This design comes from an exercise in tuning for small area, a short achievable clock period and few clock cycles per item on the open sky130 flow, not from production work.
The RTL was checked by simulation tests, not by an equivalence proof against the original design.
Some runs may be left out. An edit can pass the tests and still lose a function that they never use.
Power is estimated from default activity; no workload was simulated.

==> flow/design.v <==
`timescale 1ns / 1ps
module mac_pe_8_bit #(
    parameter W = 8
)(
    input  wire clk,
    input  wire clear,
    input  wire signed [W-1:0] a,
    input  wire signed [W-1:0] b,
    output reg  signed [2*W-1:0] product
);
    wire signed [2*W-1:0] mul = a * b;
    wire signed [2*W-1:0] acc = clear ? {2*W{1'b0}} : product;
    always @(posedge clk)
        product <= acc + mul;
endmodule
`timescale 1ns / 1ps
module array #(
    parameter W = 8
)(
    input  wire clk,
    input  wire rst,
    input  wire start,
    input  wire signed [3*W-1:0] a,
    input  wire signed [3*W-1:0] b,
    output wire signed [9*2*W-1:0] result,
    output reg  result_valid
);
    reg beat1, beat2;
    always @(posedge clk) begin
        if (rst) begin
            beat1        <= 1'b0;
            beat2        <= 1'b0;
            result_valid <= 1'b0;
        end else begin
            beat1        <= start;
            beat2        <= beat1;
            result_valid <= beat2;
        end
    end
    genvar i, j;
    generate
        for (i = 0; i < 3; i = i + 1) begin : row
            for (j = 0; j < 3; j = j + 1) begin : col
                mac_pe_8_bit PE (
                    .clk    (clk),
                    .clear  (start),
                    .a      (a[i*W +: W]),
                    .b      (b[j*W +: W]),
                    .product(result[(i*3 + j)*2*W +: 2*W])
                );
            end
        end
    endgenerate
endmodule
==> flow/run.sh <==
#!/bin/bash
# synth_recipe.tcl (not shown) runs the flow's synth.tcl, then flattens the netlist and writes it again
# the make line also repeats each setting of config.mk as NAME=value (left out here)
make -C /OpenROAD-flow-scripts/flow DESIGN_CONFIG=/design/flow/config.mk WORK_HOME=/design/flow/orfs CLKGATE_MAP_FILE= SYNTH_SCRIPT=/design/flow/synth_recipe.tcl finish
==> flow/config.mk <==
export PLATFORM = sky130hd
export DESIGN_NAME = array
export DESIGN_NICKNAME = array
export VERILOG_FILES = /design/flow/design.v
export SDC_FILE = /design/flow/constraint.sdc
export NUM_CORES = 4
export LEC_CHECK = 0
export CAP_MARGIN = 20
export CORE_MARGIN = 2
export CORE_UTILIZATION = 40
export SLEW_MARGIN = 20
==> flow/constraint.sdc <==
create_clock -name core_clock -period 6.5 [get_ports {clk}]
set_input_delay 1.3000 -clock core_clock [delete_from_list [all_inputs] [get_ports {clk}]]
set_output_delay 1.3000 -clock core_clock [all_outputs]
set_load 0.01 [all_outputs]
**Run 1: pin map**

Pins as bars across the die edge, other pins in grey.
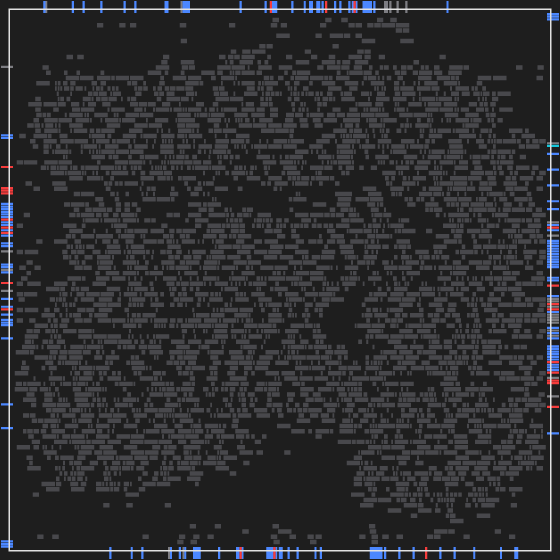
- blue: result (pins 144; direction output; edge 41 bottom, 38 right, 36 top, 29 left)
- cyan: result_valid (pins 1; direction output; edge right)
- red: b (pins 24; direction input; edge 9 right, 9 left, 3 bottom, 3 top)
- all pins by edge: 62 right, 46 top, 46 bottom, 42 left
Die H: 279 µm
Buffers on Ports: 195
die width: 279 µm

**Run 1: I/O nets highlighted**

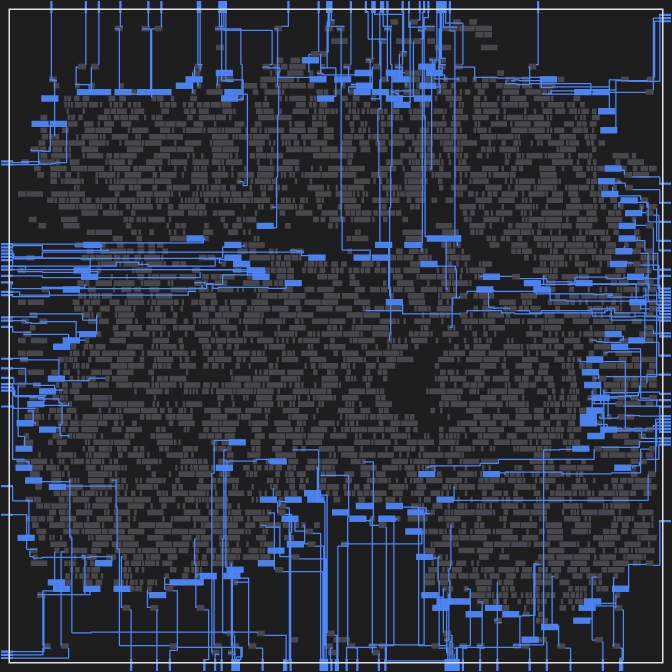
- blue: result (bits 144; direction output; edge 41 bottom, 38 right, 36 top, 29 left; end cells 144; buffers 144; wire 9,250 µm)
num ports: 196

**Run 1: cell classes on the final placement**

The bar under the picture is 100 µm long.
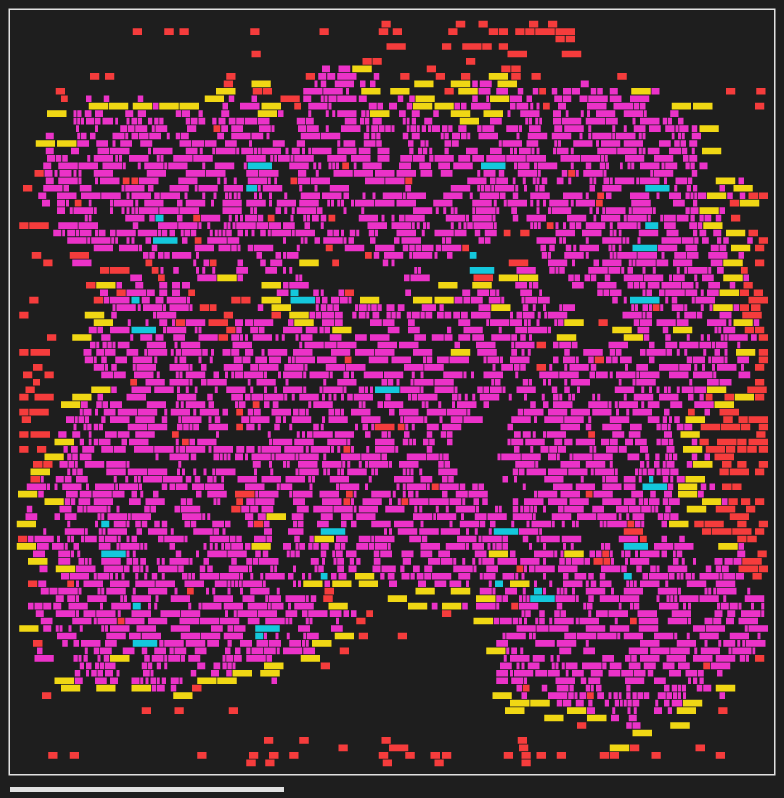
- yellow: flops (cells 147; share of their area 8.8%)
- magenta: combinational and other logic (cells 2,854; share of their area 80%)
- cyan: clock drivers and dummy loads (cells 32; share of their area 1.7%)
- red: other buffers and delay cells (cells 299; share of their area 9.6%)
cell area after layout: 34,700 µm²
Seq area share: 0.0847

run 1: registers in the layout, summed over array words and instances, names as in the netlist:
signal / flops
row.col.PE.product: 144
beat1: 1
beat2: 1
result_valid: 1
run 1: final timing paths:
kind	from	end	slack (ns)	cells after the start
setup / recovery	a[23]	row[2].col[1].PE.product[15]$_DFF_P_	0.53	17
hold / removal	beat1$_SDFF_PP0_	beat2$_SDFF_PP0_	0.44	1
setup reg to reg	row[0].col[2].PE.product[6]$_DFF_P_	row[0].col[2].PE.product[15]$_DFF_P_	1.70	15
hold reg to reg	beat1$_SDFF_PP0_	beat2$_SDFF_PP0_	0.44	1
run 1: cell families after synthesis:
kind of cell	Yosys count	share of synthesized area
mux	3	0.00108
buf+inv	744	0.0927
simple gates	876	0.152
fa+ha+maj	972	0.563
flops	147	0.0976
compound gates	193	0.0423
xor+xnor	177	0.0514
run 1: power breakdown:
part / internal, mW / switching [mW] / leakage [nW]
Clock: 0.545 / 0.496 / 0.280
Combinational: 8.06 / 8.88 / 15.7
Sequential: 1.62 / 0.326 / 1.24
run 1: per-stage QoR:
stage	instance area, µm²	total power [mW]
finish	34700	19.9
global route	34700	22.7
CTS	34700	20.2
detailed placement	34200	19.0
global placement	34200	18.8
floorplan	30100	14.8
run 1: placed cells by master (no fill, tap or decap), types with 17 or more instances in the layout:
cell	instances
nand2b_1	97
a21o_1	19
a21oi_1	55
dfxtp_1	147
o21ai_0	36
xnor2_1	155
and2_1	281
fa_1	639
nor3_1	17
nor2b_1	96
nand2_1	262
clkdlybuf4s50_1	194
a211oi_1	18
buf_12	40
xor2_1	22
buf_4	65
inv_1	632
clkbuf_16	17
nor2_1	86
ha_1	333
run 1: routing by layer:
metal | vias to the layer above | GRT usage
li1 | 9744 | -
met1 | 10506 | 0.263
met2 | 320 | 0.341
met3 | 46 | 0.0344
met4 | 4 | 0.0380
met5 | - | 0
run 1: worst reg2reg max path, cell delays in order, from the launching register on:
cell       delay [ns]
dfxtp_1          0.44
nand2b_1         0.12
fa_1             0.54
inv_1            0.05
fa_1             0.50
inv_1            0.06
fa_1             0.54
inv_1            0.06
fa_1             0.39
fa_1             0.47
ha_1             0.34
o21a_1           0.16
a2111oi_2        0.47
o31ai_1          0.21
o31ai_2          0.23
xnor2_1          0.10
run 1: layout make-up:
cell class / count / area share
Multi-Input combinational cell: 2221 / 0.702
Timing Repair Buffer: 299 / 0.0930
Sequential cell: 147 / 0.0847
Inverter: 633 / 0.0684
Tap cell: 969 / 0.0349
Clock buffer: 18 / 0.0126
Clock inverter: 14 / 0.00403
==> flow_summary.yaml, run 1 <==
floorplan:
  initial_core_util: 0.404
  dieArea_um2: 77600
  num_rows: 100
  core-area_um2: 74600
synthesis:
  syn_area_um2: 30100
  yosys.area.top_type: "fa_1"
  syn_avg_cell_area_um2: 9.69
  yosys_warnings: 2
  synthesis.nets: 4135
  synth_common_cells: "639 x fa_1, 632 x inv_1, 333 x ha_1"
  synth_flop_cell: "dfxtp_1"
  syn_inst: 3112
  synth_edf_count: 0
  synth_top_area_share: 0.424
  synthTopCellsByArea: "fa_1 42%, ha_1 14%, dfxtp_1 9.8%, inv_1 7.9%, and2_1 5.8%"
  synth.distinct_cells: 49
  synth-seq-area-share: 0.0976
  ys_seq_elements: 147
  synth_most_common_cell: "fa_1"
  synthArstFlopShare: 0
hold_path:
  hold_class: "reg -> reg"
worst_setup_path:
  cp.arrival_ns: 6.40
  critPathLaunchType: "primary input"
  critical-path-max-stage-delay_ns: 0.59
  crit_required_ns: 6.93
  crit_top_cell: "fa_1"
  path_cells: "clkdlybuf4s50_1, buf_4, nand2_1, fa_1, inv_1, fa_1, inv_1, fa_1, fa_1, fa_1, inv_1, ha_1, o21a_1, a2111oi_1, o31ai_1, o22ai_1, xnor2_1"
  critPathBufInv: 5
  cpMaxStageDelayCell: "a2111oi_1"
  cp_max_fo: 8
  path_class: "in -> reg"
  critPathTopFamily: "adder cells"
  cp-end-kind: "flop"
global_route:
  grt.overflow.total: 0
  grt_util_all_layers: 0.198
  grt_pass1_wl_um: 120000
  grt_pass1_vias: 22369
  grt_max_degree: 35
  antenna_found_initial: 3
run_status:
  outcome: "no timing/DRC/antenna violations"
cts:
  cts_resized: 0
  ctsRootBufferMaster: "clkbuf_16"
  ctsHoldBuffers: 0
  cts-buffers-inserted: 17
  cts_setup_buffers: 0
  clkSinkCount: 147
  cts_buffer_depth: 2
  htreeDepth: 4
  cts_tree: "done"
  cts.clk_slew.worst_paths_ns: 0.07
  clk_latency_ns: 0.50
placement:
  pre_cts_ws_ns: 0.0347
  dp_cells: 4269
  hpwl_um: 59600
  gp_congestion: 0.843
drt:
  dr_wl_met3_um: 3170
  num_vias: 20620
  first_iter_violations: 838
  wl_met1_um: 31600
  wl_met2_um: 35700
  avgViaCountPerCell: 4.79
  drc: 0
  drt-wirelength-per-cell_um: 16.6
  drt_wl_total_um: 71400
  drt-pass1-iter-count: 5
  ant_nets: 0
  top_layer: "met5"
timing:
  rsz0062_at_grt: "false"
  min_period_ns: 5.97
  timing.fmax_ghz: 0.168
  hold_violations: 0
  holdWs_ns: 0.443
  min_period_over_period: 0.918
  fin_ws_ns: 0.535
  worst_slew_pin_slew_ns: 0.566
  drv_slew: 0
  setup_viol_count_final: 0
  slew_headroom: 0.622
  tns_ns: 0
  fin_skew_ns: 0.0115
finish:
  syn_to_final_growth_pct: 15.3
  nNetsFinal: 4342
  final_util: 0.466
  fillCellCount: 7127
  diodes: 0
  multi_input_area_um2: 24400
  drive_gt1_frac: 0.0447
  final_cells: 4301
  seqCellArea_um2: 2940
power_and_ir_drop:
  leakagePower_nw: 17.3
  vdd_drop_max_uv: 354
  powerDensity_nw_per_um2: 574
job:
  maxCapViolCount: 0
Testbench counts for the RTL of run 1, summed over its fixed seeds: cycles 14,408, items 4,800.
**Run 1: routed metal per tile**

The die is cut into 28 by 28 equal tiles; white is low, dark blue is high, scaled to the fullest tile. Values are wire area over tile area, all layers added.
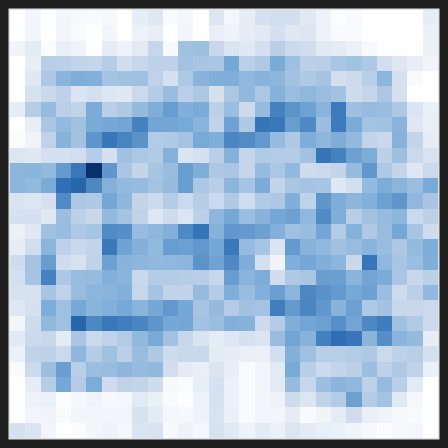

## Run 2: files that changed since run 1, shown whole
==> flow/design.v <==
`timescale 1ns / 1ps
module mac_pe_8_bit #(
    parameter W = 8
)(
    input  wire clk,
    input  wire clear,
    input  wire [W-1:0] a,
    input  wire [W-1:0] b,
    output reg  [2*W-1:0] product
);
    wire pp_0_0 = a[0] & b[0];
    wire pp_0_1 = a[0] & b[1];
    wire pp_0_2 = a[0] & b[2];
    wire pp_0_3 = a[0] & b[3];
    wire pp_0_4 = a[0] & b[4];
    wire pp_0_5 = a[0] & b[5];
    wire pp_0_6 = a[0] & b[6];
    wire pp_0_7 = ~(a[0] & b[7]);
    wire pp_1_0 = a[1] & b[0];
    wire pp_1_1 = a[1] & b[1];
    wire pp_1_2 = a[1] & b[2];
    wire pp_1_3 = a[1] & b[3];
    wire pp_1_4 = a[1] & b[4];
    wire pp_1_5 = a[1] & b[5];
    wire pp_1_6 = a[1] & b[6];
    wire pp_1_7 = ~(a[1] & b[7]);
    wire pp_2_0 = a[2] & b[0];
    wire pp_2_1 = a[2] & b[1];
    wire pp_2_2 = a[2] & b[2];
    wire pp_2_3 = a[2] & b[3];
    wire pp_2_4 = a[2] & b[4];
    wire pp_2_5 = a[2] & b[5];
    wire pp_2_6 = a[2] & b[6];
    wire pp_2_7 = ~(a[2] & b[7]);
    wire pp_3_0 = a[3] & b[0];
    wire pp_3_1 = a[3] & b[1];
    wire pp_3_2 = a[3] & b[2];
    wire pp_3_3 = a[3] & b[3];
    wire pp_3_4 = a[3] & b[4];
    wire pp_3_5 = a[3] & b[5];
    wire pp_3_6 = a[3] & b[6];
    wire pp_3_7 = ~(a[3] & b[7]);
    wire pp_4_0 = a[4] & b[0];
    wire pp_4_1 = a[4] & b[1];
    wire pp_4_2 = a[4] & b[2];
    wire pp_4_3 = a[4] & b[3];
    wire pp_4_4 = a[4] & b[4];
    wire pp_4_5 = a[4] & b[5];
    wire pp_4_6 = a[4] & b[6];
    wire pp_4_7 = ~(a[4] & b[7]);
    wire pp_5_0 = a[5] & b[0];
    wire pp_5_1 = a[5] & b[1];
    wire pp_5_2 = a[5] & b[2];
    wire pp_5_3 = a[5] & b[3];
    wire pp_5_4 = a[5] & b[4];
    wire pp_5_5 = a[5] & b[5];
    wire pp_5_6 = a[5] & b[6];
    wire pp_5_7 = ~(a[5] & b[7]);
    wire pp_6_0 = a[6] & b[0];
    wire pp_6_1 = a[6] & b[1];
    wire pp_6_2 = a[6] & b[2];
    wire pp_6_3 = a[6] & b[3];
    wire pp_6_4 = a[6] & b[4];
    wire pp_6_5 = a[6] & b[5];
    wire pp_6_6 = a[6] & b[6];
    wire pp_6_7 = ~(a[6] & b[7]);
    wire pp_7_0 = ~(a[7] & b[0]);
    wire pp_7_1 = ~(a[7] & b[1]);
    wire pp_7_2 = ~(a[7] & b[2]);
    wire pp_7_3 = ~(a[7] & b[3]);
    wire pp_7_4 = ~(a[7] & b[4]);
    wire pp_7_5 = ~(a[7] & b[5]);
    wire pp_7_6 = ~(a[7] & b[6]);
    wire pp_7_7 = a[7] & b[7];
    wire acc_0 = ~clear & product[0];
    wire acc_1 = ~clear & product[1];
    wire acc_2 = ~clear & product[2];
    wire acc_3 = ~clear & product[3];
    wire acc_4 = ~clear & product[4];
    wire acc_5 = ~clear & product[5];
    wire acc_6 = ~clear & product[6];
    wire acc_7 = ~clear & product[7];
    wire acc_8 = clear | product[8];
    wire acc_9 = clear | product[9];
    wire acc_10 = ~clear & product[10];
    wire acc_11 = ~clear & product[11];
    wire acc_12 = ~clear & product[12];
    wire acc_13 = ~clear & product[13];
    wire acc_14 = ~clear & product[14];
    wire acc_15 = clear | product[15];
    wire s0, c0;
    ha_cell u1 (.x(pp_0_5), .y(pp_1_4), .s(s0), .co(c0));
    wire s1, c1;
    fa_cell u2 (.x(pp_0_6), .y(pp_1_5), .z(pp_2_4), .s(s1), .co(c1));
    wire s2, c2;
    ha_cell u3 (.x(pp_3_3), .y(pp_4_2), .s(s2), .co(c2));
    wire s3, c3;
    fa_cell u4 (.x(pp_0_7), .y(pp_1_6), .z(pp_2_5), .s(s3), .co(c3));
    wire s4, c4;
    fa_cell u5 (.x(pp_3_4), .y(pp_4_3), .z(pp_5_2), .s(s4), .co(c4));
    wire s5, c5;
    ha_cell u6 (.x(pp_6_1), .y(pp_7_0), .s(s5), .co(c5));
    wire s6, c6;
    fa_cell u7 (.x(pp_1_7), .y(pp_2_6), .z(pp_3_5), .s(s6), .co(c6));
    wire s7, c7;
    fa_cell u8 (.x(pp_4_4), .y(pp_5_3), .z(pp_6_2), .s(s7), .co(c7));
    wire s8, c8;
    ha_cell u9 (.x(pp_7_1), .y(acc_8), .s(s8), .co(c8));
    wire s9, c9;
    fa_cell u10 (.x(pp_2_7), .y(pp_3_6), .z(pp_4_5), .s(s9), .co(c9));
    wire s10, c10;
    fa_cell u11 (.x(pp_5_4), .y(pp_6_3), .z(pp_7_2), .s(s10), .co(c10));
    wire s11, c11;
    fa_cell u12 (.x(pp_3_7), .y(pp_4_6), .z(pp_5_5), .s(s11), .co(c11));
    wire s12, c12;
    ha_cell u13 (.x(pp_0_3), .y(pp_1_2), .s(s12), .co(c12));
    wire s13, c13;
    fa_cell u14 (.x(pp_0_4), .y(pp_1_3), .z(pp_2_2), .s(s13), .co(c13));
    wire s14, c14;
    ha_cell u15 (.x(pp_3_1), .y(pp_4_0), .s(s14), .co(c14));
    wire s15, c15;
    fa_cell u16 (.x(pp_2_3), .y(pp_3_2), .z(pp_4_1), .s(s15), .co(c15));
    wire s16, c16;
    fa_cell u17 (.x(pp_5_0), .y(acc_5), .z(s0), .s(s16), .co(c16));
    wire s17, c17;
    fa_cell u18 (.x(pp_5_1), .y(pp_6_0), .z(acc_6), .s(s17), .co(c17));
    wire s18, c18;
    fa_cell u19 (.x(s1), .y(s2), .z(c0), .s(s18), .co(c18));
    wire s19, c19;
    fa_cell u20 (.x(acc_7), .y(s3), .z(s4), .s(s19), .co(c19));
    wire s20, c20;
    fa_cell u21 (.x(s5), .y(c1), .z(c2), .s(s20), .co(c20));
    wire s21, c21;
    fa_cell u22 (.x(s6), .y(s7), .z(s8), .s(s21), .co(c21));
    wire s22, c22;
    fa_cell u23 (.x(c3), .y(c4), .z(c5), .s(s22), .co(c22));
    wire s23, c23;
    fa_cell u24 (.x(acc_9), .y(s9), .z(s10), .s(s23), .co(c23));
    wire s24, c24;
    fa_cell u25 (.x(c6), .y(c7), .z(c8), .s(s24), .co(c24));
    wire s25, c25;
    fa_cell u26 (.x(pp_6_4), .y(pp_7_3), .z(acc_10), .s(s25), .co(c25));
    wire s26, c26;
    fa_cell u27 (.x(s11), .y(c9), .z(c10), .s(s26), .co(c26));
    wire s27, c27;
    fa_cell u28 (.x(pp_4_7), .y(pp_5_6), .z(pp_6_5), .s(s27), .co(c27));
    wire s28, c28;
    fa_cell u29 (.x(pp_7_4), .y(acc_11), .z(c11), .s(s28), .co(c28));
    wire s29, c29;
    fa_cell u30 (.x(pp_5_7), .y(pp_6_6), .z(pp_7_5), .s(s29), .co(c29));
    wire s30, c30;
    ha_cell u31 (.x(pp_0_2), .y(pp_1_1), .s(s30), .co(c30));
    wire s31, c31;
    fa_cell u32 (.x(pp_2_1), .y(pp_3_0), .z(acc_3), .s(s31), .co(c31));
    wire s32, c32;
    fa_cell u33 (.x(acc_4), .y(s13), .z(s14), .s(s32), .co(c32));
    wire s33, c33;
    fa_cell u34 (.x(s15), .y(s16), .z(c13), .s(s33), .co(c33));
    wire s34, c34;
    fa_cell u35 (.x(s17), .y(s18), .z(c15), .s(s34), .co(c34));
    wire s35, c35;
    fa_cell u36 (.x(s19), .y(s20), .z(c17), .s(s35), .co(c35));
    wire s36, c36;
    fa_cell u37 (.x(s21), .y(s22), .z(c19), .s(s36), .co(c36));
    wire s37, c37;
    fa_cell u38 (.x(s23), .y(s24), .z(c21), .s(s37), .co(c37));
    wire s38, c38;
    fa_cell u39 (.x(s25), .y(s26), .z(c23), .s(s38), .co(c38));
    wire s39, c39;
    fa_cell u40 (.x(s27), .y(s28), .z(c25), .s(s39), .co(c39));
    wire s40, c40;
    fa_cell u41 (.x(acc_12), .y(s29), .z(c27), .s(s40), .co(c40));
    wire s41, c41;
    fa_cell u42 (.x(pp_6_7), .y(pp_7_6), .z(acc_13), .s(s41), .co(c41));
    wire s42, c42;
    ha_cell u43 (.x(pp_0_1), .y(pp_1_0), .s(s42), .co(c42));
    wire s43, c43;
    fa_cell u44 (.x(pp_2_0), .y(acc_2), .z(s30), .s(s43), .co(c43));
    wire s44, c44;
    fa_cell u45 (.x(s12), .y(s31), .z(c30), .s(s44), .co(c44));
    wire s45, c45;
    fa_cell u46 (.x(c12), .y(s32), .z(c31), .s(s45), .co(c45));
    wire s46, c46;
    fa_cell u47 (.x(c14), .y(s33), .z(c32), .s(s46), .co(c46));
    wire s47, c47;
    fa_cell u48 (.x(c16), .y(s34), .z(c33), .s(s47), .co(c47));
    wire s48, c48;
    fa_cell u49 (.x(c18), .y(s35), .z(c34), .s(s48), .co(c48));
    wire s49, c49;
    fa_cell u50 (.x(c20), .y(s36), .z(c35), .s(s49), .co(c49));
    wire s50, c50;
    fa_cell u51 (.x(c22), .y(s37), .z(c36), .s(s50), .co(c50));
    wire s51, c51;
    fa_cell u52 (.x(c24), .y(s38), .z(c37), .s(s51), .co(c51));
    wire s52, c52;
    fa_cell u53 (.x(c26), .y(s39), .z(c38), .s(s52), .co(c52));
    wire s53, c53;
    fa_cell u54 (.x(c28), .y(s40), .z(c39), .s(s53), .co(c53));
    wire s54, c54;
    fa_cell u55 (.x(c29), .y(s41), .z(c40), .s(s54), .co(c54));
    wire s55, c55;
    fa_cell u56 (.x(pp_7_7), .y(acc_14), .z(c41), .s(s55), .co(c55));
    wire [15:0] row0 = {acc_15, s55, s54, s53, s52, s51, s50, s49, s48, s47, s46, s45, s44, s43, acc_1, pp_0_0};
    wire [15:0] row1 = {c55, c54, c53, c52, c51, c50, c49, c48, c47, c46, c45, c44, c43, c42, s42, acc_0};
    always @(posedge clk)
        product <= row0 + row1;
endmodule
module fa_cell (input wire x, input wire y, input wire z, output wire s, output wire co);
    assign s  = x ^ y ^ z;
    assign co = (x & y) | (x & z) | (y & z);
endmodule
module ha_cell (input wire x, input wire y, output wire s, output wire co);
    assign s  = x ^ y;
    assign co = x & y;
endmodule
`timescale 1ns / 1ps
module array #(
    parameter W = 8
)(
    input  wire clk,
    input  wire rst,
    input  wire start,
    input  wire signed [3*W-1:0] a,
    input  wire signed [3*W-1:0] b,
    output wire signed [9*2*W-1:0] result,
    output reg  result_valid
);
    reg beat1, beat2;
    reg accumulate;
    always @(posedge clk) begin
        if (rst) begin
            beat1        <= 1'b0;
            beat2        <= 1'b0;
            accumulate   <= 1'b0;
            result_valid <= 1'b0;
        end else begin
            beat1        <= start;
            beat2        <= beat1;
            accumulate   <= start | beat1;
            result_valid <= beat2;
        end
    end
    genvar i, j;
    generate
        for (i = 0; i < 3; i = i + 1) begin : row
            for (j = 0; j < 3; j = j + 1) begin : col
                mac_pe_8_bit PE (
                    .clk    (clk),
                    .clear  (~accumulate),
                    .a      (a[i*W +: W]),
                    .b      (b[j*W +: W]),
                    .product(result[(i*3 + j)*2*W +: 2*W])
                );
            end
        end
    endgenerate
endmodule
==> flow/config.mk <==
export PLATFORM = sky130hd
export DESIGN_NAME = array
export DESIGN_NICKNAME = array
export VERILOG_FILES = /design/flow/design.v
export SDC_FILE = /design/flow/constraint.sdc
export NUM_CORES = 4
export LEC_CHECK = 0
export CAP_MARGIN = 20
export CORE_MARGIN = 2
export CORE_UTILIZATION = 40
export SLEW_MARGIN = 20
export SYNTH_HIERARCHICAL = 1
export SYNTH_MINIMUM_KEEP_SIZE = 0
**Run 2: routed metal per tile**

The die is cut into 24 by 24 equal tiles; white is low, dark blue is high, scaled to the fullest tile. Values are wire area over tile area, all layers added.
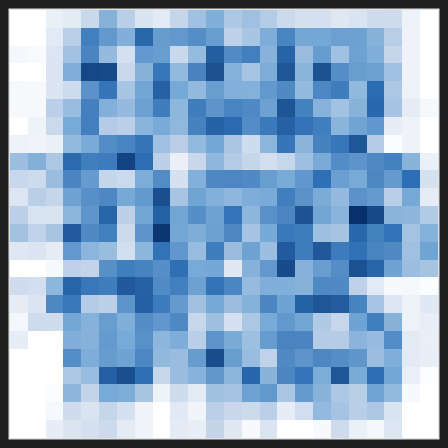
- nearly empty tiles: 7.5%
- fullest tile: 0.40
- mean over tiles: 0.17
- tiles over half the peak: 40%
vias: 17.4k
wire per inst: 19.2 µm
Global Route Usage Sum: 0.224

**Run 2: cell classes on the final placement**

The bar under the picture is 50 µm long.
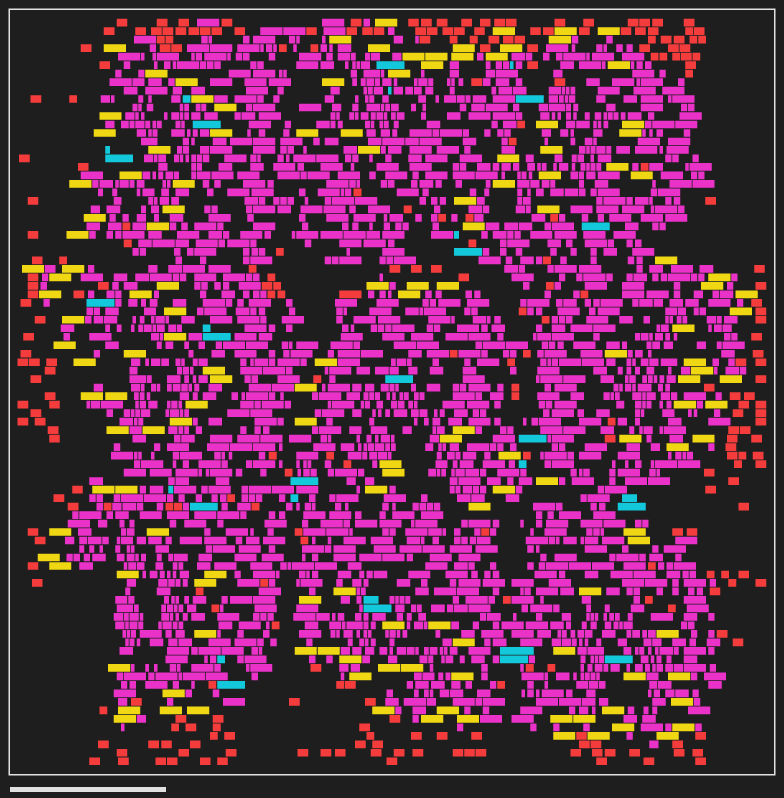
- red: other buffers and delay cells (cells 278; share of their area 9.9%)
- yellow: flops (cells 148; share of their area 11%)
- magenta: combinational and other logic (cells 2,111; share of their area 77%)
- cyan: clock drivers and dummy loads (cells 30; share of their area 2.1%)
row count: 88
Seq area share: 0.109
Util after Layout: 0.473
core area: 57,500 µm²

==> flow_summary.yaml, run 2 <==
global_route:
  grt.overflow.total: 0
  antenna_found_initial: 2
  grt_max_degree: 47
  grt_pass1_wl_um: 105000
  grt_pass1_vias: 19538
worst_setup_path:
  cpMaxStageDelayCell: "clkdlybuf4s50_1"
  crit_required_ns: 6.87
  path_class: "in -> reg"
  critical-path-max-stage-delay_ns: 0.87
  critPathTopFamily: "adder cells"
  critPathBufInv: 1
  cp-end-kind: "flop"
  critPathLaunchType: "primary input"
  crit_top_cell: "fa_1"
  cp_max_fo: 15
  cp.arrival_ns: 6.03
  path_cells: "clkdlybuf4s50_1, and2_1, fa_1, fa_1, fa_1, fa_1, ha_1, nand2_1, a211oi_1, nor2_1, o31ai_1, xnor2_1"
drt:
  ant_nets: 0
  drt_wl_total_um: 64100
  avgViaCountPerCell: 5.23
  drt-pass1-iter-count: 5
  drc: 0
  first_iter_violations: 673
synthesis:
  synthAdderAreaFrac: 0.492
  yosys.area.top_type: "fa_1"
  synthSimpleGateAreaFrac: 0.227
  yosys_warnings: 8
  syn_inst: 2277
  synth_most_common_cell: "and2_1"
  ys_seq_elements: 148
  synth_edf_count: 0
  syn_avg_cell_area_um2: 10.2
  synth.distinct_cells: 33
  synth_compound_area_frac: 0.0985
  synth_xor_area_frac: 0.0442
  synth-seq-area-share: 0.128
  synthTopCellsByArea: "fa_1 38%, dfxtp_1 13%, and2_1 12%, ha_1 11%, nand2_1 4.1%"
  synthesis.nets: 2976
  synthArstFlopShare: 0
  synth_flop_cell: "dfxtp_1"
  synth_top_family_by_area: "adder cells"
  synthMuxAreaShare: 0.00437
  syn_area_um2: 23200
  synth_top_area_share: 0.381
  synth_common_cells: "450 x and2_1, 441 x fa_1, 252 x nand2_1"
hold_path:
  hold_class: "reg -> reg"
timing:
  hold_violations: 0
  min_period_ns: 5.66
  timing.fmax_ghz: 0.177
  rsz0062_at_grt: "false"
  fin_skew_ns: 0.0121
  slew_headroom: 0.420
  drv_slew: 0
  worst_slew_pin_slew_ns: 0.867
  setup_viol_count_final: 0
  min_period_over_period: 0.871
  tns_ns: 0
finish:
  final_cell_mix: "450 x and2_1, 441 x fa_1, 252 x nand2_1"
  top_register: "row.col.PE.product"
  syn_to_final_growth_pct: 17.4
  drive_gt1_frac: 0.0682
  largest_register_ffs: 144
  final_common_cell: "and2_1"
  nNetsFinal: 3255
  fillCellCount: 5481
job:
  maxCapViolCount: 0
cts:
  cts_tree: "done"
  clk_latency_ns: 0.50
  cts_resized: 0
  cts.clk_slew.worst_paths_ns: 0.06
  cts_buffer_depth: 2
  cts-buffers-inserted: 17
  htreeDepth: 4
  clkSinkCount: 148
  cts_setup_buffers: 0
  ctsHoldBuffers: 0
  ctsRootBufferMaster: "clkbuf_16"
floorplan:
  io_pins: 196
  die_w_um: 245
  initial_core_util: 0.403
  dieArea_um2: 59900
  die_y_um: 245
power_and_ir_drop:
  power_frac_comb: 0.789
  seq_power_share: 0.136
  clockPowerShare: 0.075
  leakagePower_nw: 12.0
  p_sw_frac: 0.485
  vdd_drop_max_uv: 350
placement:
  io_buffers: 195
  hpwl_um: 50000
  gp_congestion: 0.883
run_status:
  outcome: "no timing/DRC/antenna violations"
Testbench counts for the RTL of run 2, summed over its fixed seeds: cycles 14,408, items 4,800.
**Run 2: I/O nets highlighted**

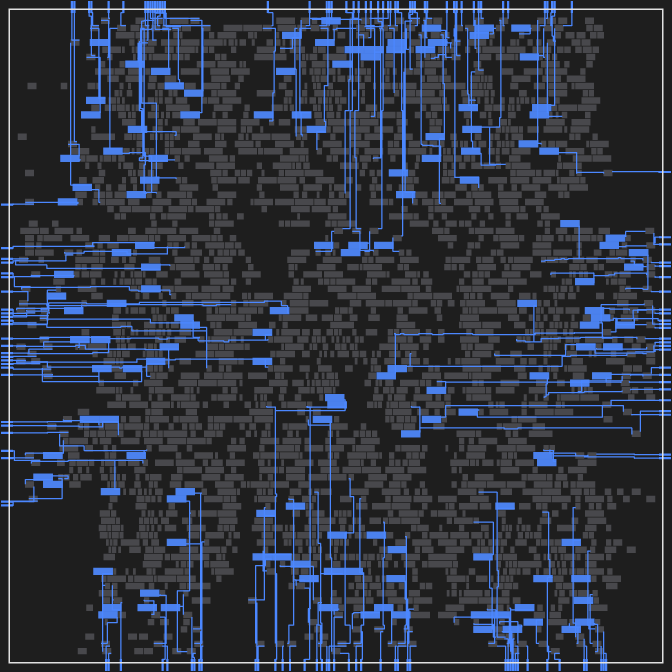
- blue: result (bits 144; direction output; edge 50 top, 42 bottom, 27 left, 25 right; end cells 144; buffers 144; wire 7,570 µm)

**Run 2: supply voltage drop heat map**

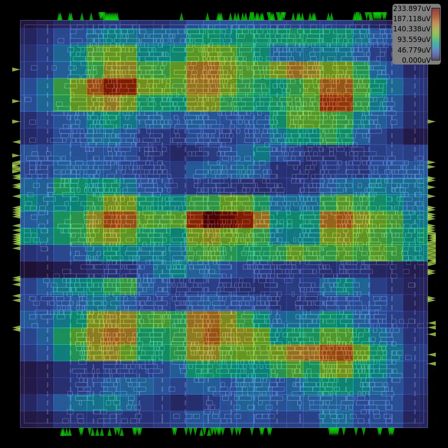
Final Total Pwr: 13.4 mW
Internal: 6.88 mW
PwrDens: 491 nW/µm²
net switching power: 6.48 mW

==> run 2: per-module statistics from Yosys (local to each module, per instance) <==
module / times used / area (µm²)
ha_cell: 72 / 12.5
mac_pe_8_bit: 9 / 1500
array: 1 / 113
fa_cell: 432 / 20.0
==> run 2: worst paths after layout <==
check,cells after the start,endpoint,slack [ns],startpoint
hold / removal,1,result_valid$_SDFF_PP0_,0.46,beat2$_SDFF_PP0_
hold reg to reg,1,result_valid$_SDFF_PP0_,0.46,beat2$_SDFF_PP0_
setup reg to reg,13,row[2].col[1].PE.product[14]$_DFF_P_,1.97,accumulate$_SDFF_PP0_
setup / recovery,12,row[2].col[2].PE.product[15]$_DFF_P_,0.84,a[17]
==> run 2: area by class of cell <==
type	instances	area [µm²]	share of cell area
diodes	2	5.00	0.000184
clock buffers	21	460	0.0169
clock inverters	9	82.6	0.00303
inverters	19	73.8	0.00271
multi-input cells	2092	20100	0.738
flip-flops and latches	148	2960	0.109
well taps	765	957	0.0352
repair buffers	278	2590	0.0951
==> run 2: power groups by stage <==
stage                     sequential, mW  combinational [mW]  clock [mW]
final                               1.82                10.5       0.999
after global routing                1.87                11.9        1.05
after CTS                           1.84                10.6        1.03
after detailed placement            1.85                10.5           0
after global placement              1.85                10.4           0
after floorplan                     1.89                7.48           0
==> run 2: layer usage <==
metal / share of wire / up-vias / GRT usage
li1: - / 8172 / -
met1: 0.45 / 8913 / 0.291
met2: 0.50 / 299 / 0.386
met3: 0.037 / 60 / 0.0378
met4: 0.017 / 2 / 0.0606
met5: 0.00020 / - / 0
==> run 2: metrics by stage <==
step / instance area, µm² / std cells / hold slack, ns / util / setup slack (ns)
final: 27200 / 3334 / 0.461 / 0.473 / 0.836
after global routing: 27200 / 3332 / 0.492 / 0.473 / 0.647
after CTS: 27200 / 3332 / 0.467 / 0.473 / 0.868
after detailed placement: 26700 / 3302 / 0.462 / 0.464 / 0.327
after global placement: 26700 / 3302 / 0.428 / 0.464 / 0.391
after floorplan: 23200 / 2277 / 0.414 / - / 1.69
==> run 2: cell families (layout without fill, tap and decap cells) <==
family / after synthesis / count (layout)
AND/OR/NAND/NOR: 966 / 966
flip-flops: 148 / 148
AO/OA/AOI/OAI: 352 / 352
other: 0 / 2
buffers and inverters: 37 / 327
adder cells (fa/ha/maj): 648 / 648
multiplexers: 9 / 9
XOR/XNOR: 117 / 117
==> run 2: worst register-to-register path: stages, from the launching register on <==
cell and delay [ns]:
dfxtp_1 0.32, inv_4 0.44, buf_12 0.38, or2_2 0.21, ha_1 0.25, fa_1 0.54, fa_1 0.45, fa_1 0.49
ha_1 0.37, nand2_1 0.06, o21ai_0 0.29, a21oi_1 0.18, a221oi_2 0.29, o311ai_1 0.14
**Run 2: pin map**

Pins as bars across the die edge, other pins in grey.
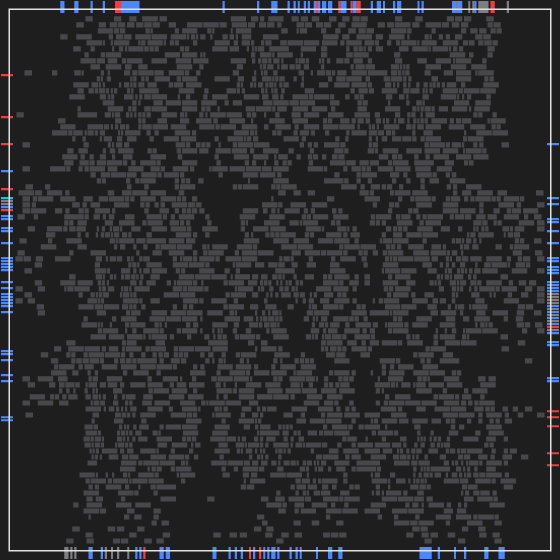

## Run 3: files that changed since run 2, shown whole
==> flow/design.v <==
`timescale 1ns / 1ps
module booth_enc #(
    parameter W = 8
)(
    input  wire [W-1:0]   b,
    output wire [W/2-1:0] one,
    output wire [W/2-1:0] two,
    output wire [W/2-1:0] neg
);
    wire [W:0] bx = {b, 1'b0};
    genvar i;
    generate
        for (i = 0; i < W/2; i = i + 1) begin : dig
            assign one[i] = bx[2*i+1] ^ bx[2*i];
            assign two[i] = (bx[2*i+2] & ~bx[2*i+1] & ~bx[2*i]) |
                            (~bx[2*i+2] & bx[2*i+1] & bx[2*i]);
            assign neg[i] = bx[2*i+2];
        end
    endgenerate
endmodule
module mac_pe_8_bit #(
    parameter W = 8
)(
    input  wire clk,
    input  wire clear,
    input  wire [W-1:0] a,
    input  wire [W/2-1:0] one,
    input  wire [W/2-1:0] two,
    input  wire [W/2-1:0] neg,
    output reg  [2*W-1:0] product
);
    wire pp_0_0 = ((one[0] & a[0])) ^ neg[0];
    wire pp_0_1 = ((one[0] & a[1]) | (two[0] & a[0])) ^ neg[0];
    wire pp_0_2 = ((one[0] & a[2]) | (two[0] & a[1])) ^ neg[0];
    wire pp_0_3 = ((one[0] & a[3]) | (two[0] & a[2])) ^ neg[0];
    wire pp_0_4 = ((one[0] & a[4]) | (two[0] & a[3])) ^ neg[0];
    wire pp_0_5 = ((one[0] & a[5]) | (two[0] & a[4])) ^ neg[0];
    wire pp_0_6 = ((one[0] & a[6]) | (two[0] & a[5])) ^ neg[0];
    wire pp_0_7 = ((one[0] & a[7]) | (two[0] & a[6])) ^ neg[0];
    wire pp_0_8 = ~(((one[0] & a[7]) | (two[0] & a[7])) ^ neg[0]);
    wire pp_1_0 = ((one[1] & a[0])) ^ neg[1];
    wire pp_1_1 = ((one[1] & a[1]) | (two[1] & a[0])) ^ neg[1];
    wire pp_1_2 = ((one[1] & a[2]) | (two[1] & a[1])) ^ neg[1];
    wire pp_1_3 = ((one[1] & a[3]) | (two[1] & a[2])) ^ neg[1];
    wire pp_1_4 = ((one[1] & a[4]) | (two[1] & a[3])) ^ neg[1];
    wire pp_1_5 = ((one[1] & a[5]) | (two[1] & a[4])) ^ neg[1];
    wire pp_1_6 = ((one[1] & a[6]) | (two[1] & a[5])) ^ neg[1];
    wire pp_1_7 = ((one[1] & a[7]) | (two[1] & a[6])) ^ neg[1];
    wire pp_1_8 = ~(((one[1] & a[7]) | (two[1] & a[7])) ^ neg[1]);
    wire pp_2_0 = ((one[2] & a[0])) ^ neg[2];
    wire pp_2_1 = ((one[2] & a[1]) | (two[2] & a[0])) ^ neg[2];
    wire pp_2_2 = ((one[2] & a[2]) | (two[2] & a[1])) ^ neg[2];
    wire pp_2_3 = ((one[2] & a[3]) | (two[2] & a[2])) ^ neg[2];
    wire pp_2_4 = ((one[2] & a[4]) | (two[2] & a[3])) ^ neg[2];
    wire pp_2_5 = ((one[2] & a[5]) | (two[2] & a[4])) ^ neg[2];
    wire pp_2_6 = ((one[2] & a[6]) | (two[2] & a[5])) ^ neg[2];
    wire pp_2_7 = ((one[2] & a[7]) | (two[2] & a[6])) ^ neg[2];
    wire pp_2_8 = ~(((one[2] & a[7]) | (two[2] & a[7])) ^ neg[2]);
    wire pp_3_0 = ((one[3] & a[0])) ^ neg[3];
    wire pp_3_1 = ((one[3] & a[1]) | (two[3] & a[0])) ^ neg[3];
    wire pp_3_2 = ((one[3] & a[2]) | (two[3] & a[1])) ^ neg[3];
    wire pp_3_3 = ((one[3] & a[3]) | (two[3] & a[2])) ^ neg[3];
    wire pp_3_4 = ((one[3] & a[4]) | (two[3] & a[3])) ^ neg[3];
    wire pp_3_5 = ((one[3] & a[5]) | (two[3] & a[4])) ^ neg[3];
    wire pp_3_6 = ((one[3] & a[6]) | (two[3] & a[5])) ^ neg[3];
    wire pp_3_7 = ((one[3] & a[7]) | (two[3] & a[6])) ^ neg[3];
    wire pp_3_8 = ~(((one[3] & a[7]) | (two[3] & a[7])) ^ neg[3]);
    wire acc_0 = ~clear & product[0];
    wire acc_1 = ~clear & product[1];
    wire acc_2 = ~clear & product[2];
    wire acc_3 = ~clear & product[3];
    wire acc_4 = ~clear & product[4];
    wire acc_5 = ~clear & product[5];
    wire acc_6 = ~clear & product[6];
    wire acc_7 = ~clear & product[7];
    wire acc_8 = clear | product[8];
    wire acc_9 = ~clear & product[9];
    wire acc_10 = ~clear & product[10];
    wire acc_11 = ~clear & product[11];
    wire acc_12 = ~clear & product[12];
    wire acc_13 = ~clear & product[13];
    wire acc_14 = ~clear & product[14];
    wire acc_15 = ~clear & product[15];
    wire s0, c0;
    ha_cell u1 (.x(pp_0_4), .y(pp_1_2), .s(s0), .co(c0));
    wire s1, c1;
    ha_cell u2 (.x(pp_0_5), .y(pp_1_3), .s(s1), .co(c1));
    wire s2, c2;
    fa_cell u3 (.x(pp_0_6), .y(pp_1_4), .z(pp_2_2), .s(s2), .co(c2));
    wire s3, c3;
    ha_cell u4 (.x(pp_3_0), .y(neg[3]), .s(s3), .co(c3));
    wire s4, c4;
    fa_cell u5 (.x(pp_0_7), .y(pp_1_5), .z(pp_2_3), .s(s4), .co(c4));
    wire s5, c5;
    ha_cell u6 (.x(pp_3_1), .y(acc_7), .s(s5), .co(c5));
    wire s6, c6;
    fa_cell u7 (.x(pp_0_8), .y(pp_1_6), .z(pp_2_4), .s(s6), .co(c6));
    wire s7, c7;
    ha_cell u8 (.x(pp_3_2), .y(acc_8), .s(s7), .co(c7));
    wire s8, c8;
    fa_cell u9 (.x(pp_1_7), .y(pp_2_5), .z(pp_3_3), .s(s8), .co(c8));
    wire s9, c9;
    ha_cell u10 (.x(pp_1_8), .y(pp_2_6), .s(s9), .co(c9));
    wire s10, c10;
    ha_cell u11 (.x(pp_0_2), .y(pp_1_0), .s(s10), .co(c10));
    wire s11, c11;
    ha_cell u12 (.x(pp_0_3), .y(pp_1_1), .s(s11), .co(c11));
    wire s12, c12;
    fa_cell u13 (.x(pp_2_0), .y(neg[2]), .z(acc_4), .s(s12), .co(c12));
    wire s13, c13;
    fa_cell u14 (.x(pp_2_1), .y(acc_5), .z(s1), .s(s13), .co(c13));
    wire s14, c14;
    fa_cell u15 (.x(acc_6), .y(s2), .z(s3), .s(s14), .co(c14));
    wire s15, c15;
    fa_cell u16 (.x(s4), .y(s5), .z(c2), .s(s15), .co(c15));
    wire s16, c16;
    fa_cell u17 (.x(s6), .y(s7), .z(c4), .s(s16), .co(c16));
    wire s17, c17;
    fa_cell u18 (.x(acc_9), .y(s8), .z(c6), .s(s17), .co(c17));
    wire s18, c18;
    fa_cell u19 (.x(pp_3_4), .y(acc_10), .z(s9), .s(s18), .co(c18));
    wire s19, c19;
    fa_cell u20 (.x(pp_2_7), .y(pp_3_5), .z(acc_11), .s(s19), .co(c19));
    wire s20, c20;
    ha_cell u21 (.x(pp_2_8), .y(pp_3_6), .s(s20), .co(c20));
    wire s21, c21;
    ha_cell u22 (.x(pp_0_0), .y(neg[0]), .s(s21), .co(c21));
    wire s22, c22;
    ha_cell u23 (.x(pp_0_1), .y(acc_1), .s(s22), .co(c22));
    wire s23, c23;
    fa_cell u24 (.x(neg[1]), .y(acc_2), .z(s10), .s(s23), .co(c23));
    wire s24, c24;
    fa_cell u25 (.x(acc_3), .y(s11), .z(c10), .s(s24), .co(c24));
    wire s25, c25;
    fa_cell u26 (.x(s0), .y(s12), .z(c11), .s(s25), .co(c25));
    wire s26, c26;
    fa_cell u27 (.x(c0), .y(s13), .z(c12), .s(s26), .co(c26));
    wire s27, c27;
    fa_cell u28 (.x(c1), .y(s14), .z(c13), .s(s27), .co(c27));
    wire s28, c28;
    fa_cell u29 (.x(c3), .y(s15), .z(c14), .s(s28), .co(c28));
    wire s29, c29;
    fa_cell u30 (.x(c5), .y(s16), .z(c15), .s(s29), .co(c29));
    wire s30, c30;
    fa_cell u31 (.x(c7), .y(s17), .z(c16), .s(s30), .co(c30));
    wire s31, c31;
    fa_cell u32 (.x(c8), .y(s18), .z(c17), .s(s31), .co(c31));
    wire s32, c32;
    fa_cell u33 (.x(c9), .y(s19), .z(c18), .s(s32), .co(c32));
    wire s33, c33;
    fa_cell u34 (.x(acc_12), .y(s20), .z(c19), .s(s33), .co(c33));
    wire s34, c34;
    fa_cell u35 (.x(pp_3_7), .y(acc_13), .z(c20), .s(s34), .co(c34));
    wire s35, c35;
    ha_cell u36 (.x(pp_3_8), .y(acc_14), .s(s35), .co(c35));
    wire [15:0] row0 = {acc_15, s35, s34, s33, s32, s31, s30, s29, s28, s27, s26, s25, s24, s23, s22, acc_0};
    wire [15:0] row1 = {c35, c34, c33, c32, c31, c30, c29, c28, c27, c26, c25, c24, c23, c22, c21, s21};
    always @(posedge clk)
        product <= row0 + row1;
endmodule
module fa_cell (input wire x, input wire y, input wire z, output wire s, output wire co);
    assign s  = x ^ y ^ z;
    assign co = (x & y) | (x & z) | (y & z);
endmodule
module ha_cell (input wire x, input wire y, output wire s, output wire co);
    assign s  = x ^ y;
    assign co = x & y;
endmodule
`timescale 1ns / 1ps
module array #(
    parameter W = 8
)(
    input  wire clk,
    input  wire rst,
    input  wire start,
    input  wire signed [3*W-1:0] a,
    input  wire signed [3*W-1:0] b,
    output wire signed [9*2*W-1:0] result,
    output reg  result_valid
);
    reg beat1, beat2;
    reg accumulate;
    always @(posedge clk) begin
        if (rst) begin
            beat1        <= 1'b0;
            beat2        <= 1'b0;
            accumulate   <= 1'b0;
            result_valid <= 1'b0;
        end else begin
            beat1        <= start;
            beat2        <= beat1;
            accumulate   <= start | beat1;
            result_valid <= beat2;
        end
    end
    genvar i, j;
    generate
        for (j = 0; j < 3; j = j + 1) begin : enc
            wire [W/2-1:0] one, two, neg;
            booth_enc #(.W(W)) E (
                .b  (b[j*W +: W]),
                .one(one),
                .two(two),
                .neg(neg)
            );
        end
        for (i = 0; i < 3; i = i + 1) begin : row
            for (j = 0; j < 3; j = j + 1) begin : col
                mac_pe_8_bit PE (
                    .clk    (clk),
                    .clear  (~accumulate),
                    .a      (a[i*W +: W]),
                    .one    (enc[j].one),
                    .two    (enc[j].two),
                    .neg    (enc[j].neg),
                    .product(result[(i*3 + j)*2*W +: 2*W])
                );
            end
        end
    endgenerate
endmodule
**Run 3: pin map**

Pins as bars across the die edge, other pins in grey.
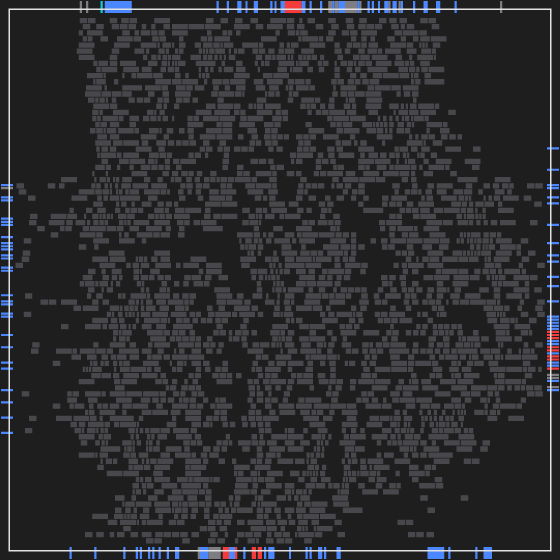
- red: b (pins 24; direction input; edge 8 right, 8 top, 8 bottom)
- blue: result (pins 144; direction output; edge 47 top, 45 bottom, 27 left, 25 right)
- cyan: result_valid (pins 1; direction output; edge top)
Die H: 240 µm
die width: 240 µm

**Run 3: supply voltage drop heat map**

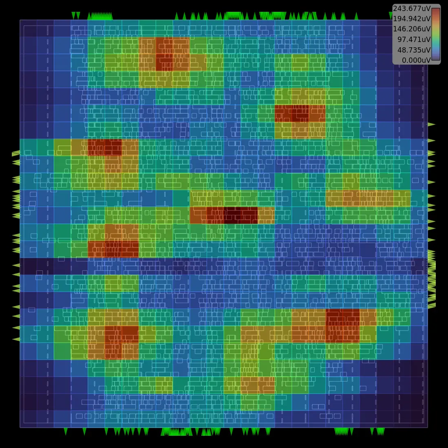
net switching power: 7.03 mW
Internal: 7.46 mW
PwrDens: 570 nW/µm²
Final Total Pwr: 14.5 mW

**Run 3: the clock network**

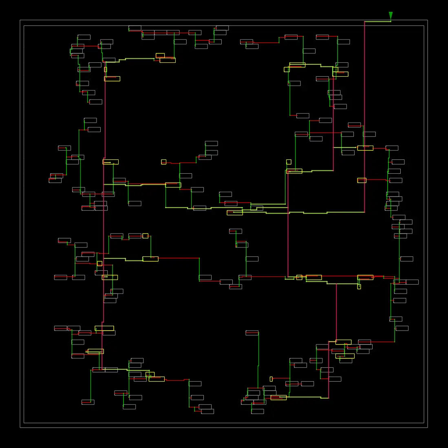
CTS Buf Count: 17
Seq cells: 148
Clk Latency, worst-skew pair: 0.49 ns
CTS Sinks: 148

**Run 3: cell classes on the final placement**

The bar under the picture is 50 µm long.
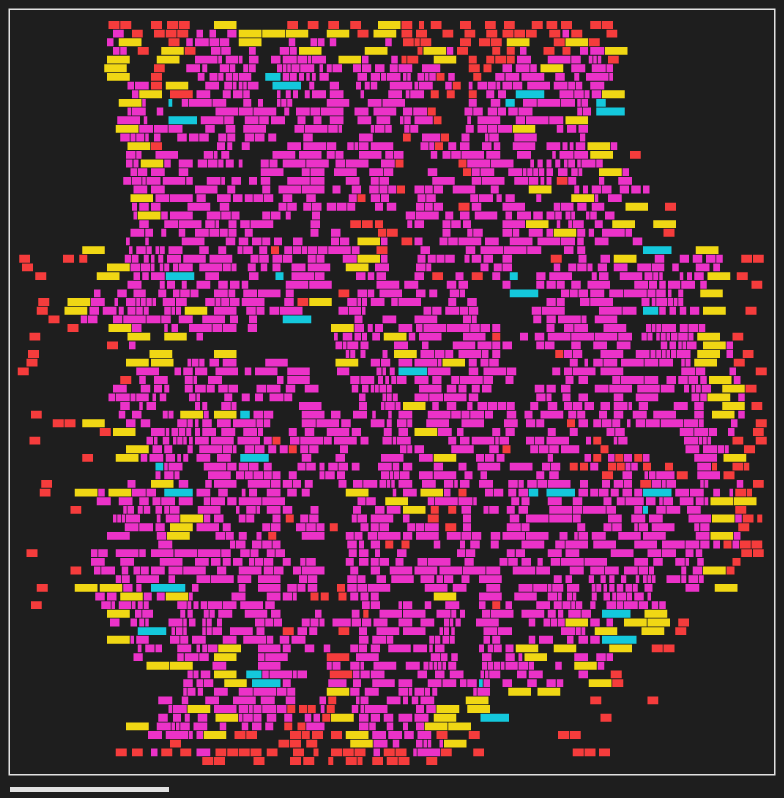
- yellow: flops (cells 148; share of their area 12%)
- cyan: clock drivers and dummy loads (cells 32; share of their area 2.4%)
- magenta: combinational and other logic (cells 1,997; share of their area 75%)
- red: other buffers and delay cells (cells 267; share of their area 10%)
core area: 55,100 µm²
cell area after layout: 25,400 µm²
Util after Layout: 0.462
Seq area share: 0.116
row count: 86

==> flow_summary.yaml, run 3 <==
run_status:
  outcome: "no timing/DRC/antenna violations"
cts:
  cts_resized: 0
  cts_tree: "done"
  htreeDepth: 4
  ctsRootBufferMaster: "clkbuf_16"
  cts_buffer_depth: 2
  cts.clk_slew.worst_paths_ns: 0.06
  cts_setup_buffers: 0
  ctsHoldBuffers: 0
synthesis:
  synthesis.nets: 2877
  synth_flop_cell: "dfxtp_1"
  synth_top_area_share: 0.202
  synth_edf_count: 0
  yosys.area.top_type: "fa_1"
  synth-seq-area-share: 0.133
  ys_seq_elements: 148
  syn_area_um2: 22300
  syn_inst: 2358
  syn_avg_cell_area_um2: 9.45
  synth_most_common_cell: "xnor2_1"
  synth.distinct_cells: 39
  synthTopCellsByArea: "fa_1 20%, xnor2_1 14%, ha_1 14%, dfxtp_1 13%, a22oi_1 8.5%"
  synth_common_cells: "360 x xnor2_1, 252 x a22oi_1, 243 x ha_1"
  synthArstFlopShare: 0
  yosys_warnings: 8
global_route:
  grt_util_all_layers: 0.222
  grt_pass1_wl_um: 101000
  grt_max_degree: 65
  grt.overflow.total: 0
  grt_pass1_vias: 17992
  antenna_found_initial: 2
timing:
  fin_skew_ns: 0.0105
  drv_slew: 0
  timing.fmax_ghz: 0.187
  min_period_over_period: 0.823
  min_period_ns: 5.35
  tns_ns: 0
  worst_slew_pin_slew_ns: 0.885
  hold_violations: 0
  rsz0062_at_grt: "false"
  slew_headroom: 0.408
  setup_viol_count_final: 0
worst_setup_path:
  crit_required_ns: 6.87
  cp_max_fo: 24
  startpoint: "b[2]"
  path_class: "in -> reg"
  crit_path_end: "row[0].col[0].PE.product[13]$_DFF_P_"
  reg2reg_from: "accumulate$_SDFF_PP0_"
  critPathLaunchType: "primary input"
  r2r_slack_ns: 2.34
  cp-end-kind: "flop"
  r2r_cells: 12
  cp.arrival_ns: 5.72
  r2r_end: "row[0].col[0].PE.product[13]$_DFF_P_"
finish:
  top_register: "row.col.PE.product"
  final_common_cell: "xnor2_1"
  drive_gt1_frac: 0.0876
  largest_register_ffs: 144
  nNetsFinal: 2950
  syn_to_final_growth_pct: 14.2
  final_cell_mix: "360 x xnor2_1, 252 x a22oi_1, 243 x ha_1"
  fillCellCount: 5240
drt:
  first_iter_violations: 1077
  drt-wirelength-per-cell_um: 19.6
  num_vias: 17603
  ant_nets: 0
  drt-pass1-iter-count: 6
  drt_wl_total_um: 62600
  drc: 0
  avgViaCountPerCell: 5.51
power_and_ir_drop:
  vdd_drop_max_uv: 346
  leakagePower_nw: 10.5
floorplan:
  dieArea_um2: 57600
  initial_core_util: 0.404
  io_pins: 196
placement:
  gp_congestion: 0.879
  hpwl_um: 46600
  placed_cell_area_um2: 24800
  io_buffers: 195
job:
  maxCapViolCount: 0
hold_path:
  hold_class: "reg -> reg"
Testbench counts for the RTL of run 3, summed over its fixed seeds: cycles 14,408, items 4,800.
-- run 3: changes by cell type in the layout (fill, tap and decap cells not counted), sizes merged, moves of 20 or more --
cell / change
xor2: +45
fa: -216
o21ai: +42
nand2: -123
inv: +20
nand2b: +27
nor2b: +21
a21o: +27
and2: -450
o211ai: +36
xnor2: +297
a21oi: -54
a22oi: +252
ha: +36
-- run 3: layout make-up --
class,instances,area (µm²),share of cell area
diodes,1,2.50,0.0000984
clock buffers,22,474,0.0186
clock inverters,10,123,0.00482
inverters,37,141,0.00556
multi-input cells,1960,18300,0.721
flip-flops and latches,148,2960,0.116
well taps,748,936,0.0368
repair buffers,267,2470,0.0971
-- run 3: modules after synthesis, one instance, submodules excluded, excerpt --
| module | cell area [µm²] | copies in the design | flip-flops and latches |
|---|---|---|---|
| mac_pe_8_bit | 1790 | 9 | 16 |
| array | 113 | 1 | 4 |
| fa_cell | 20.0 | 216 | 0 |
| ha_cell | 12.5 | 108 | 0 |
-- run 3: worst max-delay path, stage by stage --
cell and delay [ns]:
clkdlybuf4s50_1 0.48, nand2b_1 0.18, o22ai_1 0.15, buf_4 0.33, a22oi_1 0.17, xnor2_1 0.18
fa_1 0.52, fa_1 0.51, fa_1 0.49, ha_1 0.39, a21oi_1 0.26, nand2_1 0.14
a31oi_2 0.38, o21bai_2 0.09, xor2_1 0.14
-- run 3: how the worst min path moves through the flow --
stage,startpoint,endpoint,slack [ns],depth (start not counted)
6_report,beat2$_SDFF_PP0_,result_valid$_SDFF_PP0_,0.44,1
5_1_grt,beat2$_SDFF_PP0_,result_valid$_SDFF_PP0_,0.47,1
4_1_cts,beat2$_SDFF_PP0_,result_valid$_SDFF_PP0_,0.45,1
3_5_place_dp,beat2$_SDFF_PP0_,result_valid$_SDFF_PP0_,0.43,1
3_3_place_gp,beat2$_SDFF_PP0_,result_valid$_SDFF_PP0_,0.43,1
2_1_floorplan,beat2$_SDFF_PP0_,result_valid$_SDFF_PP0_,0.41,1
-- run 3: power by group --
part / switching (mW) / internal [mW] / leakage, nW
clock network: 0.460 / 0.597 / 0.283
registers: 0.319 / 1.55 / 1.25
logic: 6.26 / 5.31 / 8.99
-- run 3: kinds of logic (layout without fill, tap and decap cells) --
group,after synthesis,after routing,share of synthesized area
flops,148,148,0.133
mux,18,18,0.00859
compound gates,586,586,0.191
buf+inv,250,336,0.0472
xor+xnor,459,459,0.180
fa+ha+maj,468,468,0.339
simple gates,429,429,0.101
other cells,0,1,0
-- run 3: stage by stage --
| step | setup WS [ns] | total power, mW | hold WS [ns] | instances | utilization |
|---|---|---|---|---|---|
| floorplan | 1.59 | 10.3 | 0.414 | 2358 | - |
| global placement | 0.789 | 13.2 | 0.428 | 3160 | 0.451 |
| detailed placement | 0.713 | 13.3 | 0.429 | 3160 | 0.451 |
| CTS | 1.24 | 14.5 | 0.448 | 3192 | 0.462 |
| global route | 0.917 | 16.0 | 0.465 | 3192 | 0.462 |
| finish | 1.15 | 14.5 | 0.445 | 3193 | 0.462 |
-- run 3: routing by layer --
layer	part of all wire	track usage	vias up
met1	0.45	0.299	8704
met3	0.047	0.0318	75
met4	0.029	0.0843	0
met2	0.47	0.360	536
met5	0	0	-
li1	-	-	8288
**Run 3: I/O nets highlighted**

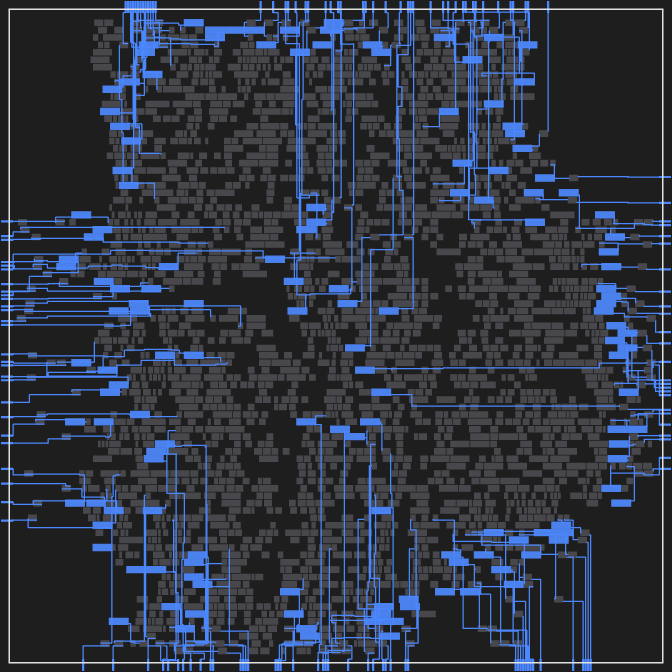

## Run 4: what changed since run 3
--- a/flow/config.mk
+++ b/flow/config.mk
@@ -10,2 +10,3 @@
 export CORE_UTILIZATION = 40
+export SETUP_SLACK_MARGIN = 3
 export SLEW_MARGIN = 20
**Run 4: I/O nets highlighted**

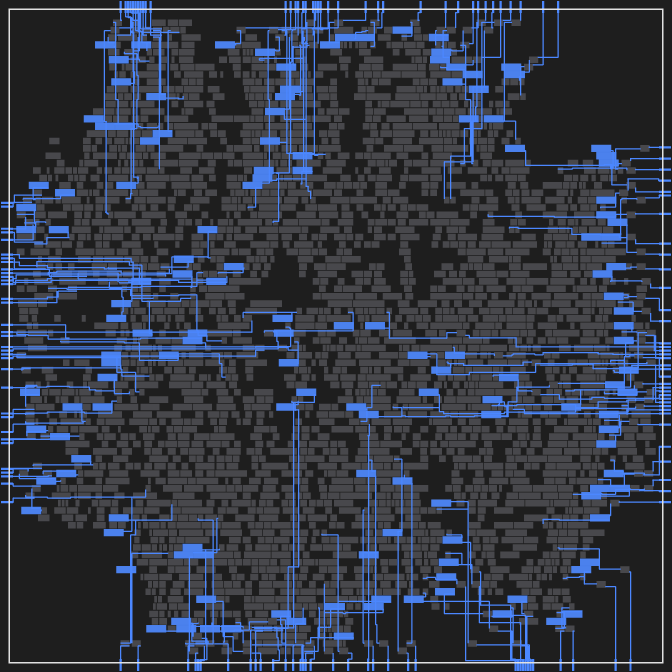
- blue: result (bits 144; direction output; edge 38 top, 36 right, 36 bottom, 34 left; end cells 144; buffers 144; wire 7,740 µm)

**Run 4: cell classes on the final placement**

The bar under the picture is 50 µm long.
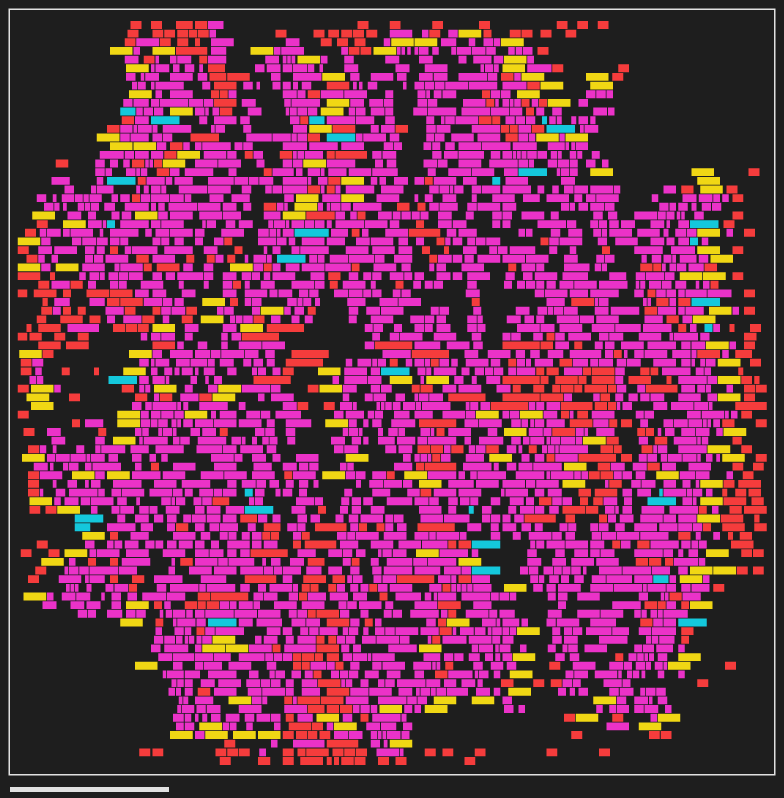
- cyan: clock drivers and dummy loads (cells 30; share of their area 1.8%)
- red: other buffers and delay cells (cells 496; share of their area 19%)
- magenta: combinational and other logic (cells 2,001; share of their area 70%)
- yellow: flops (cells 148; share of their area 9.6%)
cell area after layout: 32,000 µm²
Util after Layout: 0.580

==> flow_summary.yaml, run 4 <==
run_status:
  outcome: "no timing/DRC/antenna violations"
timing:
  hold_violations: 0
  timing.fmax_ghz: 0.217
  holdWs_ns: 0.464
  rsz0062_at_grt: "true"
  setup_viol_count_final: 0
  min_period_over_period: 0.708
  min_period_ns: 4.61
  tns_ns: 0
  drv_slew: 0
  fin_ws_ns: 1.89
  slew_headroom: 0.509
  worst_slew_pin_slew_ns: 0.737
synthesis:
  synth_most_common_cell: "xnor2_1"
  synth_common_cells: "360 x xnor2_1, 252 x a22oi_1, 243 x ha_1"
  synth_flop_cell: "dfxtp_1"
  synthArstFlopShare: 0
  synthesis.nets: 2877
  syn_avg_cell_area_um2: 9.45
  syn_inst: 2358
  synth.distinct_cells: 39
  yosys_warnings: 8
  synth_edf_count: 0
  synthTopCellsByArea: "fa_1 20%, xnor2_1 14%, ha_1 14%, dfxtp_1 13%, a22oi_1 8.5%"
  synth-seq-area-share: 0.133
  syn_area_um2: 22300
  synth_top_area_share: 0.202
  yosys.area.top_type: "fa_1"
  ys_seq_elements: 148
finish:
  diodes: 0
  drive_gt1_frac: 0.332
  final_cell_mix: "322 x xnor2_1, 195 x fa_1, 185 x a22oi_1"
  top_register: "row.col.PE.product"
  final_common_cell: "xnor2_1"
  fillCellCount: 4520
  seqCellArea_um2: 2960
  syn_to_final_growth_pct: 43.5
  largest_register_ffs: 144
  nNetsFinal: 3183
  multi_input_area_um2: 21600
placement:
  gp_congestion: 0.873
  hpwl_um: 48000
  pre_cts_ws_ns: 0.607
  io_buffers: 195
  placed_cell_area_um2: 26100
drt:
  drt-pass1-iter-count: 5
  drc: 0
  first_iter_violations: 1204
  avgViaCountPerCell: 5.68
  ant_nets: 0
global_route:
  grt.overflow.total: 0
  antenna_found_initial: 0
  grt_pass1_wl_um: 119000
  grt_pass1_vias: 20336
  grt_max_degree: 62
power_and_ir_drop:
  leakagePower_nw: 12.9
  vdd_drop_max_uv: 321
  powerDensity_nw_per_um2: 662
cts:
  clk_latency_ns: 0.51
  cts_tree: "done"
  cts.clk_slew.worst_paths_ns: 0.07
  cts_buffer_depth: 2
  cts-buffers-inserted: 17
  htreeDepth: 4
  clkSinkCount: 148
  ctsHoldBuffers: 0
  ctsRootBufferMaster: "clkbuf_16"
worst_setup_path:
  critPathLaunchType: "primary input"
  path_cells: "buf_16, buf_12, nand3b_1, o21ai_4, buf_12, buf_16, a22oi_2, xnor2_1, fa_1, fa_1, fa_1, ha_4, and3_4, and2_4, a31oi_4, o21bai_2, xor2_1"
  path_class: "in -> reg"
  cp.arrival_ns: 5.01
  crit_top_cell: "fa_1"
  critical-path-max-stage-delay_ns: 0.54
  cp_max_fo: 6
  crit_required_ns: 6.90
  cpMaxStageDelayCell: "fa_1"
  cp-end-kind: "flop"
hold_path:
  hold_class: "reg -> reg"
floorplan:
  dieArea_um2: 57600
  initial_core_util: 0.404
  io_pins: 196
  die_y_um: 240
  core-area_um2: 55100
  num_rows: 86
  die_w_um: 240
job:
  maxCapViolCount: 0
**Run 4: the clock network**

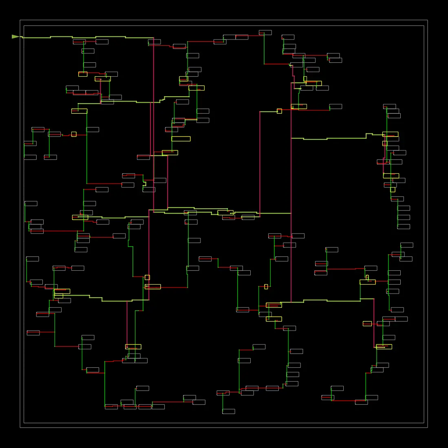
clock network power: 1.03 mW
clk_skew: 0.0206 ns
Clock buffer cells: 22

**Run 4: routed metal per tile**

The die is cut into 24 by 24 equal tiles; white is low, dark blue is high, scaled to the fullest tile. Values are wire area over tile area, all layers added.
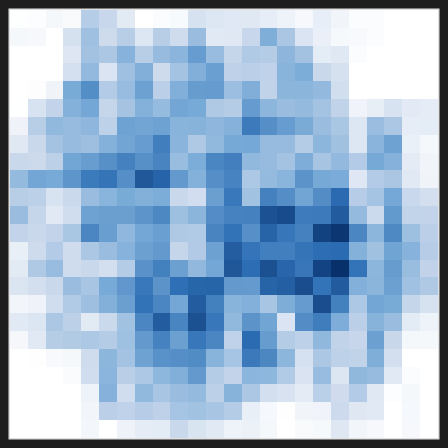
- fullest tile: 0.64
- densest ninth of the die: middle
- emptiest ninth of the die: top right
- mean over tiles: 0.22
wire per inst: 22.8 µm
Global Route Usage Sum: 0.269
drt total wl: 78,000 µm
vias: 19.4k

## run 4: final cells by class
| class | instances | share of cell area |
|---|---|---|
| multi-input cells | 1964 | 0.675 |
| well taps | 748 | 0.0293 |
| repair buffers | 496 | 0.181 |
| clock inverters | 8 | 0.00243 |
| flip-flops and latches | 148 | 0.0927 |
| inverters | 37 | 0.00442 |
| clock buffers | 22 | 0.0152 |
## run 4: modules after synthesis, one instance, submodules excluded, excerpt
module,flip-flops and latches,cells inside,cell area [µm²]
array,4,9,113
ha_cell,0,1,12.5
fa_cell,0,1,20.0
mac_pe_8_bit,16,219,1790
## run 4: final timing paths
kind                            cells past startpoint  slack (ns)                  start                                    to
worst min register to register                      1        0.46       beat2$_SDFF_PP0_               result_valid$_SDFF_PP0_
worst max-delay path                               17        1.89                   b[3]  row[2].col[0].PE.product[13]$_DFF_P_
worst min-delay path                                1        0.46       beat2$_SDFF_PP0_               result_valid$_SDFF_PP0_
worst max register to register                     12        2.54  accumulate$_SDFF_PP0_  row[0].col[0].PE.product[13]$_DFF_P_
## run 4: logic make-up after synthesis
family | count (synthesis) | synth area share
mux | 18 | 0.00859
flops | 148 | 0.133
simple gates | 429 | 0.101
buf+inv | 250 | 0.0472
fa+ha+maj | 468 | 0.339
xor+xnor | 459 | 0.180
compound gates | 586 | 0.191
## run 4: where the power goes
group	internal, mW	switching [mW]	total [mW]
Clock	0.559	0.468	1.03
Sequential	1.55	0.326	1.88
Combinational	9.51	8.73	18.2
## run 4: what timing repair did
action / in CTS / in global routing
resized for setup: 455 / 235
buffers inserted: 135 / 54
endpoints found under the setup margin: 124 / 108
pin swaps: 241 / 203
cloned: 35 / 2
## run 4: critical path, delay by kind of cell
| family | cells | cell delay, ns |
|---|---|---|
| buffers and inverters | 4 | 0.54 |
| and+or+nand+nor | 3 | 0.49 |
| xor gates and xnor gates | 2 | 0.30 |
| adders and majority gates | 4 | 1.76 |
| AOI/OAI and AO/OA | 4 | 0.62 |
## run 4: metrics by stage
step,cells,utilization,power [mW]
2_1_floorplan,2358,-,12.4
3_3_place_gp,3167,0.474,15.3
3_5_place_dp,3167,0.474,15.5
4_1_cts,3367,0.551,18.9
5_1_grt,3423,0.580,22.6
6_report,3423,0.580,21.1
## run 4: routing by layer
metal  part of all wire  track usage
met3              0.076       0.0711
met1               0.43        0.351
met4              0.042        0.104
met5                  0            0
met2               0.45        0.425
**Run 4: supply voltage drop heat map**

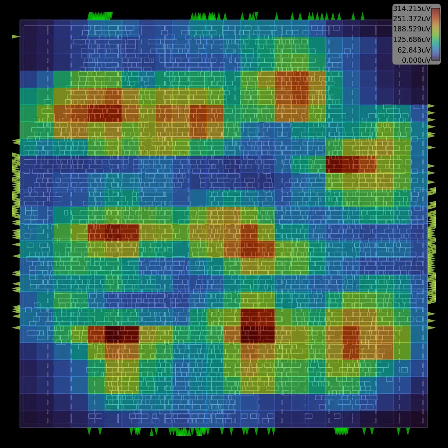

## Run 5: what changed since run 4
--- a/flow/config.mk
+++ b/flow/config.mk
@@ -10,3 +10,3 @@
 export CORE_UTILIZATION = 40
-export SETUP_SLACK_MARGIN = 3
+export SETUP_SLACK_MARGIN = 1.5
 export SLEW_MARGIN = 20
**Run 5: supply voltage drop heat map**

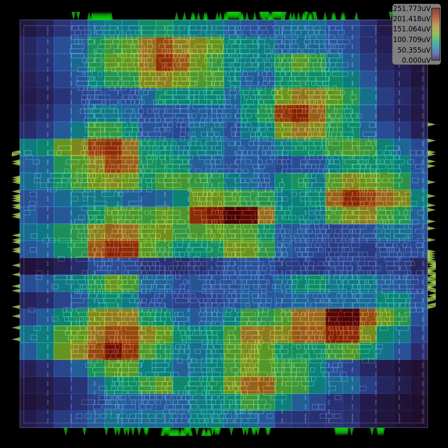
Final Total Pwr: 15.4 mW
PwrDens: 585 nW/µm²
Internal: 8.01 mW
net switching power: 7.37 mW

**Run 5: routed metal per tile**

The die is cut into 24 by 24 equal tiles; white is low, dark blue is high, scaled to the fullest tile. Values are wire area over tile area, all layers added.
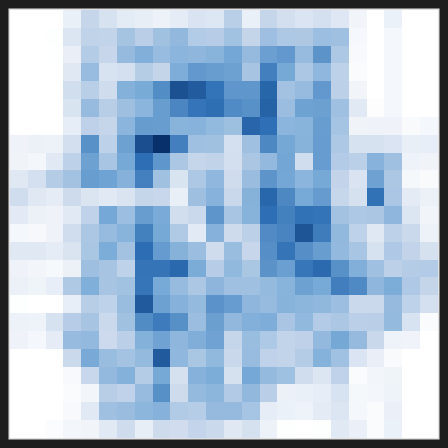
- densest ninth of the die: top middle
- tiles over half the peak: 18%
- fullest tile: 0.60
wire per inst: 20.2 µm
Global Route Usage Sum: 0.229
vias: 17.8k
drt total wl: 65,000 µm

**Run 5: cell classes on the final placement**

The bar under the picture is 50 µm long.
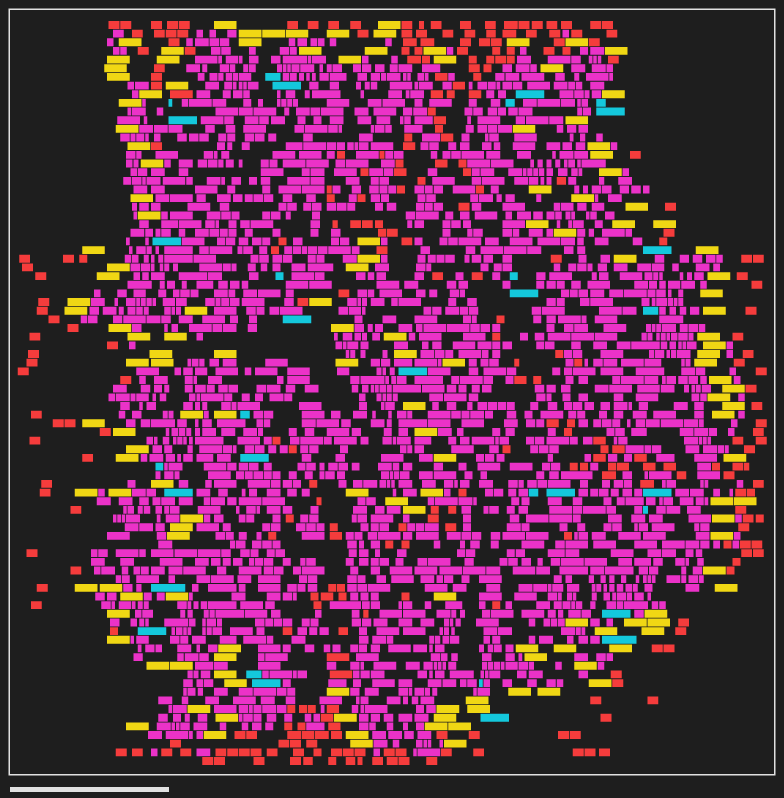
- cyan: clock drivers and dummy loads (cells 32; share of their area 2.4%)
- red: other buffers and delay cells (cells 296; share of their area 11%)
- magenta: combinational and other logic (cells 1,997; share of their area 75%)
- yellow: flops (cells 148; share of their area 12%)
cell area after layout: 26,300 µm²
Seq area share: 0.113
Util after Layout: 0.477

**Run 5: I/O nets highlighted**

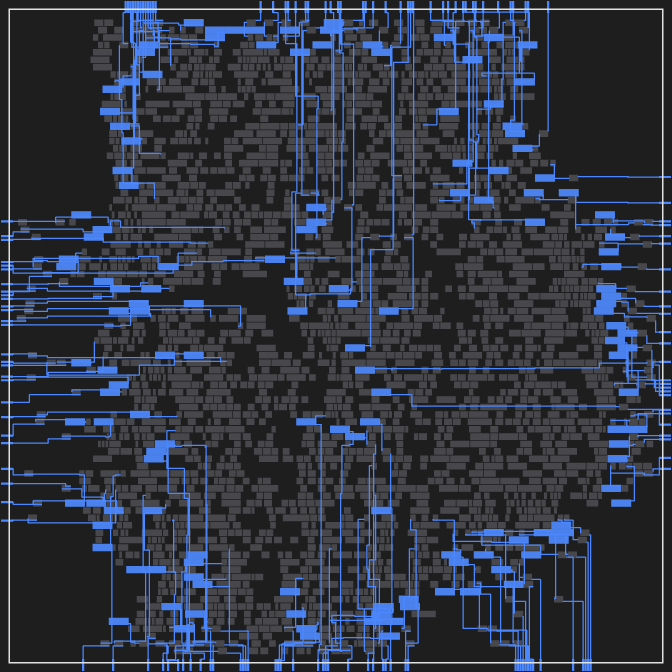
- blue: result (bits 144; direction output; edge 47 top, 45 bottom, 27 left, 25 right; end cells 144; buffers 144; wire 7,990 µm)

==> flow_summary.yaml, run 5 <==
run_status:
  outcome: "no timing/DRC/antenna violations"
synthesis:
  synth_top_area_share: 0.202
  synth_common_cells: "360 x xnor2_1, 252 x a22oi_1, 243 x ha_1"
  synth.distinct_cells: 39
  syn_avg_cell_area_um2: 9.45
  ys_seq_elements: 148
  synth_flop_cell: "dfxtp_1"
  synthTopCellsByArea: "fa_1 20%, xnor2_1 14%, ha_1 14%, dfxtp_1 13%, a22oi_1 8.5%"
  syn_inst: 2358
  synth_edf_count: 0
  synth_most_common_cell: "xnor2_1"
  yosys_warnings: 8
  yosys.area.top_type: "fa_1"
  synthArstFlopShare: 0
  synth-seq-area-share: 0.133
  synthesis.nets: 2877
  syn_area_um2: 22300
power_and_ir_drop:
  vdd_drop_max_uv: 372
  leakagePower_nw: 10.8
cts:
  cts.clk_slew.worst_paths_ns: 0.07
  cts-buffers-inserted: 17
  cts_tree: "done"
  cts_buffer_depth: 2
  clkSinkCount: 148
  htreeDepth: 4
  clk_latency_ns: 0.49
  ctsRootBufferMaster: "clkbuf_16"
hold_path:
  hold_class: "reg -> reg"
  hp-start: "beat2$_SDFF_PP0_"
  hold_path_depth: 1
  hold_end: "result_valid$_SDFF_PP0_"
worst_setup_path:
  crit_required_ns: 6.89
  cp_max_fo: 16
  critPathLaunchType: "primary input"
  r2r_slack_ns: 2.42
  path_class: "in -> reg"
  r2r_end: "row[0].col[0].PE.product[13]$_DFF_P_"
  r2r_cells: 12
  path_cells: "clkbuf_4, nand3b_1, o21ai_4, buf_6, buf_4, a22oi_1, xnor2_1, fa_1, fa_1, fa_1, ha_1, and3_1, and2_1, a31oi_4, o21bai_2, xor2_1"
  crit_top_cell: "fa_1"
  critical-path-max-stage-delay_ns: 0.52
  cp.arrival_ns: 5.29
  cp-end-kind: "flop"
  cpMaxStageDelayCell: "fa_1"
  reg2reg_from: "accumulate$_SDFF_PP0_"
timing:
  drv_slew: 0
  slew_headroom: 0.383
  hold_violations: 0
  worst_slew_pin_slew_ns: 0.925
  min_period_ns: 4.90
  rsz0062_at_grt: "true"
  setup_viol_count_final: 0
  tns_ns: 0
  fin_skew_ns: 0.0104
  timing.fmax_ghz: 0.204
  min_period_over_period: 0.754
drt:
  top_layer: "met4"
  ant_nets: 0
  dr_wl_met3_um: 3140
  avgViaCountPerCell: 5.53
  wl_met1_um: 29000
  first_iter_violations: 1176
  wl_met2_um: 30600
  drc: 0
  drt-pass1-iter-count: 5
finish:
  syn_to_final_growth_pct: 17.9
  top_register: "row.col.PE.product"
  multi_input_area_um2: 18800
  nNetsFinal: 2979
  fillCellCount: 5159
  seqCellArea_um2: 2960
  largest_register_ffs: 144
  final_common_cell: "xnor2_1"
  drive_gt1_frac: 0.120
  final_cell_mix: "360 x xnor2_1, 251 x a22oi_1, 224 x fa_1"
floorplan:
  dieArea_um2: 57600
  io_pins: 196
  num_rows: 86
  die_w_um: 240
  initial_core_util: 0.404
  core-area_um2: 55100
  die_y_um: 240
global_route:
  antenna_found_initial: 3
  grt_max_degree: 65
  grt_pass1_wl_um: 103000
  grt_pass1_vias: 18309
  grt.overflow.total: 0
placement:
  io_buffers: 195
  gp_congestion: 0.879
  hpwl_um: 46600
job:
  maxCapViolCount: 0
[run 5: cell counts after synthesis]
No cell type changed its count.
[run 5: cells by family (layout without fill, tap and decap cells)]
family                     after synthesis  in the layout  share of synthesized area
xor gates and xnor gates               459            459                      0.180
buffers and inverters                  250            365                     0.0472
muxes                                   18             18                    0.00859
adders and majority gates              468            468                      0.339
DFF                                    148            148                      0.133
and+or+nand+nor                        429            429                      0.101
other                                    0              2                          0
AOI/OAI and AO/OA                      586            586                      0.191
[run 5: per-module statistics from Yosys (local to each module, per instance), excerpt]
module        times used  cells
mac_pe_8_bit           9    219
fa_cell              216      1
array                  1      9
ha_cell              108      1
[run 5: worst max-delay path, delay by kind of cell]
family,cells,cell delay [ns]
AO/OA/AOI/OAI,4,0.57
buffers and inverters,3,0.60
AND/OR/NAND/NOR,3,0.63
XOR/XNOR,2,0.31
adder cells (fa/ha/maj),4,1.86
[run 5: worst max path at each step]
stage | from | to | slack, ns | cells past startpoint
2_1_floorplan | b[2] | row[0].col[0].PE.product[13]$_DFF_P_ | 1.59 | 14
3_5_place_dp | a[9] | row[1].col[2].PE.product[13]$_DFF_P_ | 0.71 | 12
6_report | b[13] | row[2].col[1].PE.product[13]$_DFF_P_ | 1.60 | 16
5_1_grt | b[16] | row[1].col[2].PE.product[15]$_DFF_P_ | 1.50 | 14
3_3_place_gp | b[12] | row[1].col[1].PE.product[13]$_DFF_P_ | 0.79 | 15
4_1_cts | b[18] | row[1].col[2].PE.product[13]$_DFF_P_ | 1.48 | 15
[run 5: per-layer routing]
layer / global-route usage / vias up
met5: 0 / -
met4: 0.0900 / 0
met3: 0.0338 / 110
met2: 0.373 / 552
met1: 0.305 / 8826
li1: - / 8348
[run 5: layout make-up]
type,count,share of cell area
Tap cell,748,0.0356
Clock buffer,22,0.0181
Multi-Input combinational cell,1960,0.717
Inverter,37,0.00538
Sequential cell,148,0.113
Antenna cell,2,0.000191
Clock inverter,10,0.00467
Timing Repair Buffer,296,0.107
[run 5: repair_timing]
action                                  CTS  global route
pin swaps                                26            49
resized for setup                        76            57
hold buffers                              0             0
buffers inserted                         13             2
cloned                                   12             2
endpoints found under the setup margin   48            68
endpoints found under the hold margin     0             0
[run 5: where the power goes]
| group | switching [mW] | internal [mW] | leakage [nW] |
|---|---|---|---|
| Sequential | 0.320 | 1.55 | 1.25 |
| Combinational | 6.59 | 5.86 | 9.28 |
| Clock | 0.461 | 0.597 | 0.283 |
| Total | 7.37 | 8.01 | 10.8 |
[run 5: metrics by stage]
step                      setup WS, ns  instance area [µm²]  utilization  hold slack, ns  cells
after floorplan                   1.59                22300            -           0.414   2358
after global placement           0.789                24800        0.451           0.428   3160
after detailed placement         0.713                24800        0.451           0.429   3160
after CTS                         1.48                26000        0.472           0.448   3217
after global routing              1.50                26300        0.477           0.465   3222
final                             1.60                26300        0.477           0.445   3223
**Run 5: pin map**

Pins as bars across the die edge, other pins in grey.
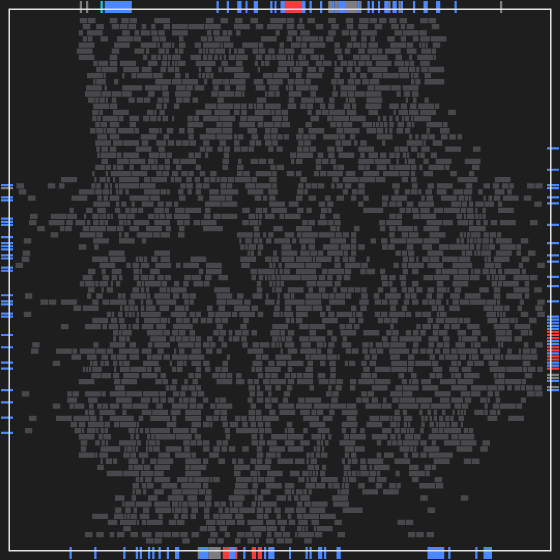

## Run 6: what changed since run 5
--- a/flow/config.mk
+++ b/flow/config.mk
@@ -10,3 +10,3 @@
 export CORE_UTILIZATION = 40
-export SETUP_SLACK_MARGIN = 1.5
+export SETUP_SLACK_MARGIN = 2
 export SLEW_MARGIN = 20
**Run 6: pin map**

Pins as bars across the die edge, other pins in grey.
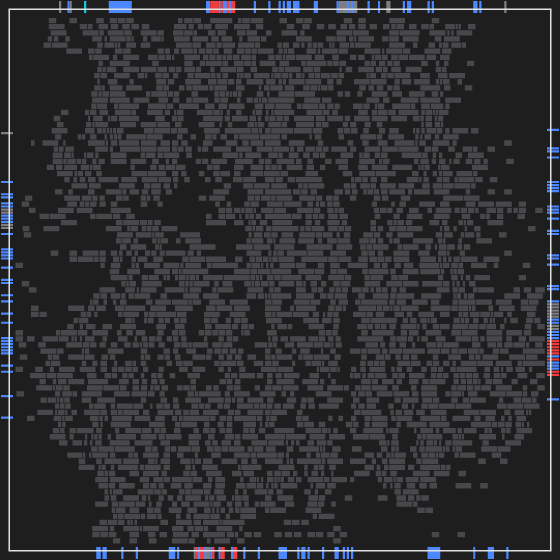
- red: b (pins 24; direction input; edge 8 right, 8 top, 8 bottom)
- cyan: result_valid (pins 1; direction output; edge top)
- blue: result (pins 144; direction output; edge 42 bottom, 42 top, 30 right, 30 left)

**Run 6: the clock network**

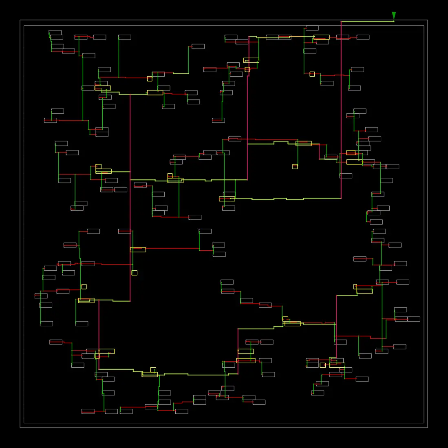
Clock buffer cells: 18
Clk Latency, worst-skew pair: 0.51 ns
clk_skew: 0.0133 ns

**Run 6: supply voltage drop heat map**

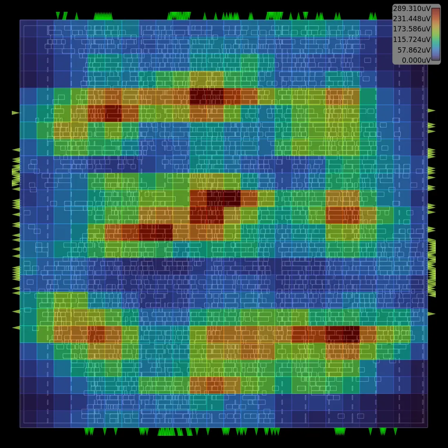
PwrDens: 606 nW/µm²
net switching power: 8.23 mW
Internal: 9.65 mW
Final Total Pwr: 17.9 mW

**Run 6: routed metal per tile**

The die is cut into 24 by 24 equal tiles; white is low, dark blue is high, scaled to the fullest tile. Values are wire area over tile area, all layers added.
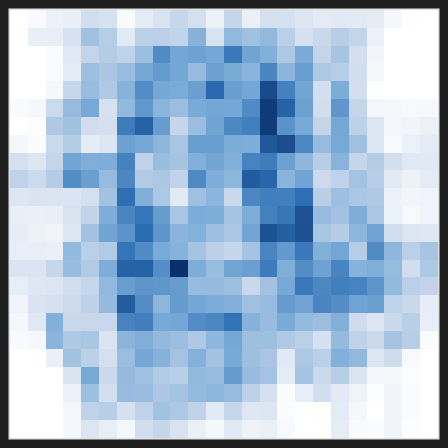
- tiles over half the peak: 22%
- nearly empty tiles: 8.9%
- mean over tiles: 0.21
- fullest tile: 0.64
drt total wl: 72,800 µm
vias: 18.6k

==> flow_summary.yaml, run 6 <==
timing:
  tns_ns: 0
  fin_ws_ns: 1.90
  min_period_ns: 4.60
  setup_viol_count_final: 0
  slew_headroom: 0.522
  hold_violations: 0
  timing.fmax_ghz: 0.217
  rsz0062_at_grt: "true"
  min_period_over_period: 0.708
  drv_slew: 0
  worst_slew_pin_slew_ns: 0.717
synthesis:
  synth.distinct_cells: 39
  synth-seq-area-share: 0.133
  synth_compound_area_frac: 0.191
  synthesis.nets: 2877
  synthMuxAreaShare: 0.00859
  synthArstFlopShare: 0
  synth_xor_area_frac: 0.180
  yosys.area.top_type: "fa_1"
  synthAdderAreaFrac: 0.339
  synth_most_common_cell: "xnor2_1"
  syn_inst: 2358
  synth_edf_count: 0
  syn_avg_cell_area_um2: 9.45
  syn_area_um2: 22300
  synth_flop_cell: "dfxtp_1"
  synthSimpleGateAreaFrac: 0.101
  yosys_warnings: 8
  synthTopCellsByArea: "fa_1 20%, xnor2_1 14%, ha_1 14%, dfxtp_1 13%, a22oi_1 8.5%"
  synth_top_area_share: 0.202
  ys_seq_elements: 148
  synth_common_cells: "360 x xnor2_1, 252 x a22oi_1, 243 x ha_1"
finish:
  drive_gt1_frac: 0.239
  largest_register_ffs: 144
  stdcell_area_um2: 29500
  diodes: 0
  final_common_cell: "xnor2_1"
  fillCellCount: 4931
  final_cell_mix: "335 x xnor2_1, 212 x a22oi_1, 204 x fa_1"
  nNetsFinal: 3090
  syn_to_final_growth_pct: 32.6
  top_register: "row.col.PE.product"
power_and_ir_drop:
  vdd_drop_max_uv: 332
  leakagePower_nw: 12.0
worst_setup_path:
  crit_top_cell: "fa_1"
  crit_required_ns: 6.89
  critPathBufInv: 3
  critPathTopFamily: "adder cells"
  cp-end-kind: "flop"
  cpMaxStageDelayCell: "fa_2"
  path_class: "in -> reg"
  critPathLaunchType: "primary input"
  cp_max_fo: 4
  path_cells: "buf_8, nand2b_4, o21ai_4, buf_6, buf_4, a22oi_2, xnor2_1, fa_1, fa_1, fa_2, ha_4, a21oi_2, o211ai_2, a31oi_4, o21bai_2, xor2_1"
  cp.arrival_ns: 4.99
  critical-path-max-stage-delay_ns: 0.59
cts:
  clkSinkCount: 148
  cts_tree: "done"
  cts_buffer_depth: 2
  ctsRootBufferMaster: "clkbuf_16"
  cts-buffers-inserted: 17
  htreeDepth: 4
  cts.clk_slew.worst_paths_ns: 0.07
  ctsHoldBuffers: 0
global_route:
  grt_max_degree: 73
  grt.overflow.total: 0
  grt_pass1_wl_um: 109000
  grt_util_all_layers: 0.247
  grt_pass1_vias: 19102
  antenna_found_initial: 2
placement:
  hpwl_um: 46600
  io_buffers: 195
  gp_congestion: 0.856
  placed_cell_area_um2: 25700
  pre_cts_ws_ns: 0.724
floorplan:
  io_pins: 196
  core-area_um2: 55100
  dieArea_um2: 57600
  die_w_um: 240
  initial_core_util: 0.404
  die_y_um: 240
  num_rows: 86
drt:
  ant_nets: 0
  drc: 0
  drt-pass1-iter-count: 6
  avgViaCountPerCell: 5.59
  top_layer: "met5"
  wl_met2_um: 33900
  wl_met1_um: 31400
  drt-wirelength-per-cell_um: 21.8
  dr_wl_met3_um: 4250
job:
  maxCapViolCount: 0
hold_path:
  hold_class: "reg -> reg"
run_status:
  outcome: "no timing/DRC/antenna violations"
run 6: cell count changes in the layout (fill, tap and decap cells not counted), moves of 25 or more:
cell	before	now
xnor2_2	0	25
a22oi_1	251	212
buf_12	3	34
xnor2_1	360	335
ha_1	216	178
ha_4	16	56
buf_4	69	120
a22oi_2	1	40
run 6: Yosys stat by module, one instance, submodules excluded, a selection:
| module | cell area (µm²) | cells inside | flip-flops and latches |
|---|---|---|---|
| array | 113 | 9 | 4 |
| fa_cell | 20.0 | 1 | 0 |
| ha_cell | 12.5 | 1 | 0 |
| mac_pe_8_bit | 1790 | 219 | 16 |
run 6: final cells by class:
class	instances	area [µm²]	share of cell area
Clock buffer	18	439	0.0149
Sequential cell	148	2960	0.100
Clock inverter	14	131	0.00445
Timing Repair Buffer	404	4650	0.157
Tap cell	748	936	0.0317
Inverter	37	141	0.00479
Multi-Input combinational cell	1963	20300	0.686
run 6: what timing repair did:
item | CTS | global route
setup endpoints to repair | 90 | 70
resized for setup | 231 | 185
endpoints found under the hold margin | 0 | 0
buffers inserted | 50 | 60
pin swaps | 70 | 177
cloned | 27 | 3
run 6: metal layers:
layer | up-vias | global-route usage
li1 | 8606 | -
met1 | 9218 | 0.320
met2 | 638 | 0.400
met3 | 162 | 0.0491
met4 | 4 | 0.108
met5 | - | 0
run 6: cell families (layout without fill, tap and decap cells):
| group | Yosys count | count (layout) |
|---|---|---|
| mux | 18 | 18 |
| xor+xnor | 459 | 459 |
| compound gates | 586 | 589 |
| fa+ha+maj | 468 | 468 |
| simple gates | 429 | 429 |
| buf+inv | 250 | 473 |
| flops | 148 | 148 |
run 6: where the power goes:
group / internal (mW) / switching (mW) / leakage (nW)
Clock: 0.537 / 0.496 / 0.257
Sequential: 1.55 / 0.302 / 1.25
Combinational: 7.56 / 7.43 / 10.5
Total: 9.65 / 8.23 / 12.0
run 6: through the flow:
step / hold WS (ns) / util / total power [mW] / std cells
2_1_floorplan: 0.414 / - / 11.9 / 2358
3_3_place_gp: 0.422 / 0.467 / 14.8 / 3160
3_5_place_dp: 0.436 / 0.467 / 15.0 / 3160
4_1_cts: 0.454 / 0.512 / 16.6 / 3269
5_1_grt: 0.467 / 0.536 / 19.4 / 3332
6_report: 0.448 / 0.536 / 17.9 / 3332
run 6: worst paths after layout:
check | startpoint | endpoint | slack [ns] | cells past startpoint
setup / recovery | b[4] | row[1].col[0].PE.product[13]$_DFF_P_ | 1.90 | 16
hold / removal | beat2$_SDFF_PP0_ | result_valid$_SDFF_PP0_ | 0.45 | 1
setup reg to reg | accumulate$_SDFF_PP0_ | row[0].col[0].PE.product[15]$_DFF_P_ | 2.58 | 12
hold reg to reg | beat2$_SDFF_PP0_ | result_valid$_SDFF_PP0_ | 0.45 | 1
**Run 6: I/O nets highlighted**

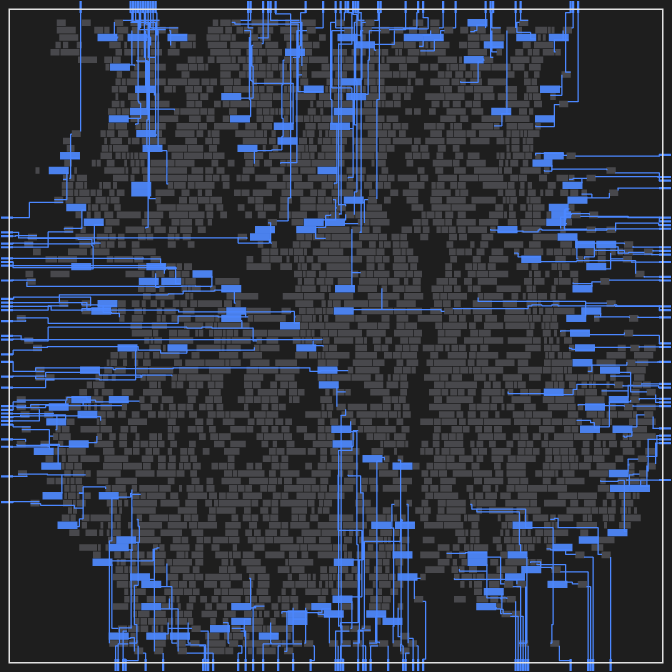

## Run 7: what changed since run 6
--- a/flow/config.mk
+++ b/flow/config.mk
@@ -10,3 +10,3 @@
 export CORE_UTILIZATION = 40
-export SETUP_SLACK_MARGIN = 2
+export SETUP_SLACK_MARGIN = 1.0
 export SLEW_MARGIN = 20
**Run 7: I/O nets highlighted**

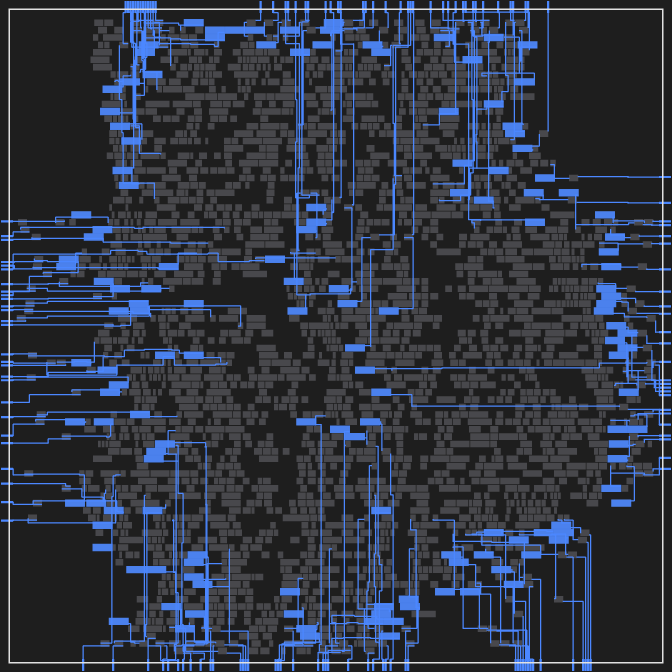
- blue: result (bits 144; direction output; edge 47 top, 45 bottom, 27 left, 25 right; end cells 144; buffers 144; wire 7,970 µm)

**Run 7: the clock network**

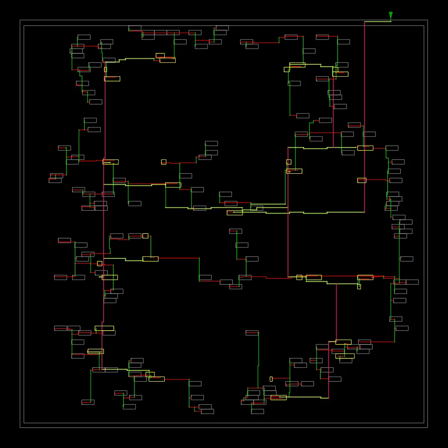
clk_skew: 0.0105 ns
Clk Latency, worst-skew pair: 0.49 ns
Clock buffer cells: 22

==> flow_summary.yaml, run 7 <==
worst_setup_path:
  crit_required_ns: 6.87
  critPathTopFamily: "adder cells"
  cp.arrival_ns: 5.64
  path_cells: "clkdlybuf4s50_1, xor2_2, buf_4, a22oi_1, xnor2_1, ha_1, fa_1, fa_1, ha_1, a21oi_1, o21ai_0, a31oi_2, o21bai_2, xor2_1"
  path_class: "in -> reg"
  cpMaxStageDelayCell: "xor2_2"
  cp-end-kind: "flop"
  critical-path-max-stage-delay_ns: 0.56
  critPathLaunchType: "primary input"
  critPathBufInv: 2
  cp_max_fo: 12
job:
  maxCapViolCount: 0
drt:
  drt-wirelength-per-cell_um: 19.6
  top_layer: "met4"
  dr_wl_met3_um: 2780
  first_iter_violations: 1155
  drt_wl_total_um: 62700
  ant_nets: 0
  num_vias: 17514
  wl_met1_um: 28500
  avgViaCountPerCell: 5.48
  drc: 0
  drt-pass1-iter-count: 5
  wl_met2_um: 29600
floorplan:
  die_w_um: 240
  die_y_um: 240
  io_pins: 196
  initial_core_util: 0.404
  core-area_um2: 55100
  dieArea_um2: 57600
  num_rows: 86
finish:
  seqCellArea_um2: 2960
  largest_register_ffs: 144
  nNetsFinal: 2951
  drive_gt1_frac: 0.0888
  fillCellCount: 5241
  syn_to_final_growth_pct: 14.5
  final_cell_mix: "360 x xnor2_1, 252 x a22oi_1, 243 x ha_1"
  multi_input_area_um2: 18400
  top_register: "row.col.PE.product"
  final_common_cell: "xnor2_1"
cts:
  cts_tree: "done"
  ctsHoldBuffers: 0
  clkSinkCount: 148
  cts_setup_buffers: 0
  cts_buffer_depth: 2
  ctsRootBufferMaster: "clkbuf_16"
  cts.clk_slew.worst_paths_ns: 0.06
  cts-buffers-inserted: 17
  cts_resized: 0
  htreeDepth: 4
timing:
  slew_headroom: 0.396
  hold_violations: 0
  tns_ns: 0
  holdWs_ns: 0.445
  min_period_ns: 5.27
  rsz0062_at_grt: "false"
  fin_ws_ns: 1.23
  timing.fmax_ghz: 0.190
  setup_viol_count_final: 0
  worst_slew_pin_slew_ns: 0.903
  min_period_over_period: 0.811
  drv_slew: 0
global_route:
  antenna_found_initial: 2
  grt_max_degree: 65
  grt.overflow.total: 0
  grt_pass1_wl_um: 101000
  grt_pass1_vias: 17992
  grt_util_all_layers: 0.222
run_status:
  outcome: "no timing/DRC/antenna violations"
power_and_ir_drop:
  vdd_drop_max_uv: 355
  leakagePower_nw: 10.5
synthesis:
  synth_common_cells: "360 x xnor2_1, 252 x a22oi_1, 243 x ha_1"
  syn_avg_cell_area_um2: 9.45
  synth_top_area_share: 0.202
  syn_area_um2: 22300
  synth_flop_cell: "dfxtp_1"
  synthArstFlopShare: 0
  synth.distinct_cells: 39
  synth-seq-area-share: 0.133
  yosys_warnings: 8
  ys_seq_elements: 148
  synthTopCellsByArea: "fa_1 20%, xnor2_1 14%, ha_1 14%, dfxtp_1 13%, a22oi_1 8.5%"
  synthesis.nets: 2877
  synth_most_common_cell: "xnor2_1"
  yosys.area.top_type: "fa_1"
  syn_inst: 2358
  synth_edf_count: 0
placement:
  hpwl_um: 46600
  gp_congestion: 0.879
  io_buffers: 195
  pre_cts_ws_ns: 0.713
hold_path:
  hold_class: "reg -> reg"
**Run 7: pin map**

Pins as bars across the die edge, other pins in grey.
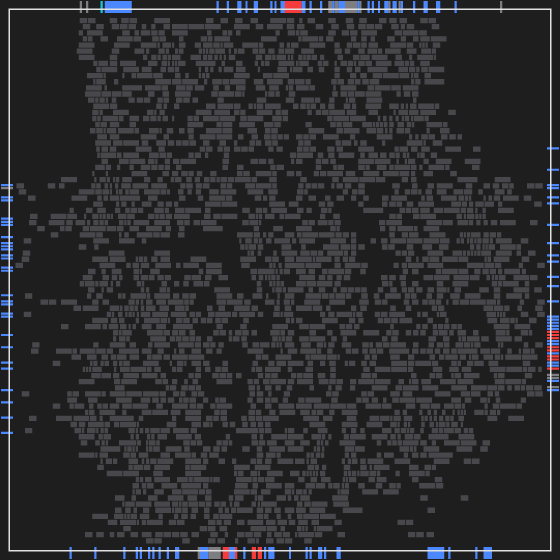
- red: b (pins 24; direction input; edge 8 right, 8 top, 8 bottom)
- blue: result (pins 144; direction output; edge 47 top, 45 bottom, 27 left, 25 right)
- cyan: result_valid (pins 1; direction output; edge top)
- all pins by edge: 72 top, 60 bottom, 36 right, 28 left

**Run 7: supply voltage drop heat map**

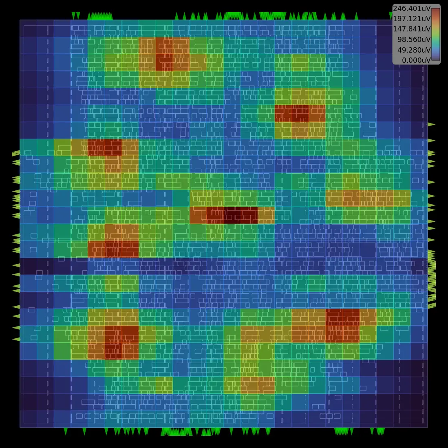
PwrDens: 571 nW/µm²
net switching power: 7.09 mW
Internal: 7.48 mW
Final Total Pwr: 14.6 mW

## run 7: cell counts after synthesis
Identical to the previous run, type by type.
## run 7: metrics by stage
step,instances,util,total power [mW],area (µm²)
final,3194,0.463,14.6,25500
after global routing,3193,0.463,16.1,25500
after CTS,3192,0.462,14.5,25400
after detailed placement,3160,0.451,13.3,24800
after global placement,3160,0.451,13.2,24800
after floorplan,2358,-,10.3,22300
## run 7: worst paths after layout
path	slack (ns)	end	depth (start not counted)	startpoint
worst min-delay path	0.44	result_valid$_SDFF_PP0_	1	beat2$_SDFF_PP0_
worst max register to register	2.37	row[0].col[0].PE.product[13]$_DFF_P_	12	accumulate$_SDFF_PP0_
worst max-delay path	1.23	row[2].col[0].PE.product[13]$_DFF_P_	14	b[6]
worst min register to register	0.44	result_valid$_SDFF_PP0_	1	beat2$_SDFF_PP0_
## run 7: logic make-up after synthesis
family,after synthesis,share of synthesized area
AO/OA/AOI/OAI,586,0.191
XOR/XNOR,459,0.180
adder cells (fa/ha/maj),468,0.339
multiplexers,18,0.00859
buffers and inverters,250,0.0472
AND/OR/NAND/NOR,429,0.101
flip-flops,148,0.133
## run 7: layout make-up
type                    count  area share
flip-flops and latches    148       0.116
diodes                      1   0.0000981
multi-input cells        1960       0.720
repair buffers            268      0.0976
inverters                  37     0.00554
clock buffers              22      0.0186
clock inverters            10     0.00481
well taps                 748      0.0367
## run 7: report_power, final
group / internal, mW / switching, mW
clock: 0.597 / 0.462
sequential: 1.55 / 0.320
combinational: 5.33 / 6.30
## run 7: layer usage
metal / vias up / GRT usage
li1: 8289 / -
met1: 8668 / 0.299
met2: 479 / 0.360
met3: 78 / 0.0318
met4: 0 / 0.0843
met5: - / 0
## run 7: per-module statistics from Yosys (local to each module, per instance), a selection
module / cells / flops+latches / copies in the design
mac_pe_8_bit: 219 / 16 / 9
fa_cell: 1 / 0 / 216
ha_cell: 1 / 0 / 108
array: 9 / 4 / 1
**Run 7: routed metal per tile**

The die is cut into 24 by 24 equal tiles; white is low, dark blue is high, scaled to the fullest tile. Values are wire area over tile area, all layers added.
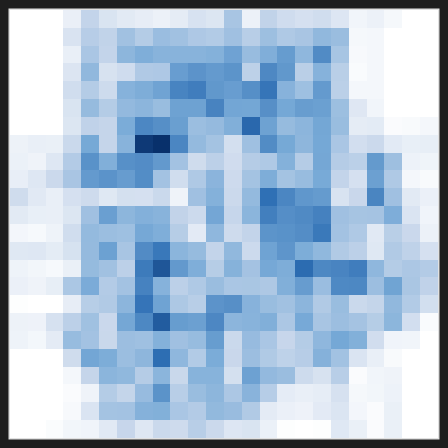

## Run 8: what changed since run 7
--- a/flow/config.mk
+++ b/flow/config.mk
@@ -9,4 +9,4 @@
 export CORE_MARGIN = 2
-export CORE_UTILIZATION = 40
-export SETUP_SLACK_MARGIN = 1.0
+export CORE_UTILIZATION = 60
+export SETUP_SLACK_MARGIN = 1.5
 export SLEW_MARGIN = 20
**Run 8: routed metal per tile**

The die is cut into 39 by 39 equal tiles; white is low, dark blue is high, scaled to the fullest tile. Values are wire area over tile area, all layers added.
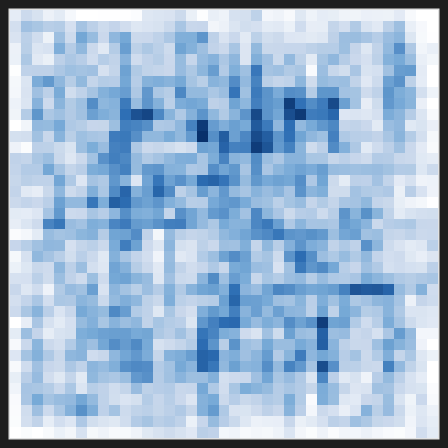
- nearly empty tiles: 1.6%
- tiles over half the peak: 20%
- mean over tiles: 0.25
- fullest tile: 0.72
wire per inst: 20.7 µm
Global Route Usage Sum: 0.317
vias: 18.0k
drt total wl: 61,200 µm

**Run 8: pin map**

Pins as bars across the die edge, other pins in grey.
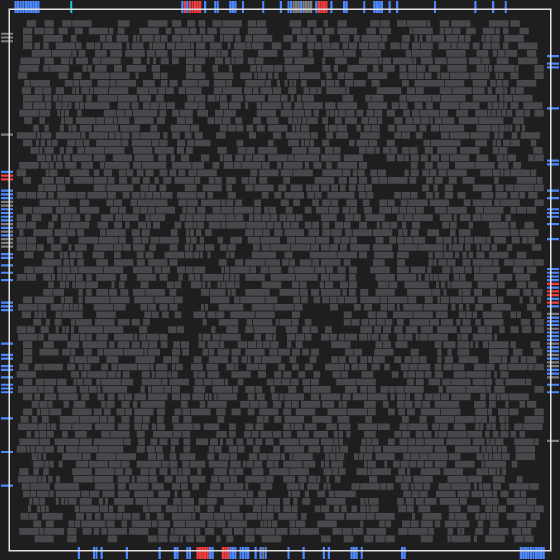
- blue: result (pins 144; direction output; edge 42 bottom, 39 top, 33 right, 30 left)
- red: b (pins 24; direction input; edge 10 top, 8 bottom, 4 right, 2 left)
- cyan: result_valid (pins 1; direction output; edge top)
die width: 197 µm
Die H: 197 µm

**Run 8: supply voltage drop heat map**

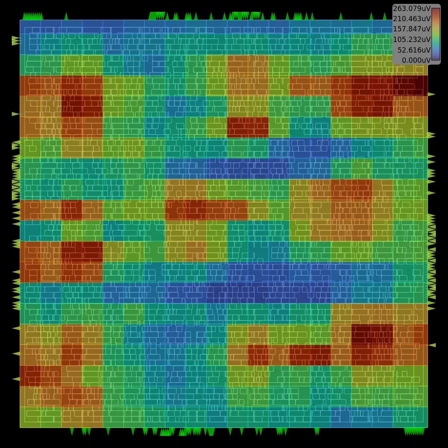
PwrDens: 598 nW/µm²
net switching power: 7.42 mW

**Run 8: cell classes on the final placement**

The bar under the picture is 50 µm long.
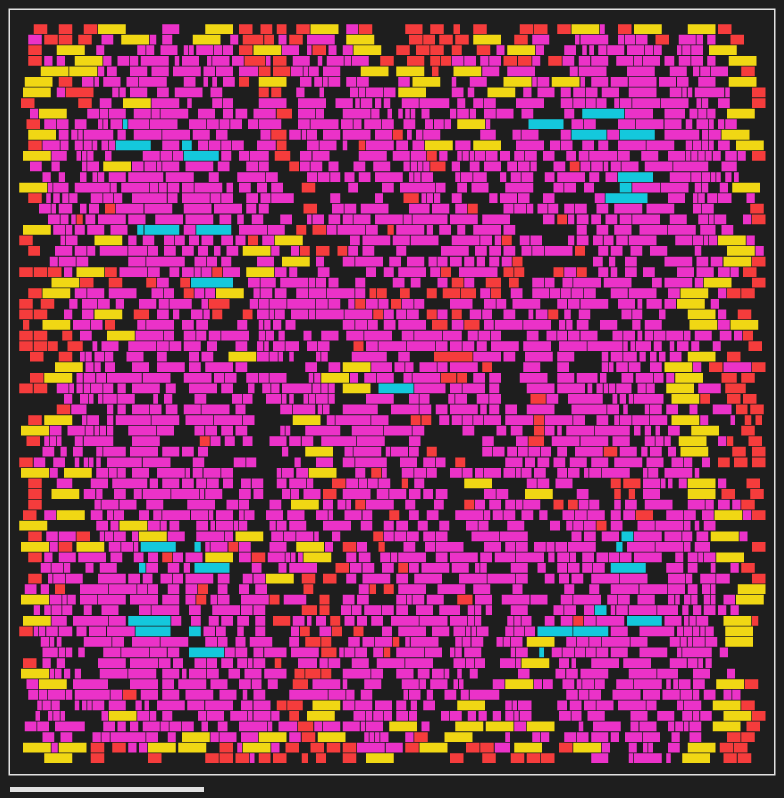
- magenta: combinational and other logic (cells 1,997; share of their area 75%)
- yellow: flops (cells 148; share of their area 12%)
- red: other buffers and delay cells (cells 315; share of their area 11%)
- cyan: clock drivers and dummy loads (cells 32; share of their area 2.4%)
Seq area share: 0.113
cell area after layout: 26,300 µm²
core area: 36,600 µm²

==> flow_summary.yaml, run 8 <==
power_and_ir_drop:
  clockPowerShare: 0.069
  seq_power_share: 0.116
  power_frac_comb: 0.814
  power_mw: 15.7
  leakagePower_nw: 11.0
  p_int_mw: 8.29
  vdd_drop_max_uv: 599
  p_sw_frac: 0.472
cts:
  htreeDepth: 4
  ctsRootBufferMaster: "clkbuf_16"
  cts_buffer_depth: 2
  clkSinkCount: 148
  cts_tree: "done"
  cts.clk_slew.worst_paths_ns: 0.06
  clk_latency_ns: 0.46
  ctsHoldBuffers: 0
  cts-buffers-inserted: 17
drt:
  avgViaCountPerCell: 6.09
  ant_nets: 0
  drc: 0
  first_iter_violations: 1275
synthesis:
  synth_most_common_cell: "xnor2_1"
  synth_flop_cell: "dfxtp_1"
  synth.distinct_cells: 39
  synthTopCellsByArea: "fa_1 20%, xnor2_1 14%, ha_1 14%, dfxtp_1 13%, a22oi_1 8.5%"
  syn_inst: 2358
  syn_avg_cell_area_um2: 9.45
  synth_common_cells: "360 x xnor2_1, 252 x a22oi_1, 243 x ha_1"
  synth-seq-area-share: 0.133
  synth_top_area_share: 0.202
  synthesis.nets: 2877
  synth_edf_count: 0
  yosys.area.top_type: "fa_1"
  ys_seq_elements: 148
placement:
  gp_congestion: 0.933
  pre_cts_ws_ns: 0.703
  io_buffers: 195
  dp_cells: 2885
  placed_cell_area_um2: 24500
  hpwl_um: 43000
timing:
  tns_ns: 0
  slew_headroom: 0.394
  worst_slew_pin_slew_ns: 0.908
  setup_viol_count_final: 0
  holdWs_ns: 0.444
  drv_slew: 0
  fin_ws_ns: 1.58
  hold_violations: 0
  fin_skew_ns: 0.00836
  rsz0062_at_grt: "false"
  min_period_over_period: 0.758
  min_period_ns: 4.92
worst_setup_path:
  cp.arrival_ns: 5.26
  path_class: "in -> reg"
  cp_max_fo: 27
  critPathTopFamily: "adder cells"
  critical-path-max-stage-delay_ns: 0.60
  cp-end-kind: "flop"
  path_cells: "clkdlybuf4s50_1, buf_6, a22oi_1, xnor2_1, fa_1, fa_1, fa_1, ha_4, and3_1, and2_1, a31oi_4, o21bai_2, xor2_1"
  critPathBufInv: 2
  critPathLaunchType: "primary input"
  cpMaxStageDelayCell: "fa_1"
finish:
  nNetsFinal: 2998
  top_register: "row.col.PE.product"
  largest_register_ffs: 144
  final_cell_mix: "359 x xnor2_1, 251 x a22oi_1, 222 x fa_1"
  final_common_cell: "xnor2_1"
  final_cells: 2962
  final_util: 0.717
  syn_to_final_growth_pct: 17.9
global_route:
  grt.overflow.total: 0
  grt_pass1_vias: 18519
  grt_pass1_wl_um: 98300
  antenna_found_initial: 3
  grt_max_degree: 75
hold_path:
  hold_class: "reg -> reg"
floorplan:
  dieArea_um2: 38700
  io_pins: 196
  num_rows: 70
run_status:
  outcome: "no timing/DRC/antenna violations"
## run 8: metal layers
layer  vias to the layer above  GRT usage  part of all wire
li1                       8397          -                 -
met1                      8882      0.443              0.45
met2                       670      0.511              0.46
met3                        84     0.0484             0.065
met4                         2     0.0964             0.020
met5                         -          0           0.00028
## run 8: path summary, 6_finish.rpt
| kind | start | to | slack (ns) | depth (start not counted) |
|---|---|---|---|---|
| setup / recovery | b[0] | row[0].col[0].PE.product[13]$_DFF_P_ | 1.58 | 13 |
| hold / removal | beat2$_SDFF_PP0_ | result_valid$_SDFF_PP0_ | 0.44 | 1 |
| setup reg to reg | accumulate$_SDFF_PP0_ | row[2].col[1].PE.product[13]$_DFF_P_ | 2.44 | 12 |
| hold reg to reg | beat2$_SDFF_PP0_ | result_valid$_SDFF_PP0_ | 0.44 | 1 |
## run 8: cell type report
type	count	area (µm²)
Fill cell	2777	10400
Clock buffer	19	433
Sequential cell	148	2960
Tap cell	468	586
Inverter	37	141
Timing Repair Buffer	315	2910
Clock inverter	13	183
Antenna cell	2	5.00
Multi-Input combinational cell	1960	19000
## run 8: logic make-up (layout without fill, tap and decap cells)
kind of cell	count (synthesis)	count (layout)	synth area share
AND/OR/NAND/NOR	429	429	0.101
flip-flops	148	148	0.133
XOR/XNOR	459	459	0.180
adder cells (fa/ha/maj)	468	468	0.339
multiplexers	18	18	0.00859
other	0	2	0
AO/OA/AOI/OAI	586	586	0.191
buffers and inverters	250	384	0.0472
## run 8: modules after synthesis (local to each module, per instance), excerpt
module,copies in the design,cell area [µm²],cells
array,1,113,9
fa_cell,216,20.0,1
ha_cell,108,12.5,1
mac_pe_8_bit,9,1790,219
## run 8: what timing repair did
| item | in CTS | in global routing |
|---|---|---|
| pin swaps | 28 | 82 |
| endpoints found under the setup margin | 63 | 62 |
| setup buffers | 17 | 9 |
| cloned | 12 | 5 |
| hold endpoints to repair | 0 | 0 |
| gates resized for setup | 102 | 104 |
## run 8: power groups by stage
stage	logic [mW]	registers, mW	clock network, mW
floorplan	8.37	1.97	0
global placement	11.2	1.84	0
detailed placement	11.4	1.84	0
CTS	12.2	1.83	1.11
global route	14.1	1.88	1.14
finish	12.8	1.83	1.09
## run 8: worst reg2reg max path, cell delays in order, from the launching register on
cell	delay, ns
dfxtp_1	0.32
inv_4	0.46
buf_12	0.36
nor2b_1	0.22
ha_1	0.34
fa_1	0.51
fa_1	0.46
ha_1	0.38
and3_2	0.23
and2_1	0.19
a31oi_4	0.25
o21bai_2	0.08
xor2_1	0.13
**Run 8: I/O nets highlighted**

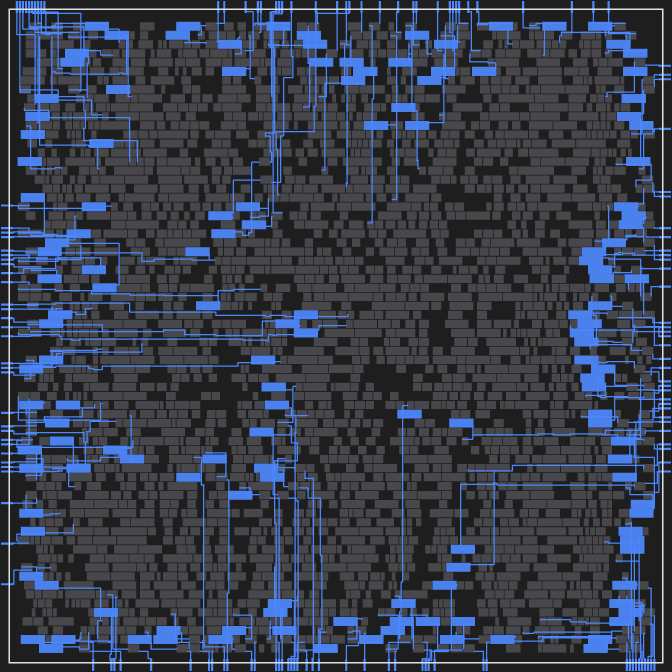

## Run 9: what changed since run 8
==> flow/flow/run.sh (new file) <==
#!/bin/bash
# The standard layout (standard.sh, standard synthesis unchanged), with
# the port buffers that ORFS inserts before global placement made of the
# smallest plain buffer instead of ORFS's default choice; repair steps resize
# them where timing needs it.
set -euo pipefail
bash standard.sh "BUFFER_PORTS_ARGS=-buffer_cell sky130_fd_sc_hd__buf_1" finish > standard.log 2>&1
==> flow/standard.sh (new file) <==
#!/bin/bash
# synth_recipe.tcl (not shown) runs the flow's synth.tcl, then flattens the netlist and writes it again
# the make line also repeats each setting of config.mk as NAME=value (left out here)
make -C /OpenROAD-flow-scripts/flow DESIGN_CONFIG=/design/flow/config.mk WORK_HOME=/design/flow/orfs CLKGATE_MAP_FILE= SYNTH_SCRIPT=/design/flow/synth_recipe.tcl "${@:-finish}"
--- a/flow/config.mk
+++ b/flow/config.mk
@@ -9,3 +9,3 @@
 export CORE_MARGIN = 2
-export CORE_UTILIZATION = 60
+export CORE_UTILIZATION = 40
 export SETUP_SLACK_MARGIN = 1.5
removed: flow/run.sh
**Run 9: I/O nets highlighted**

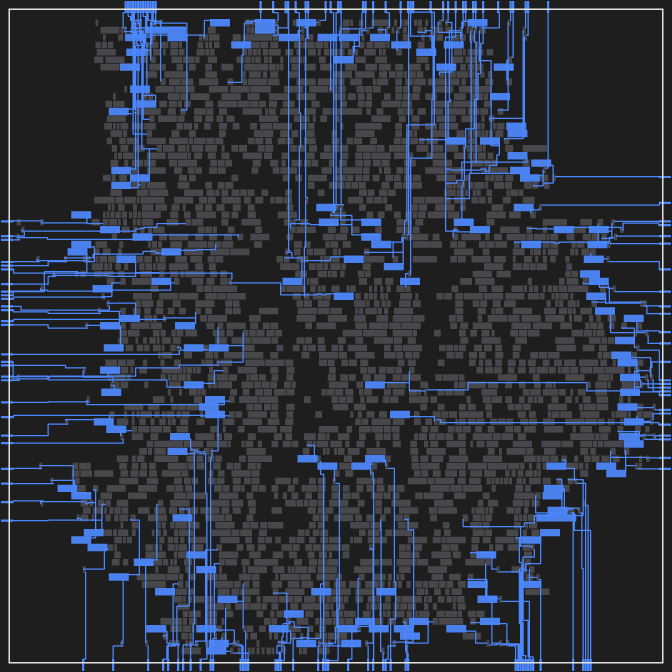
- blue: result (bits 144; direction output; edge 47 top, 45 bottom, 27 left, 25 right; end cells 144; buffers 144; wire 7,630 µm)

**Run 9: pin map**

Pins as bars across the die edge, other pins in grey.
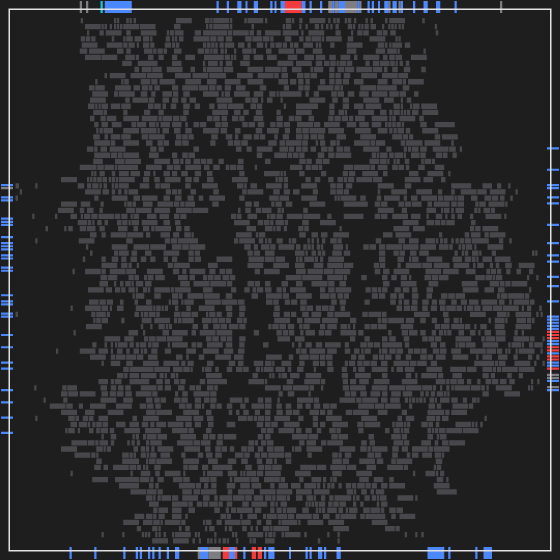
- red: b (pins 24; direction input; edge 8 right, 8 top, 8 bottom)
- blue: result (pins 144; direction output; edge 47 top, 45 bottom, 27 left, 25 right)
- cyan: result_valid (pins 1; direction output; edge top)
- all pins by edge: 72 top, 60 bottom, 36 right, 28 left
die width: 240 µm
Die H: 240 µm

==> flow_summary.yaml, run 9 <==
timing:
  tns_ns: 0
  min_period_over_period: 0.750
  rsz0062_at_grt: "true"
  slew_headroom: 0.437
synthesis:
  synth_top_family_by_area: "adder cells"
  synthesis.nets: 2877
  syn_area_um2: 22300
  synth_xor_area_frac: 0.180
  synth_top_area_share: 0.202
  syn_inst: 2358
global_route:
  grt_util_all_layers: 0.219
power_and_ir_drop:
  top_power_group: "combinational cells"
  power_frac_comb: 0.795
  seq_power_share: 0.128
  p_comb_mw: 11.4
worst_setup_path:
  r2r_cells: 12
  cp.arrival_ns: 5.26
  critPathBufInv: 2
placement:
  pre_cts_ws_ns: 0.741
  io_buffers: 195
hold_path:
  hold_path_depth: 1
drt:
  first_iter_violations: 1049
  avgViaCountPerCell: 5.49
  drt_wl_total_um: 63200
run_status:
  outcome: "no timing/DRC/antenna violations"
**Run 9: the clock network**

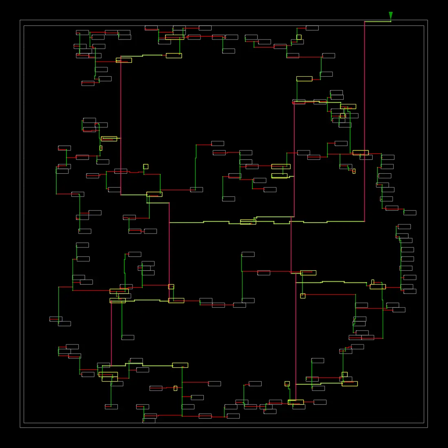
Clock buffer cells: 20
Clk Latency, worst-skew pair: 0.50 ns
clk_skew: 0.0133 ns

**Run 9: cell classes on the final placement**

The bar under the picture is 50 µm long.
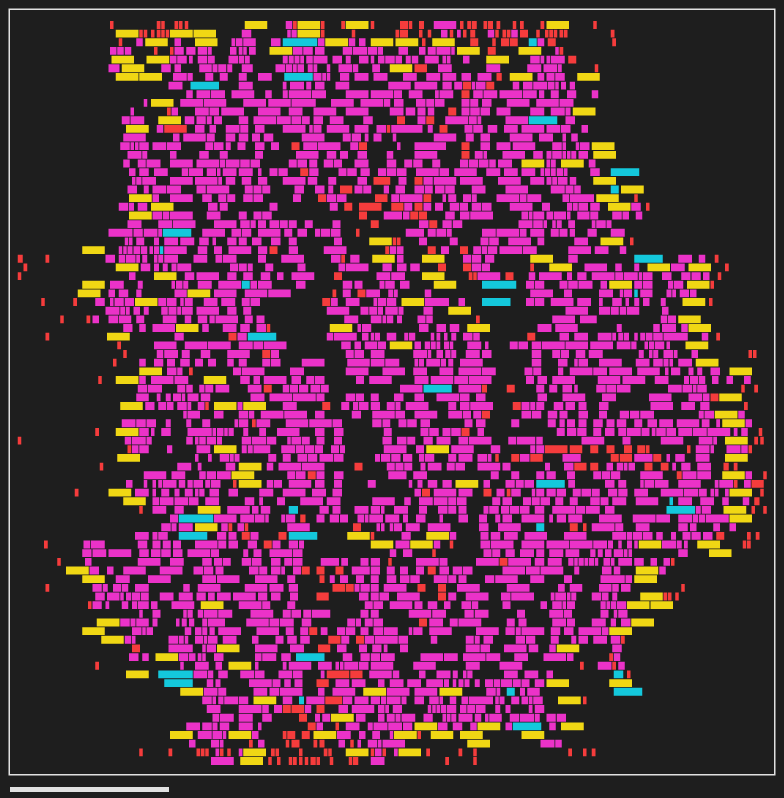
- red: other buffers and delay cells (cells 305; share of their area 7.1%)
- yellow: flops (cells 148; share of their area 12%)
- magenta: combinational and other logic (cells 1,997; share of their area 78%)
- cyan: clock drivers and dummy loads (cells 32; share of their area 2.6%)
cell area after layout: 24,900 µm²
core area: 55,100 µm²
Seq area share: 0.119
Util after Layout: 0.452

-- run 9: changes by cell type in the layout (fill, tap and decap cells not counted), moves of 9 or more --
cell / delta
ha_1: +31
ha_4: -25
buf_2: -9
dlygate4sd2_1: -9
clkdlybuf4s50_1: -158
buf_1: +178
-- run 9: through the flow --
step,std cells,cell area [µm²]
5_1_grt,3230,24900
2_1_floorplan,2358,22300
4_1_cts,3213,24500
3_5_place_dp,3181,23800
6_report,3230,24900
3_3_place_gp,3181,23800
-- run 9: area by class of cell --
cell class	instances	area, µm²	share of cell area
inverter	37	141	0.00568
tap	748	936	0.0376
timing repair buffer	305	1710	0.0687
clock inverter	12	180	0.00724
sequential	148	2960	0.119
clock buffer	20	437	0.0175
multi-input combinational	1960	18500	0.744
-- run 9: routing by layer --
layer  wire (µm)  global-route usage
met1       28200               0.284
met2       30100               0.361
met3        2840              0.0402
met4        2020              0.0856
met5           0                   0

==> gallery <==
The clock network.
panel A
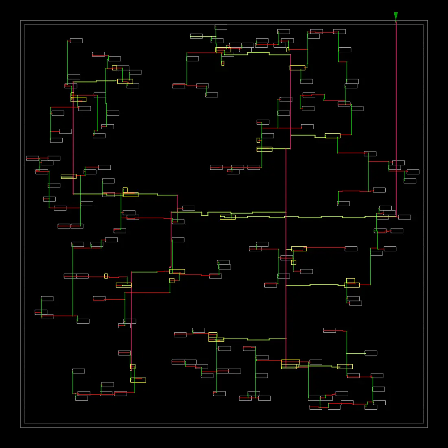
panel B
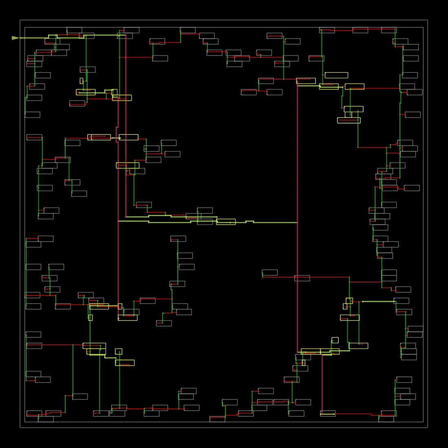
panel C
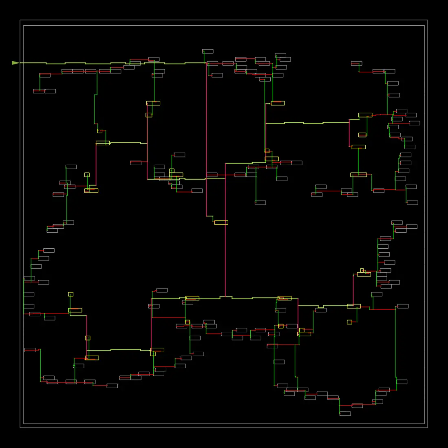
panel D
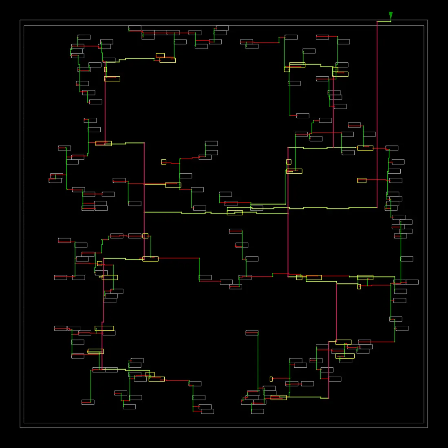
- run 1 = panel C
- run 2 = panel A
- run 5 = panel D
- run 8 = panel B

[separate check: timing with driven ports]
The flow's constraints put no driver on any port. The routed layouts listed below were extracted and timed again, unchanged, in two steps.
Step 1, drivers: a clkbuf_16 drives clk and a buf_2 each remaining input, both assumed.
Step 2 also shifts input and output timing later by t, the mid clock arrival at the registers, as if the neighbouring blocks saw the same clock.
Slacks: no drivers / after step 1 / after step 2; pairs: no drivers / after step 1.
| run | t (ns) | slack for setup (ns) | hold WS [ns] |
|---|---|---|---|
| run 1 | 0.556 | 0.535 / 0.569 / 0.013 | 0.443 / 0.443 / 0.443 |
| run 2 | 0.554 | 0.836 / 0.871 / 0.317 | 0.461 / 0.461 / 0.461 |
| run 3 | 0.545 | 1.154 / 1.170 / 0.625 | 0.445 / 0.445 / 0.445 |
| run 4 | 0.562 | 1.895 / 1.836 / 1.273 | 0.464 / 0.464 / 0.464 |
| run 5 | 0.548 | 1.598 / 1.621 / 1.073 | 0.445 / 0.445 / 0.445 |
| run 6 | 0.557 | 1.898 / 1.913 / 1.355 | 0.448 / 0.448 / 0.448 |
| run 7 | 0.546 | 1.230 / 1.206 / 0.660 | 0.445 / 0.445 / 0.445 |
| run 8 | 0.510 | 1.575 / 1.571 / 1.061 | 0.444 / 0.444 / 0.444 |
| run 9 | 0.542 | 1.624 / 1.652 / 1.110 | 0.463 / 0.463 / 0.463 |
After both steps every run listed still meets setup and hold. The setup slack of run 4, which loses most, moves by -0.059 ns with the drivers and by -0.622 ns with both steps.
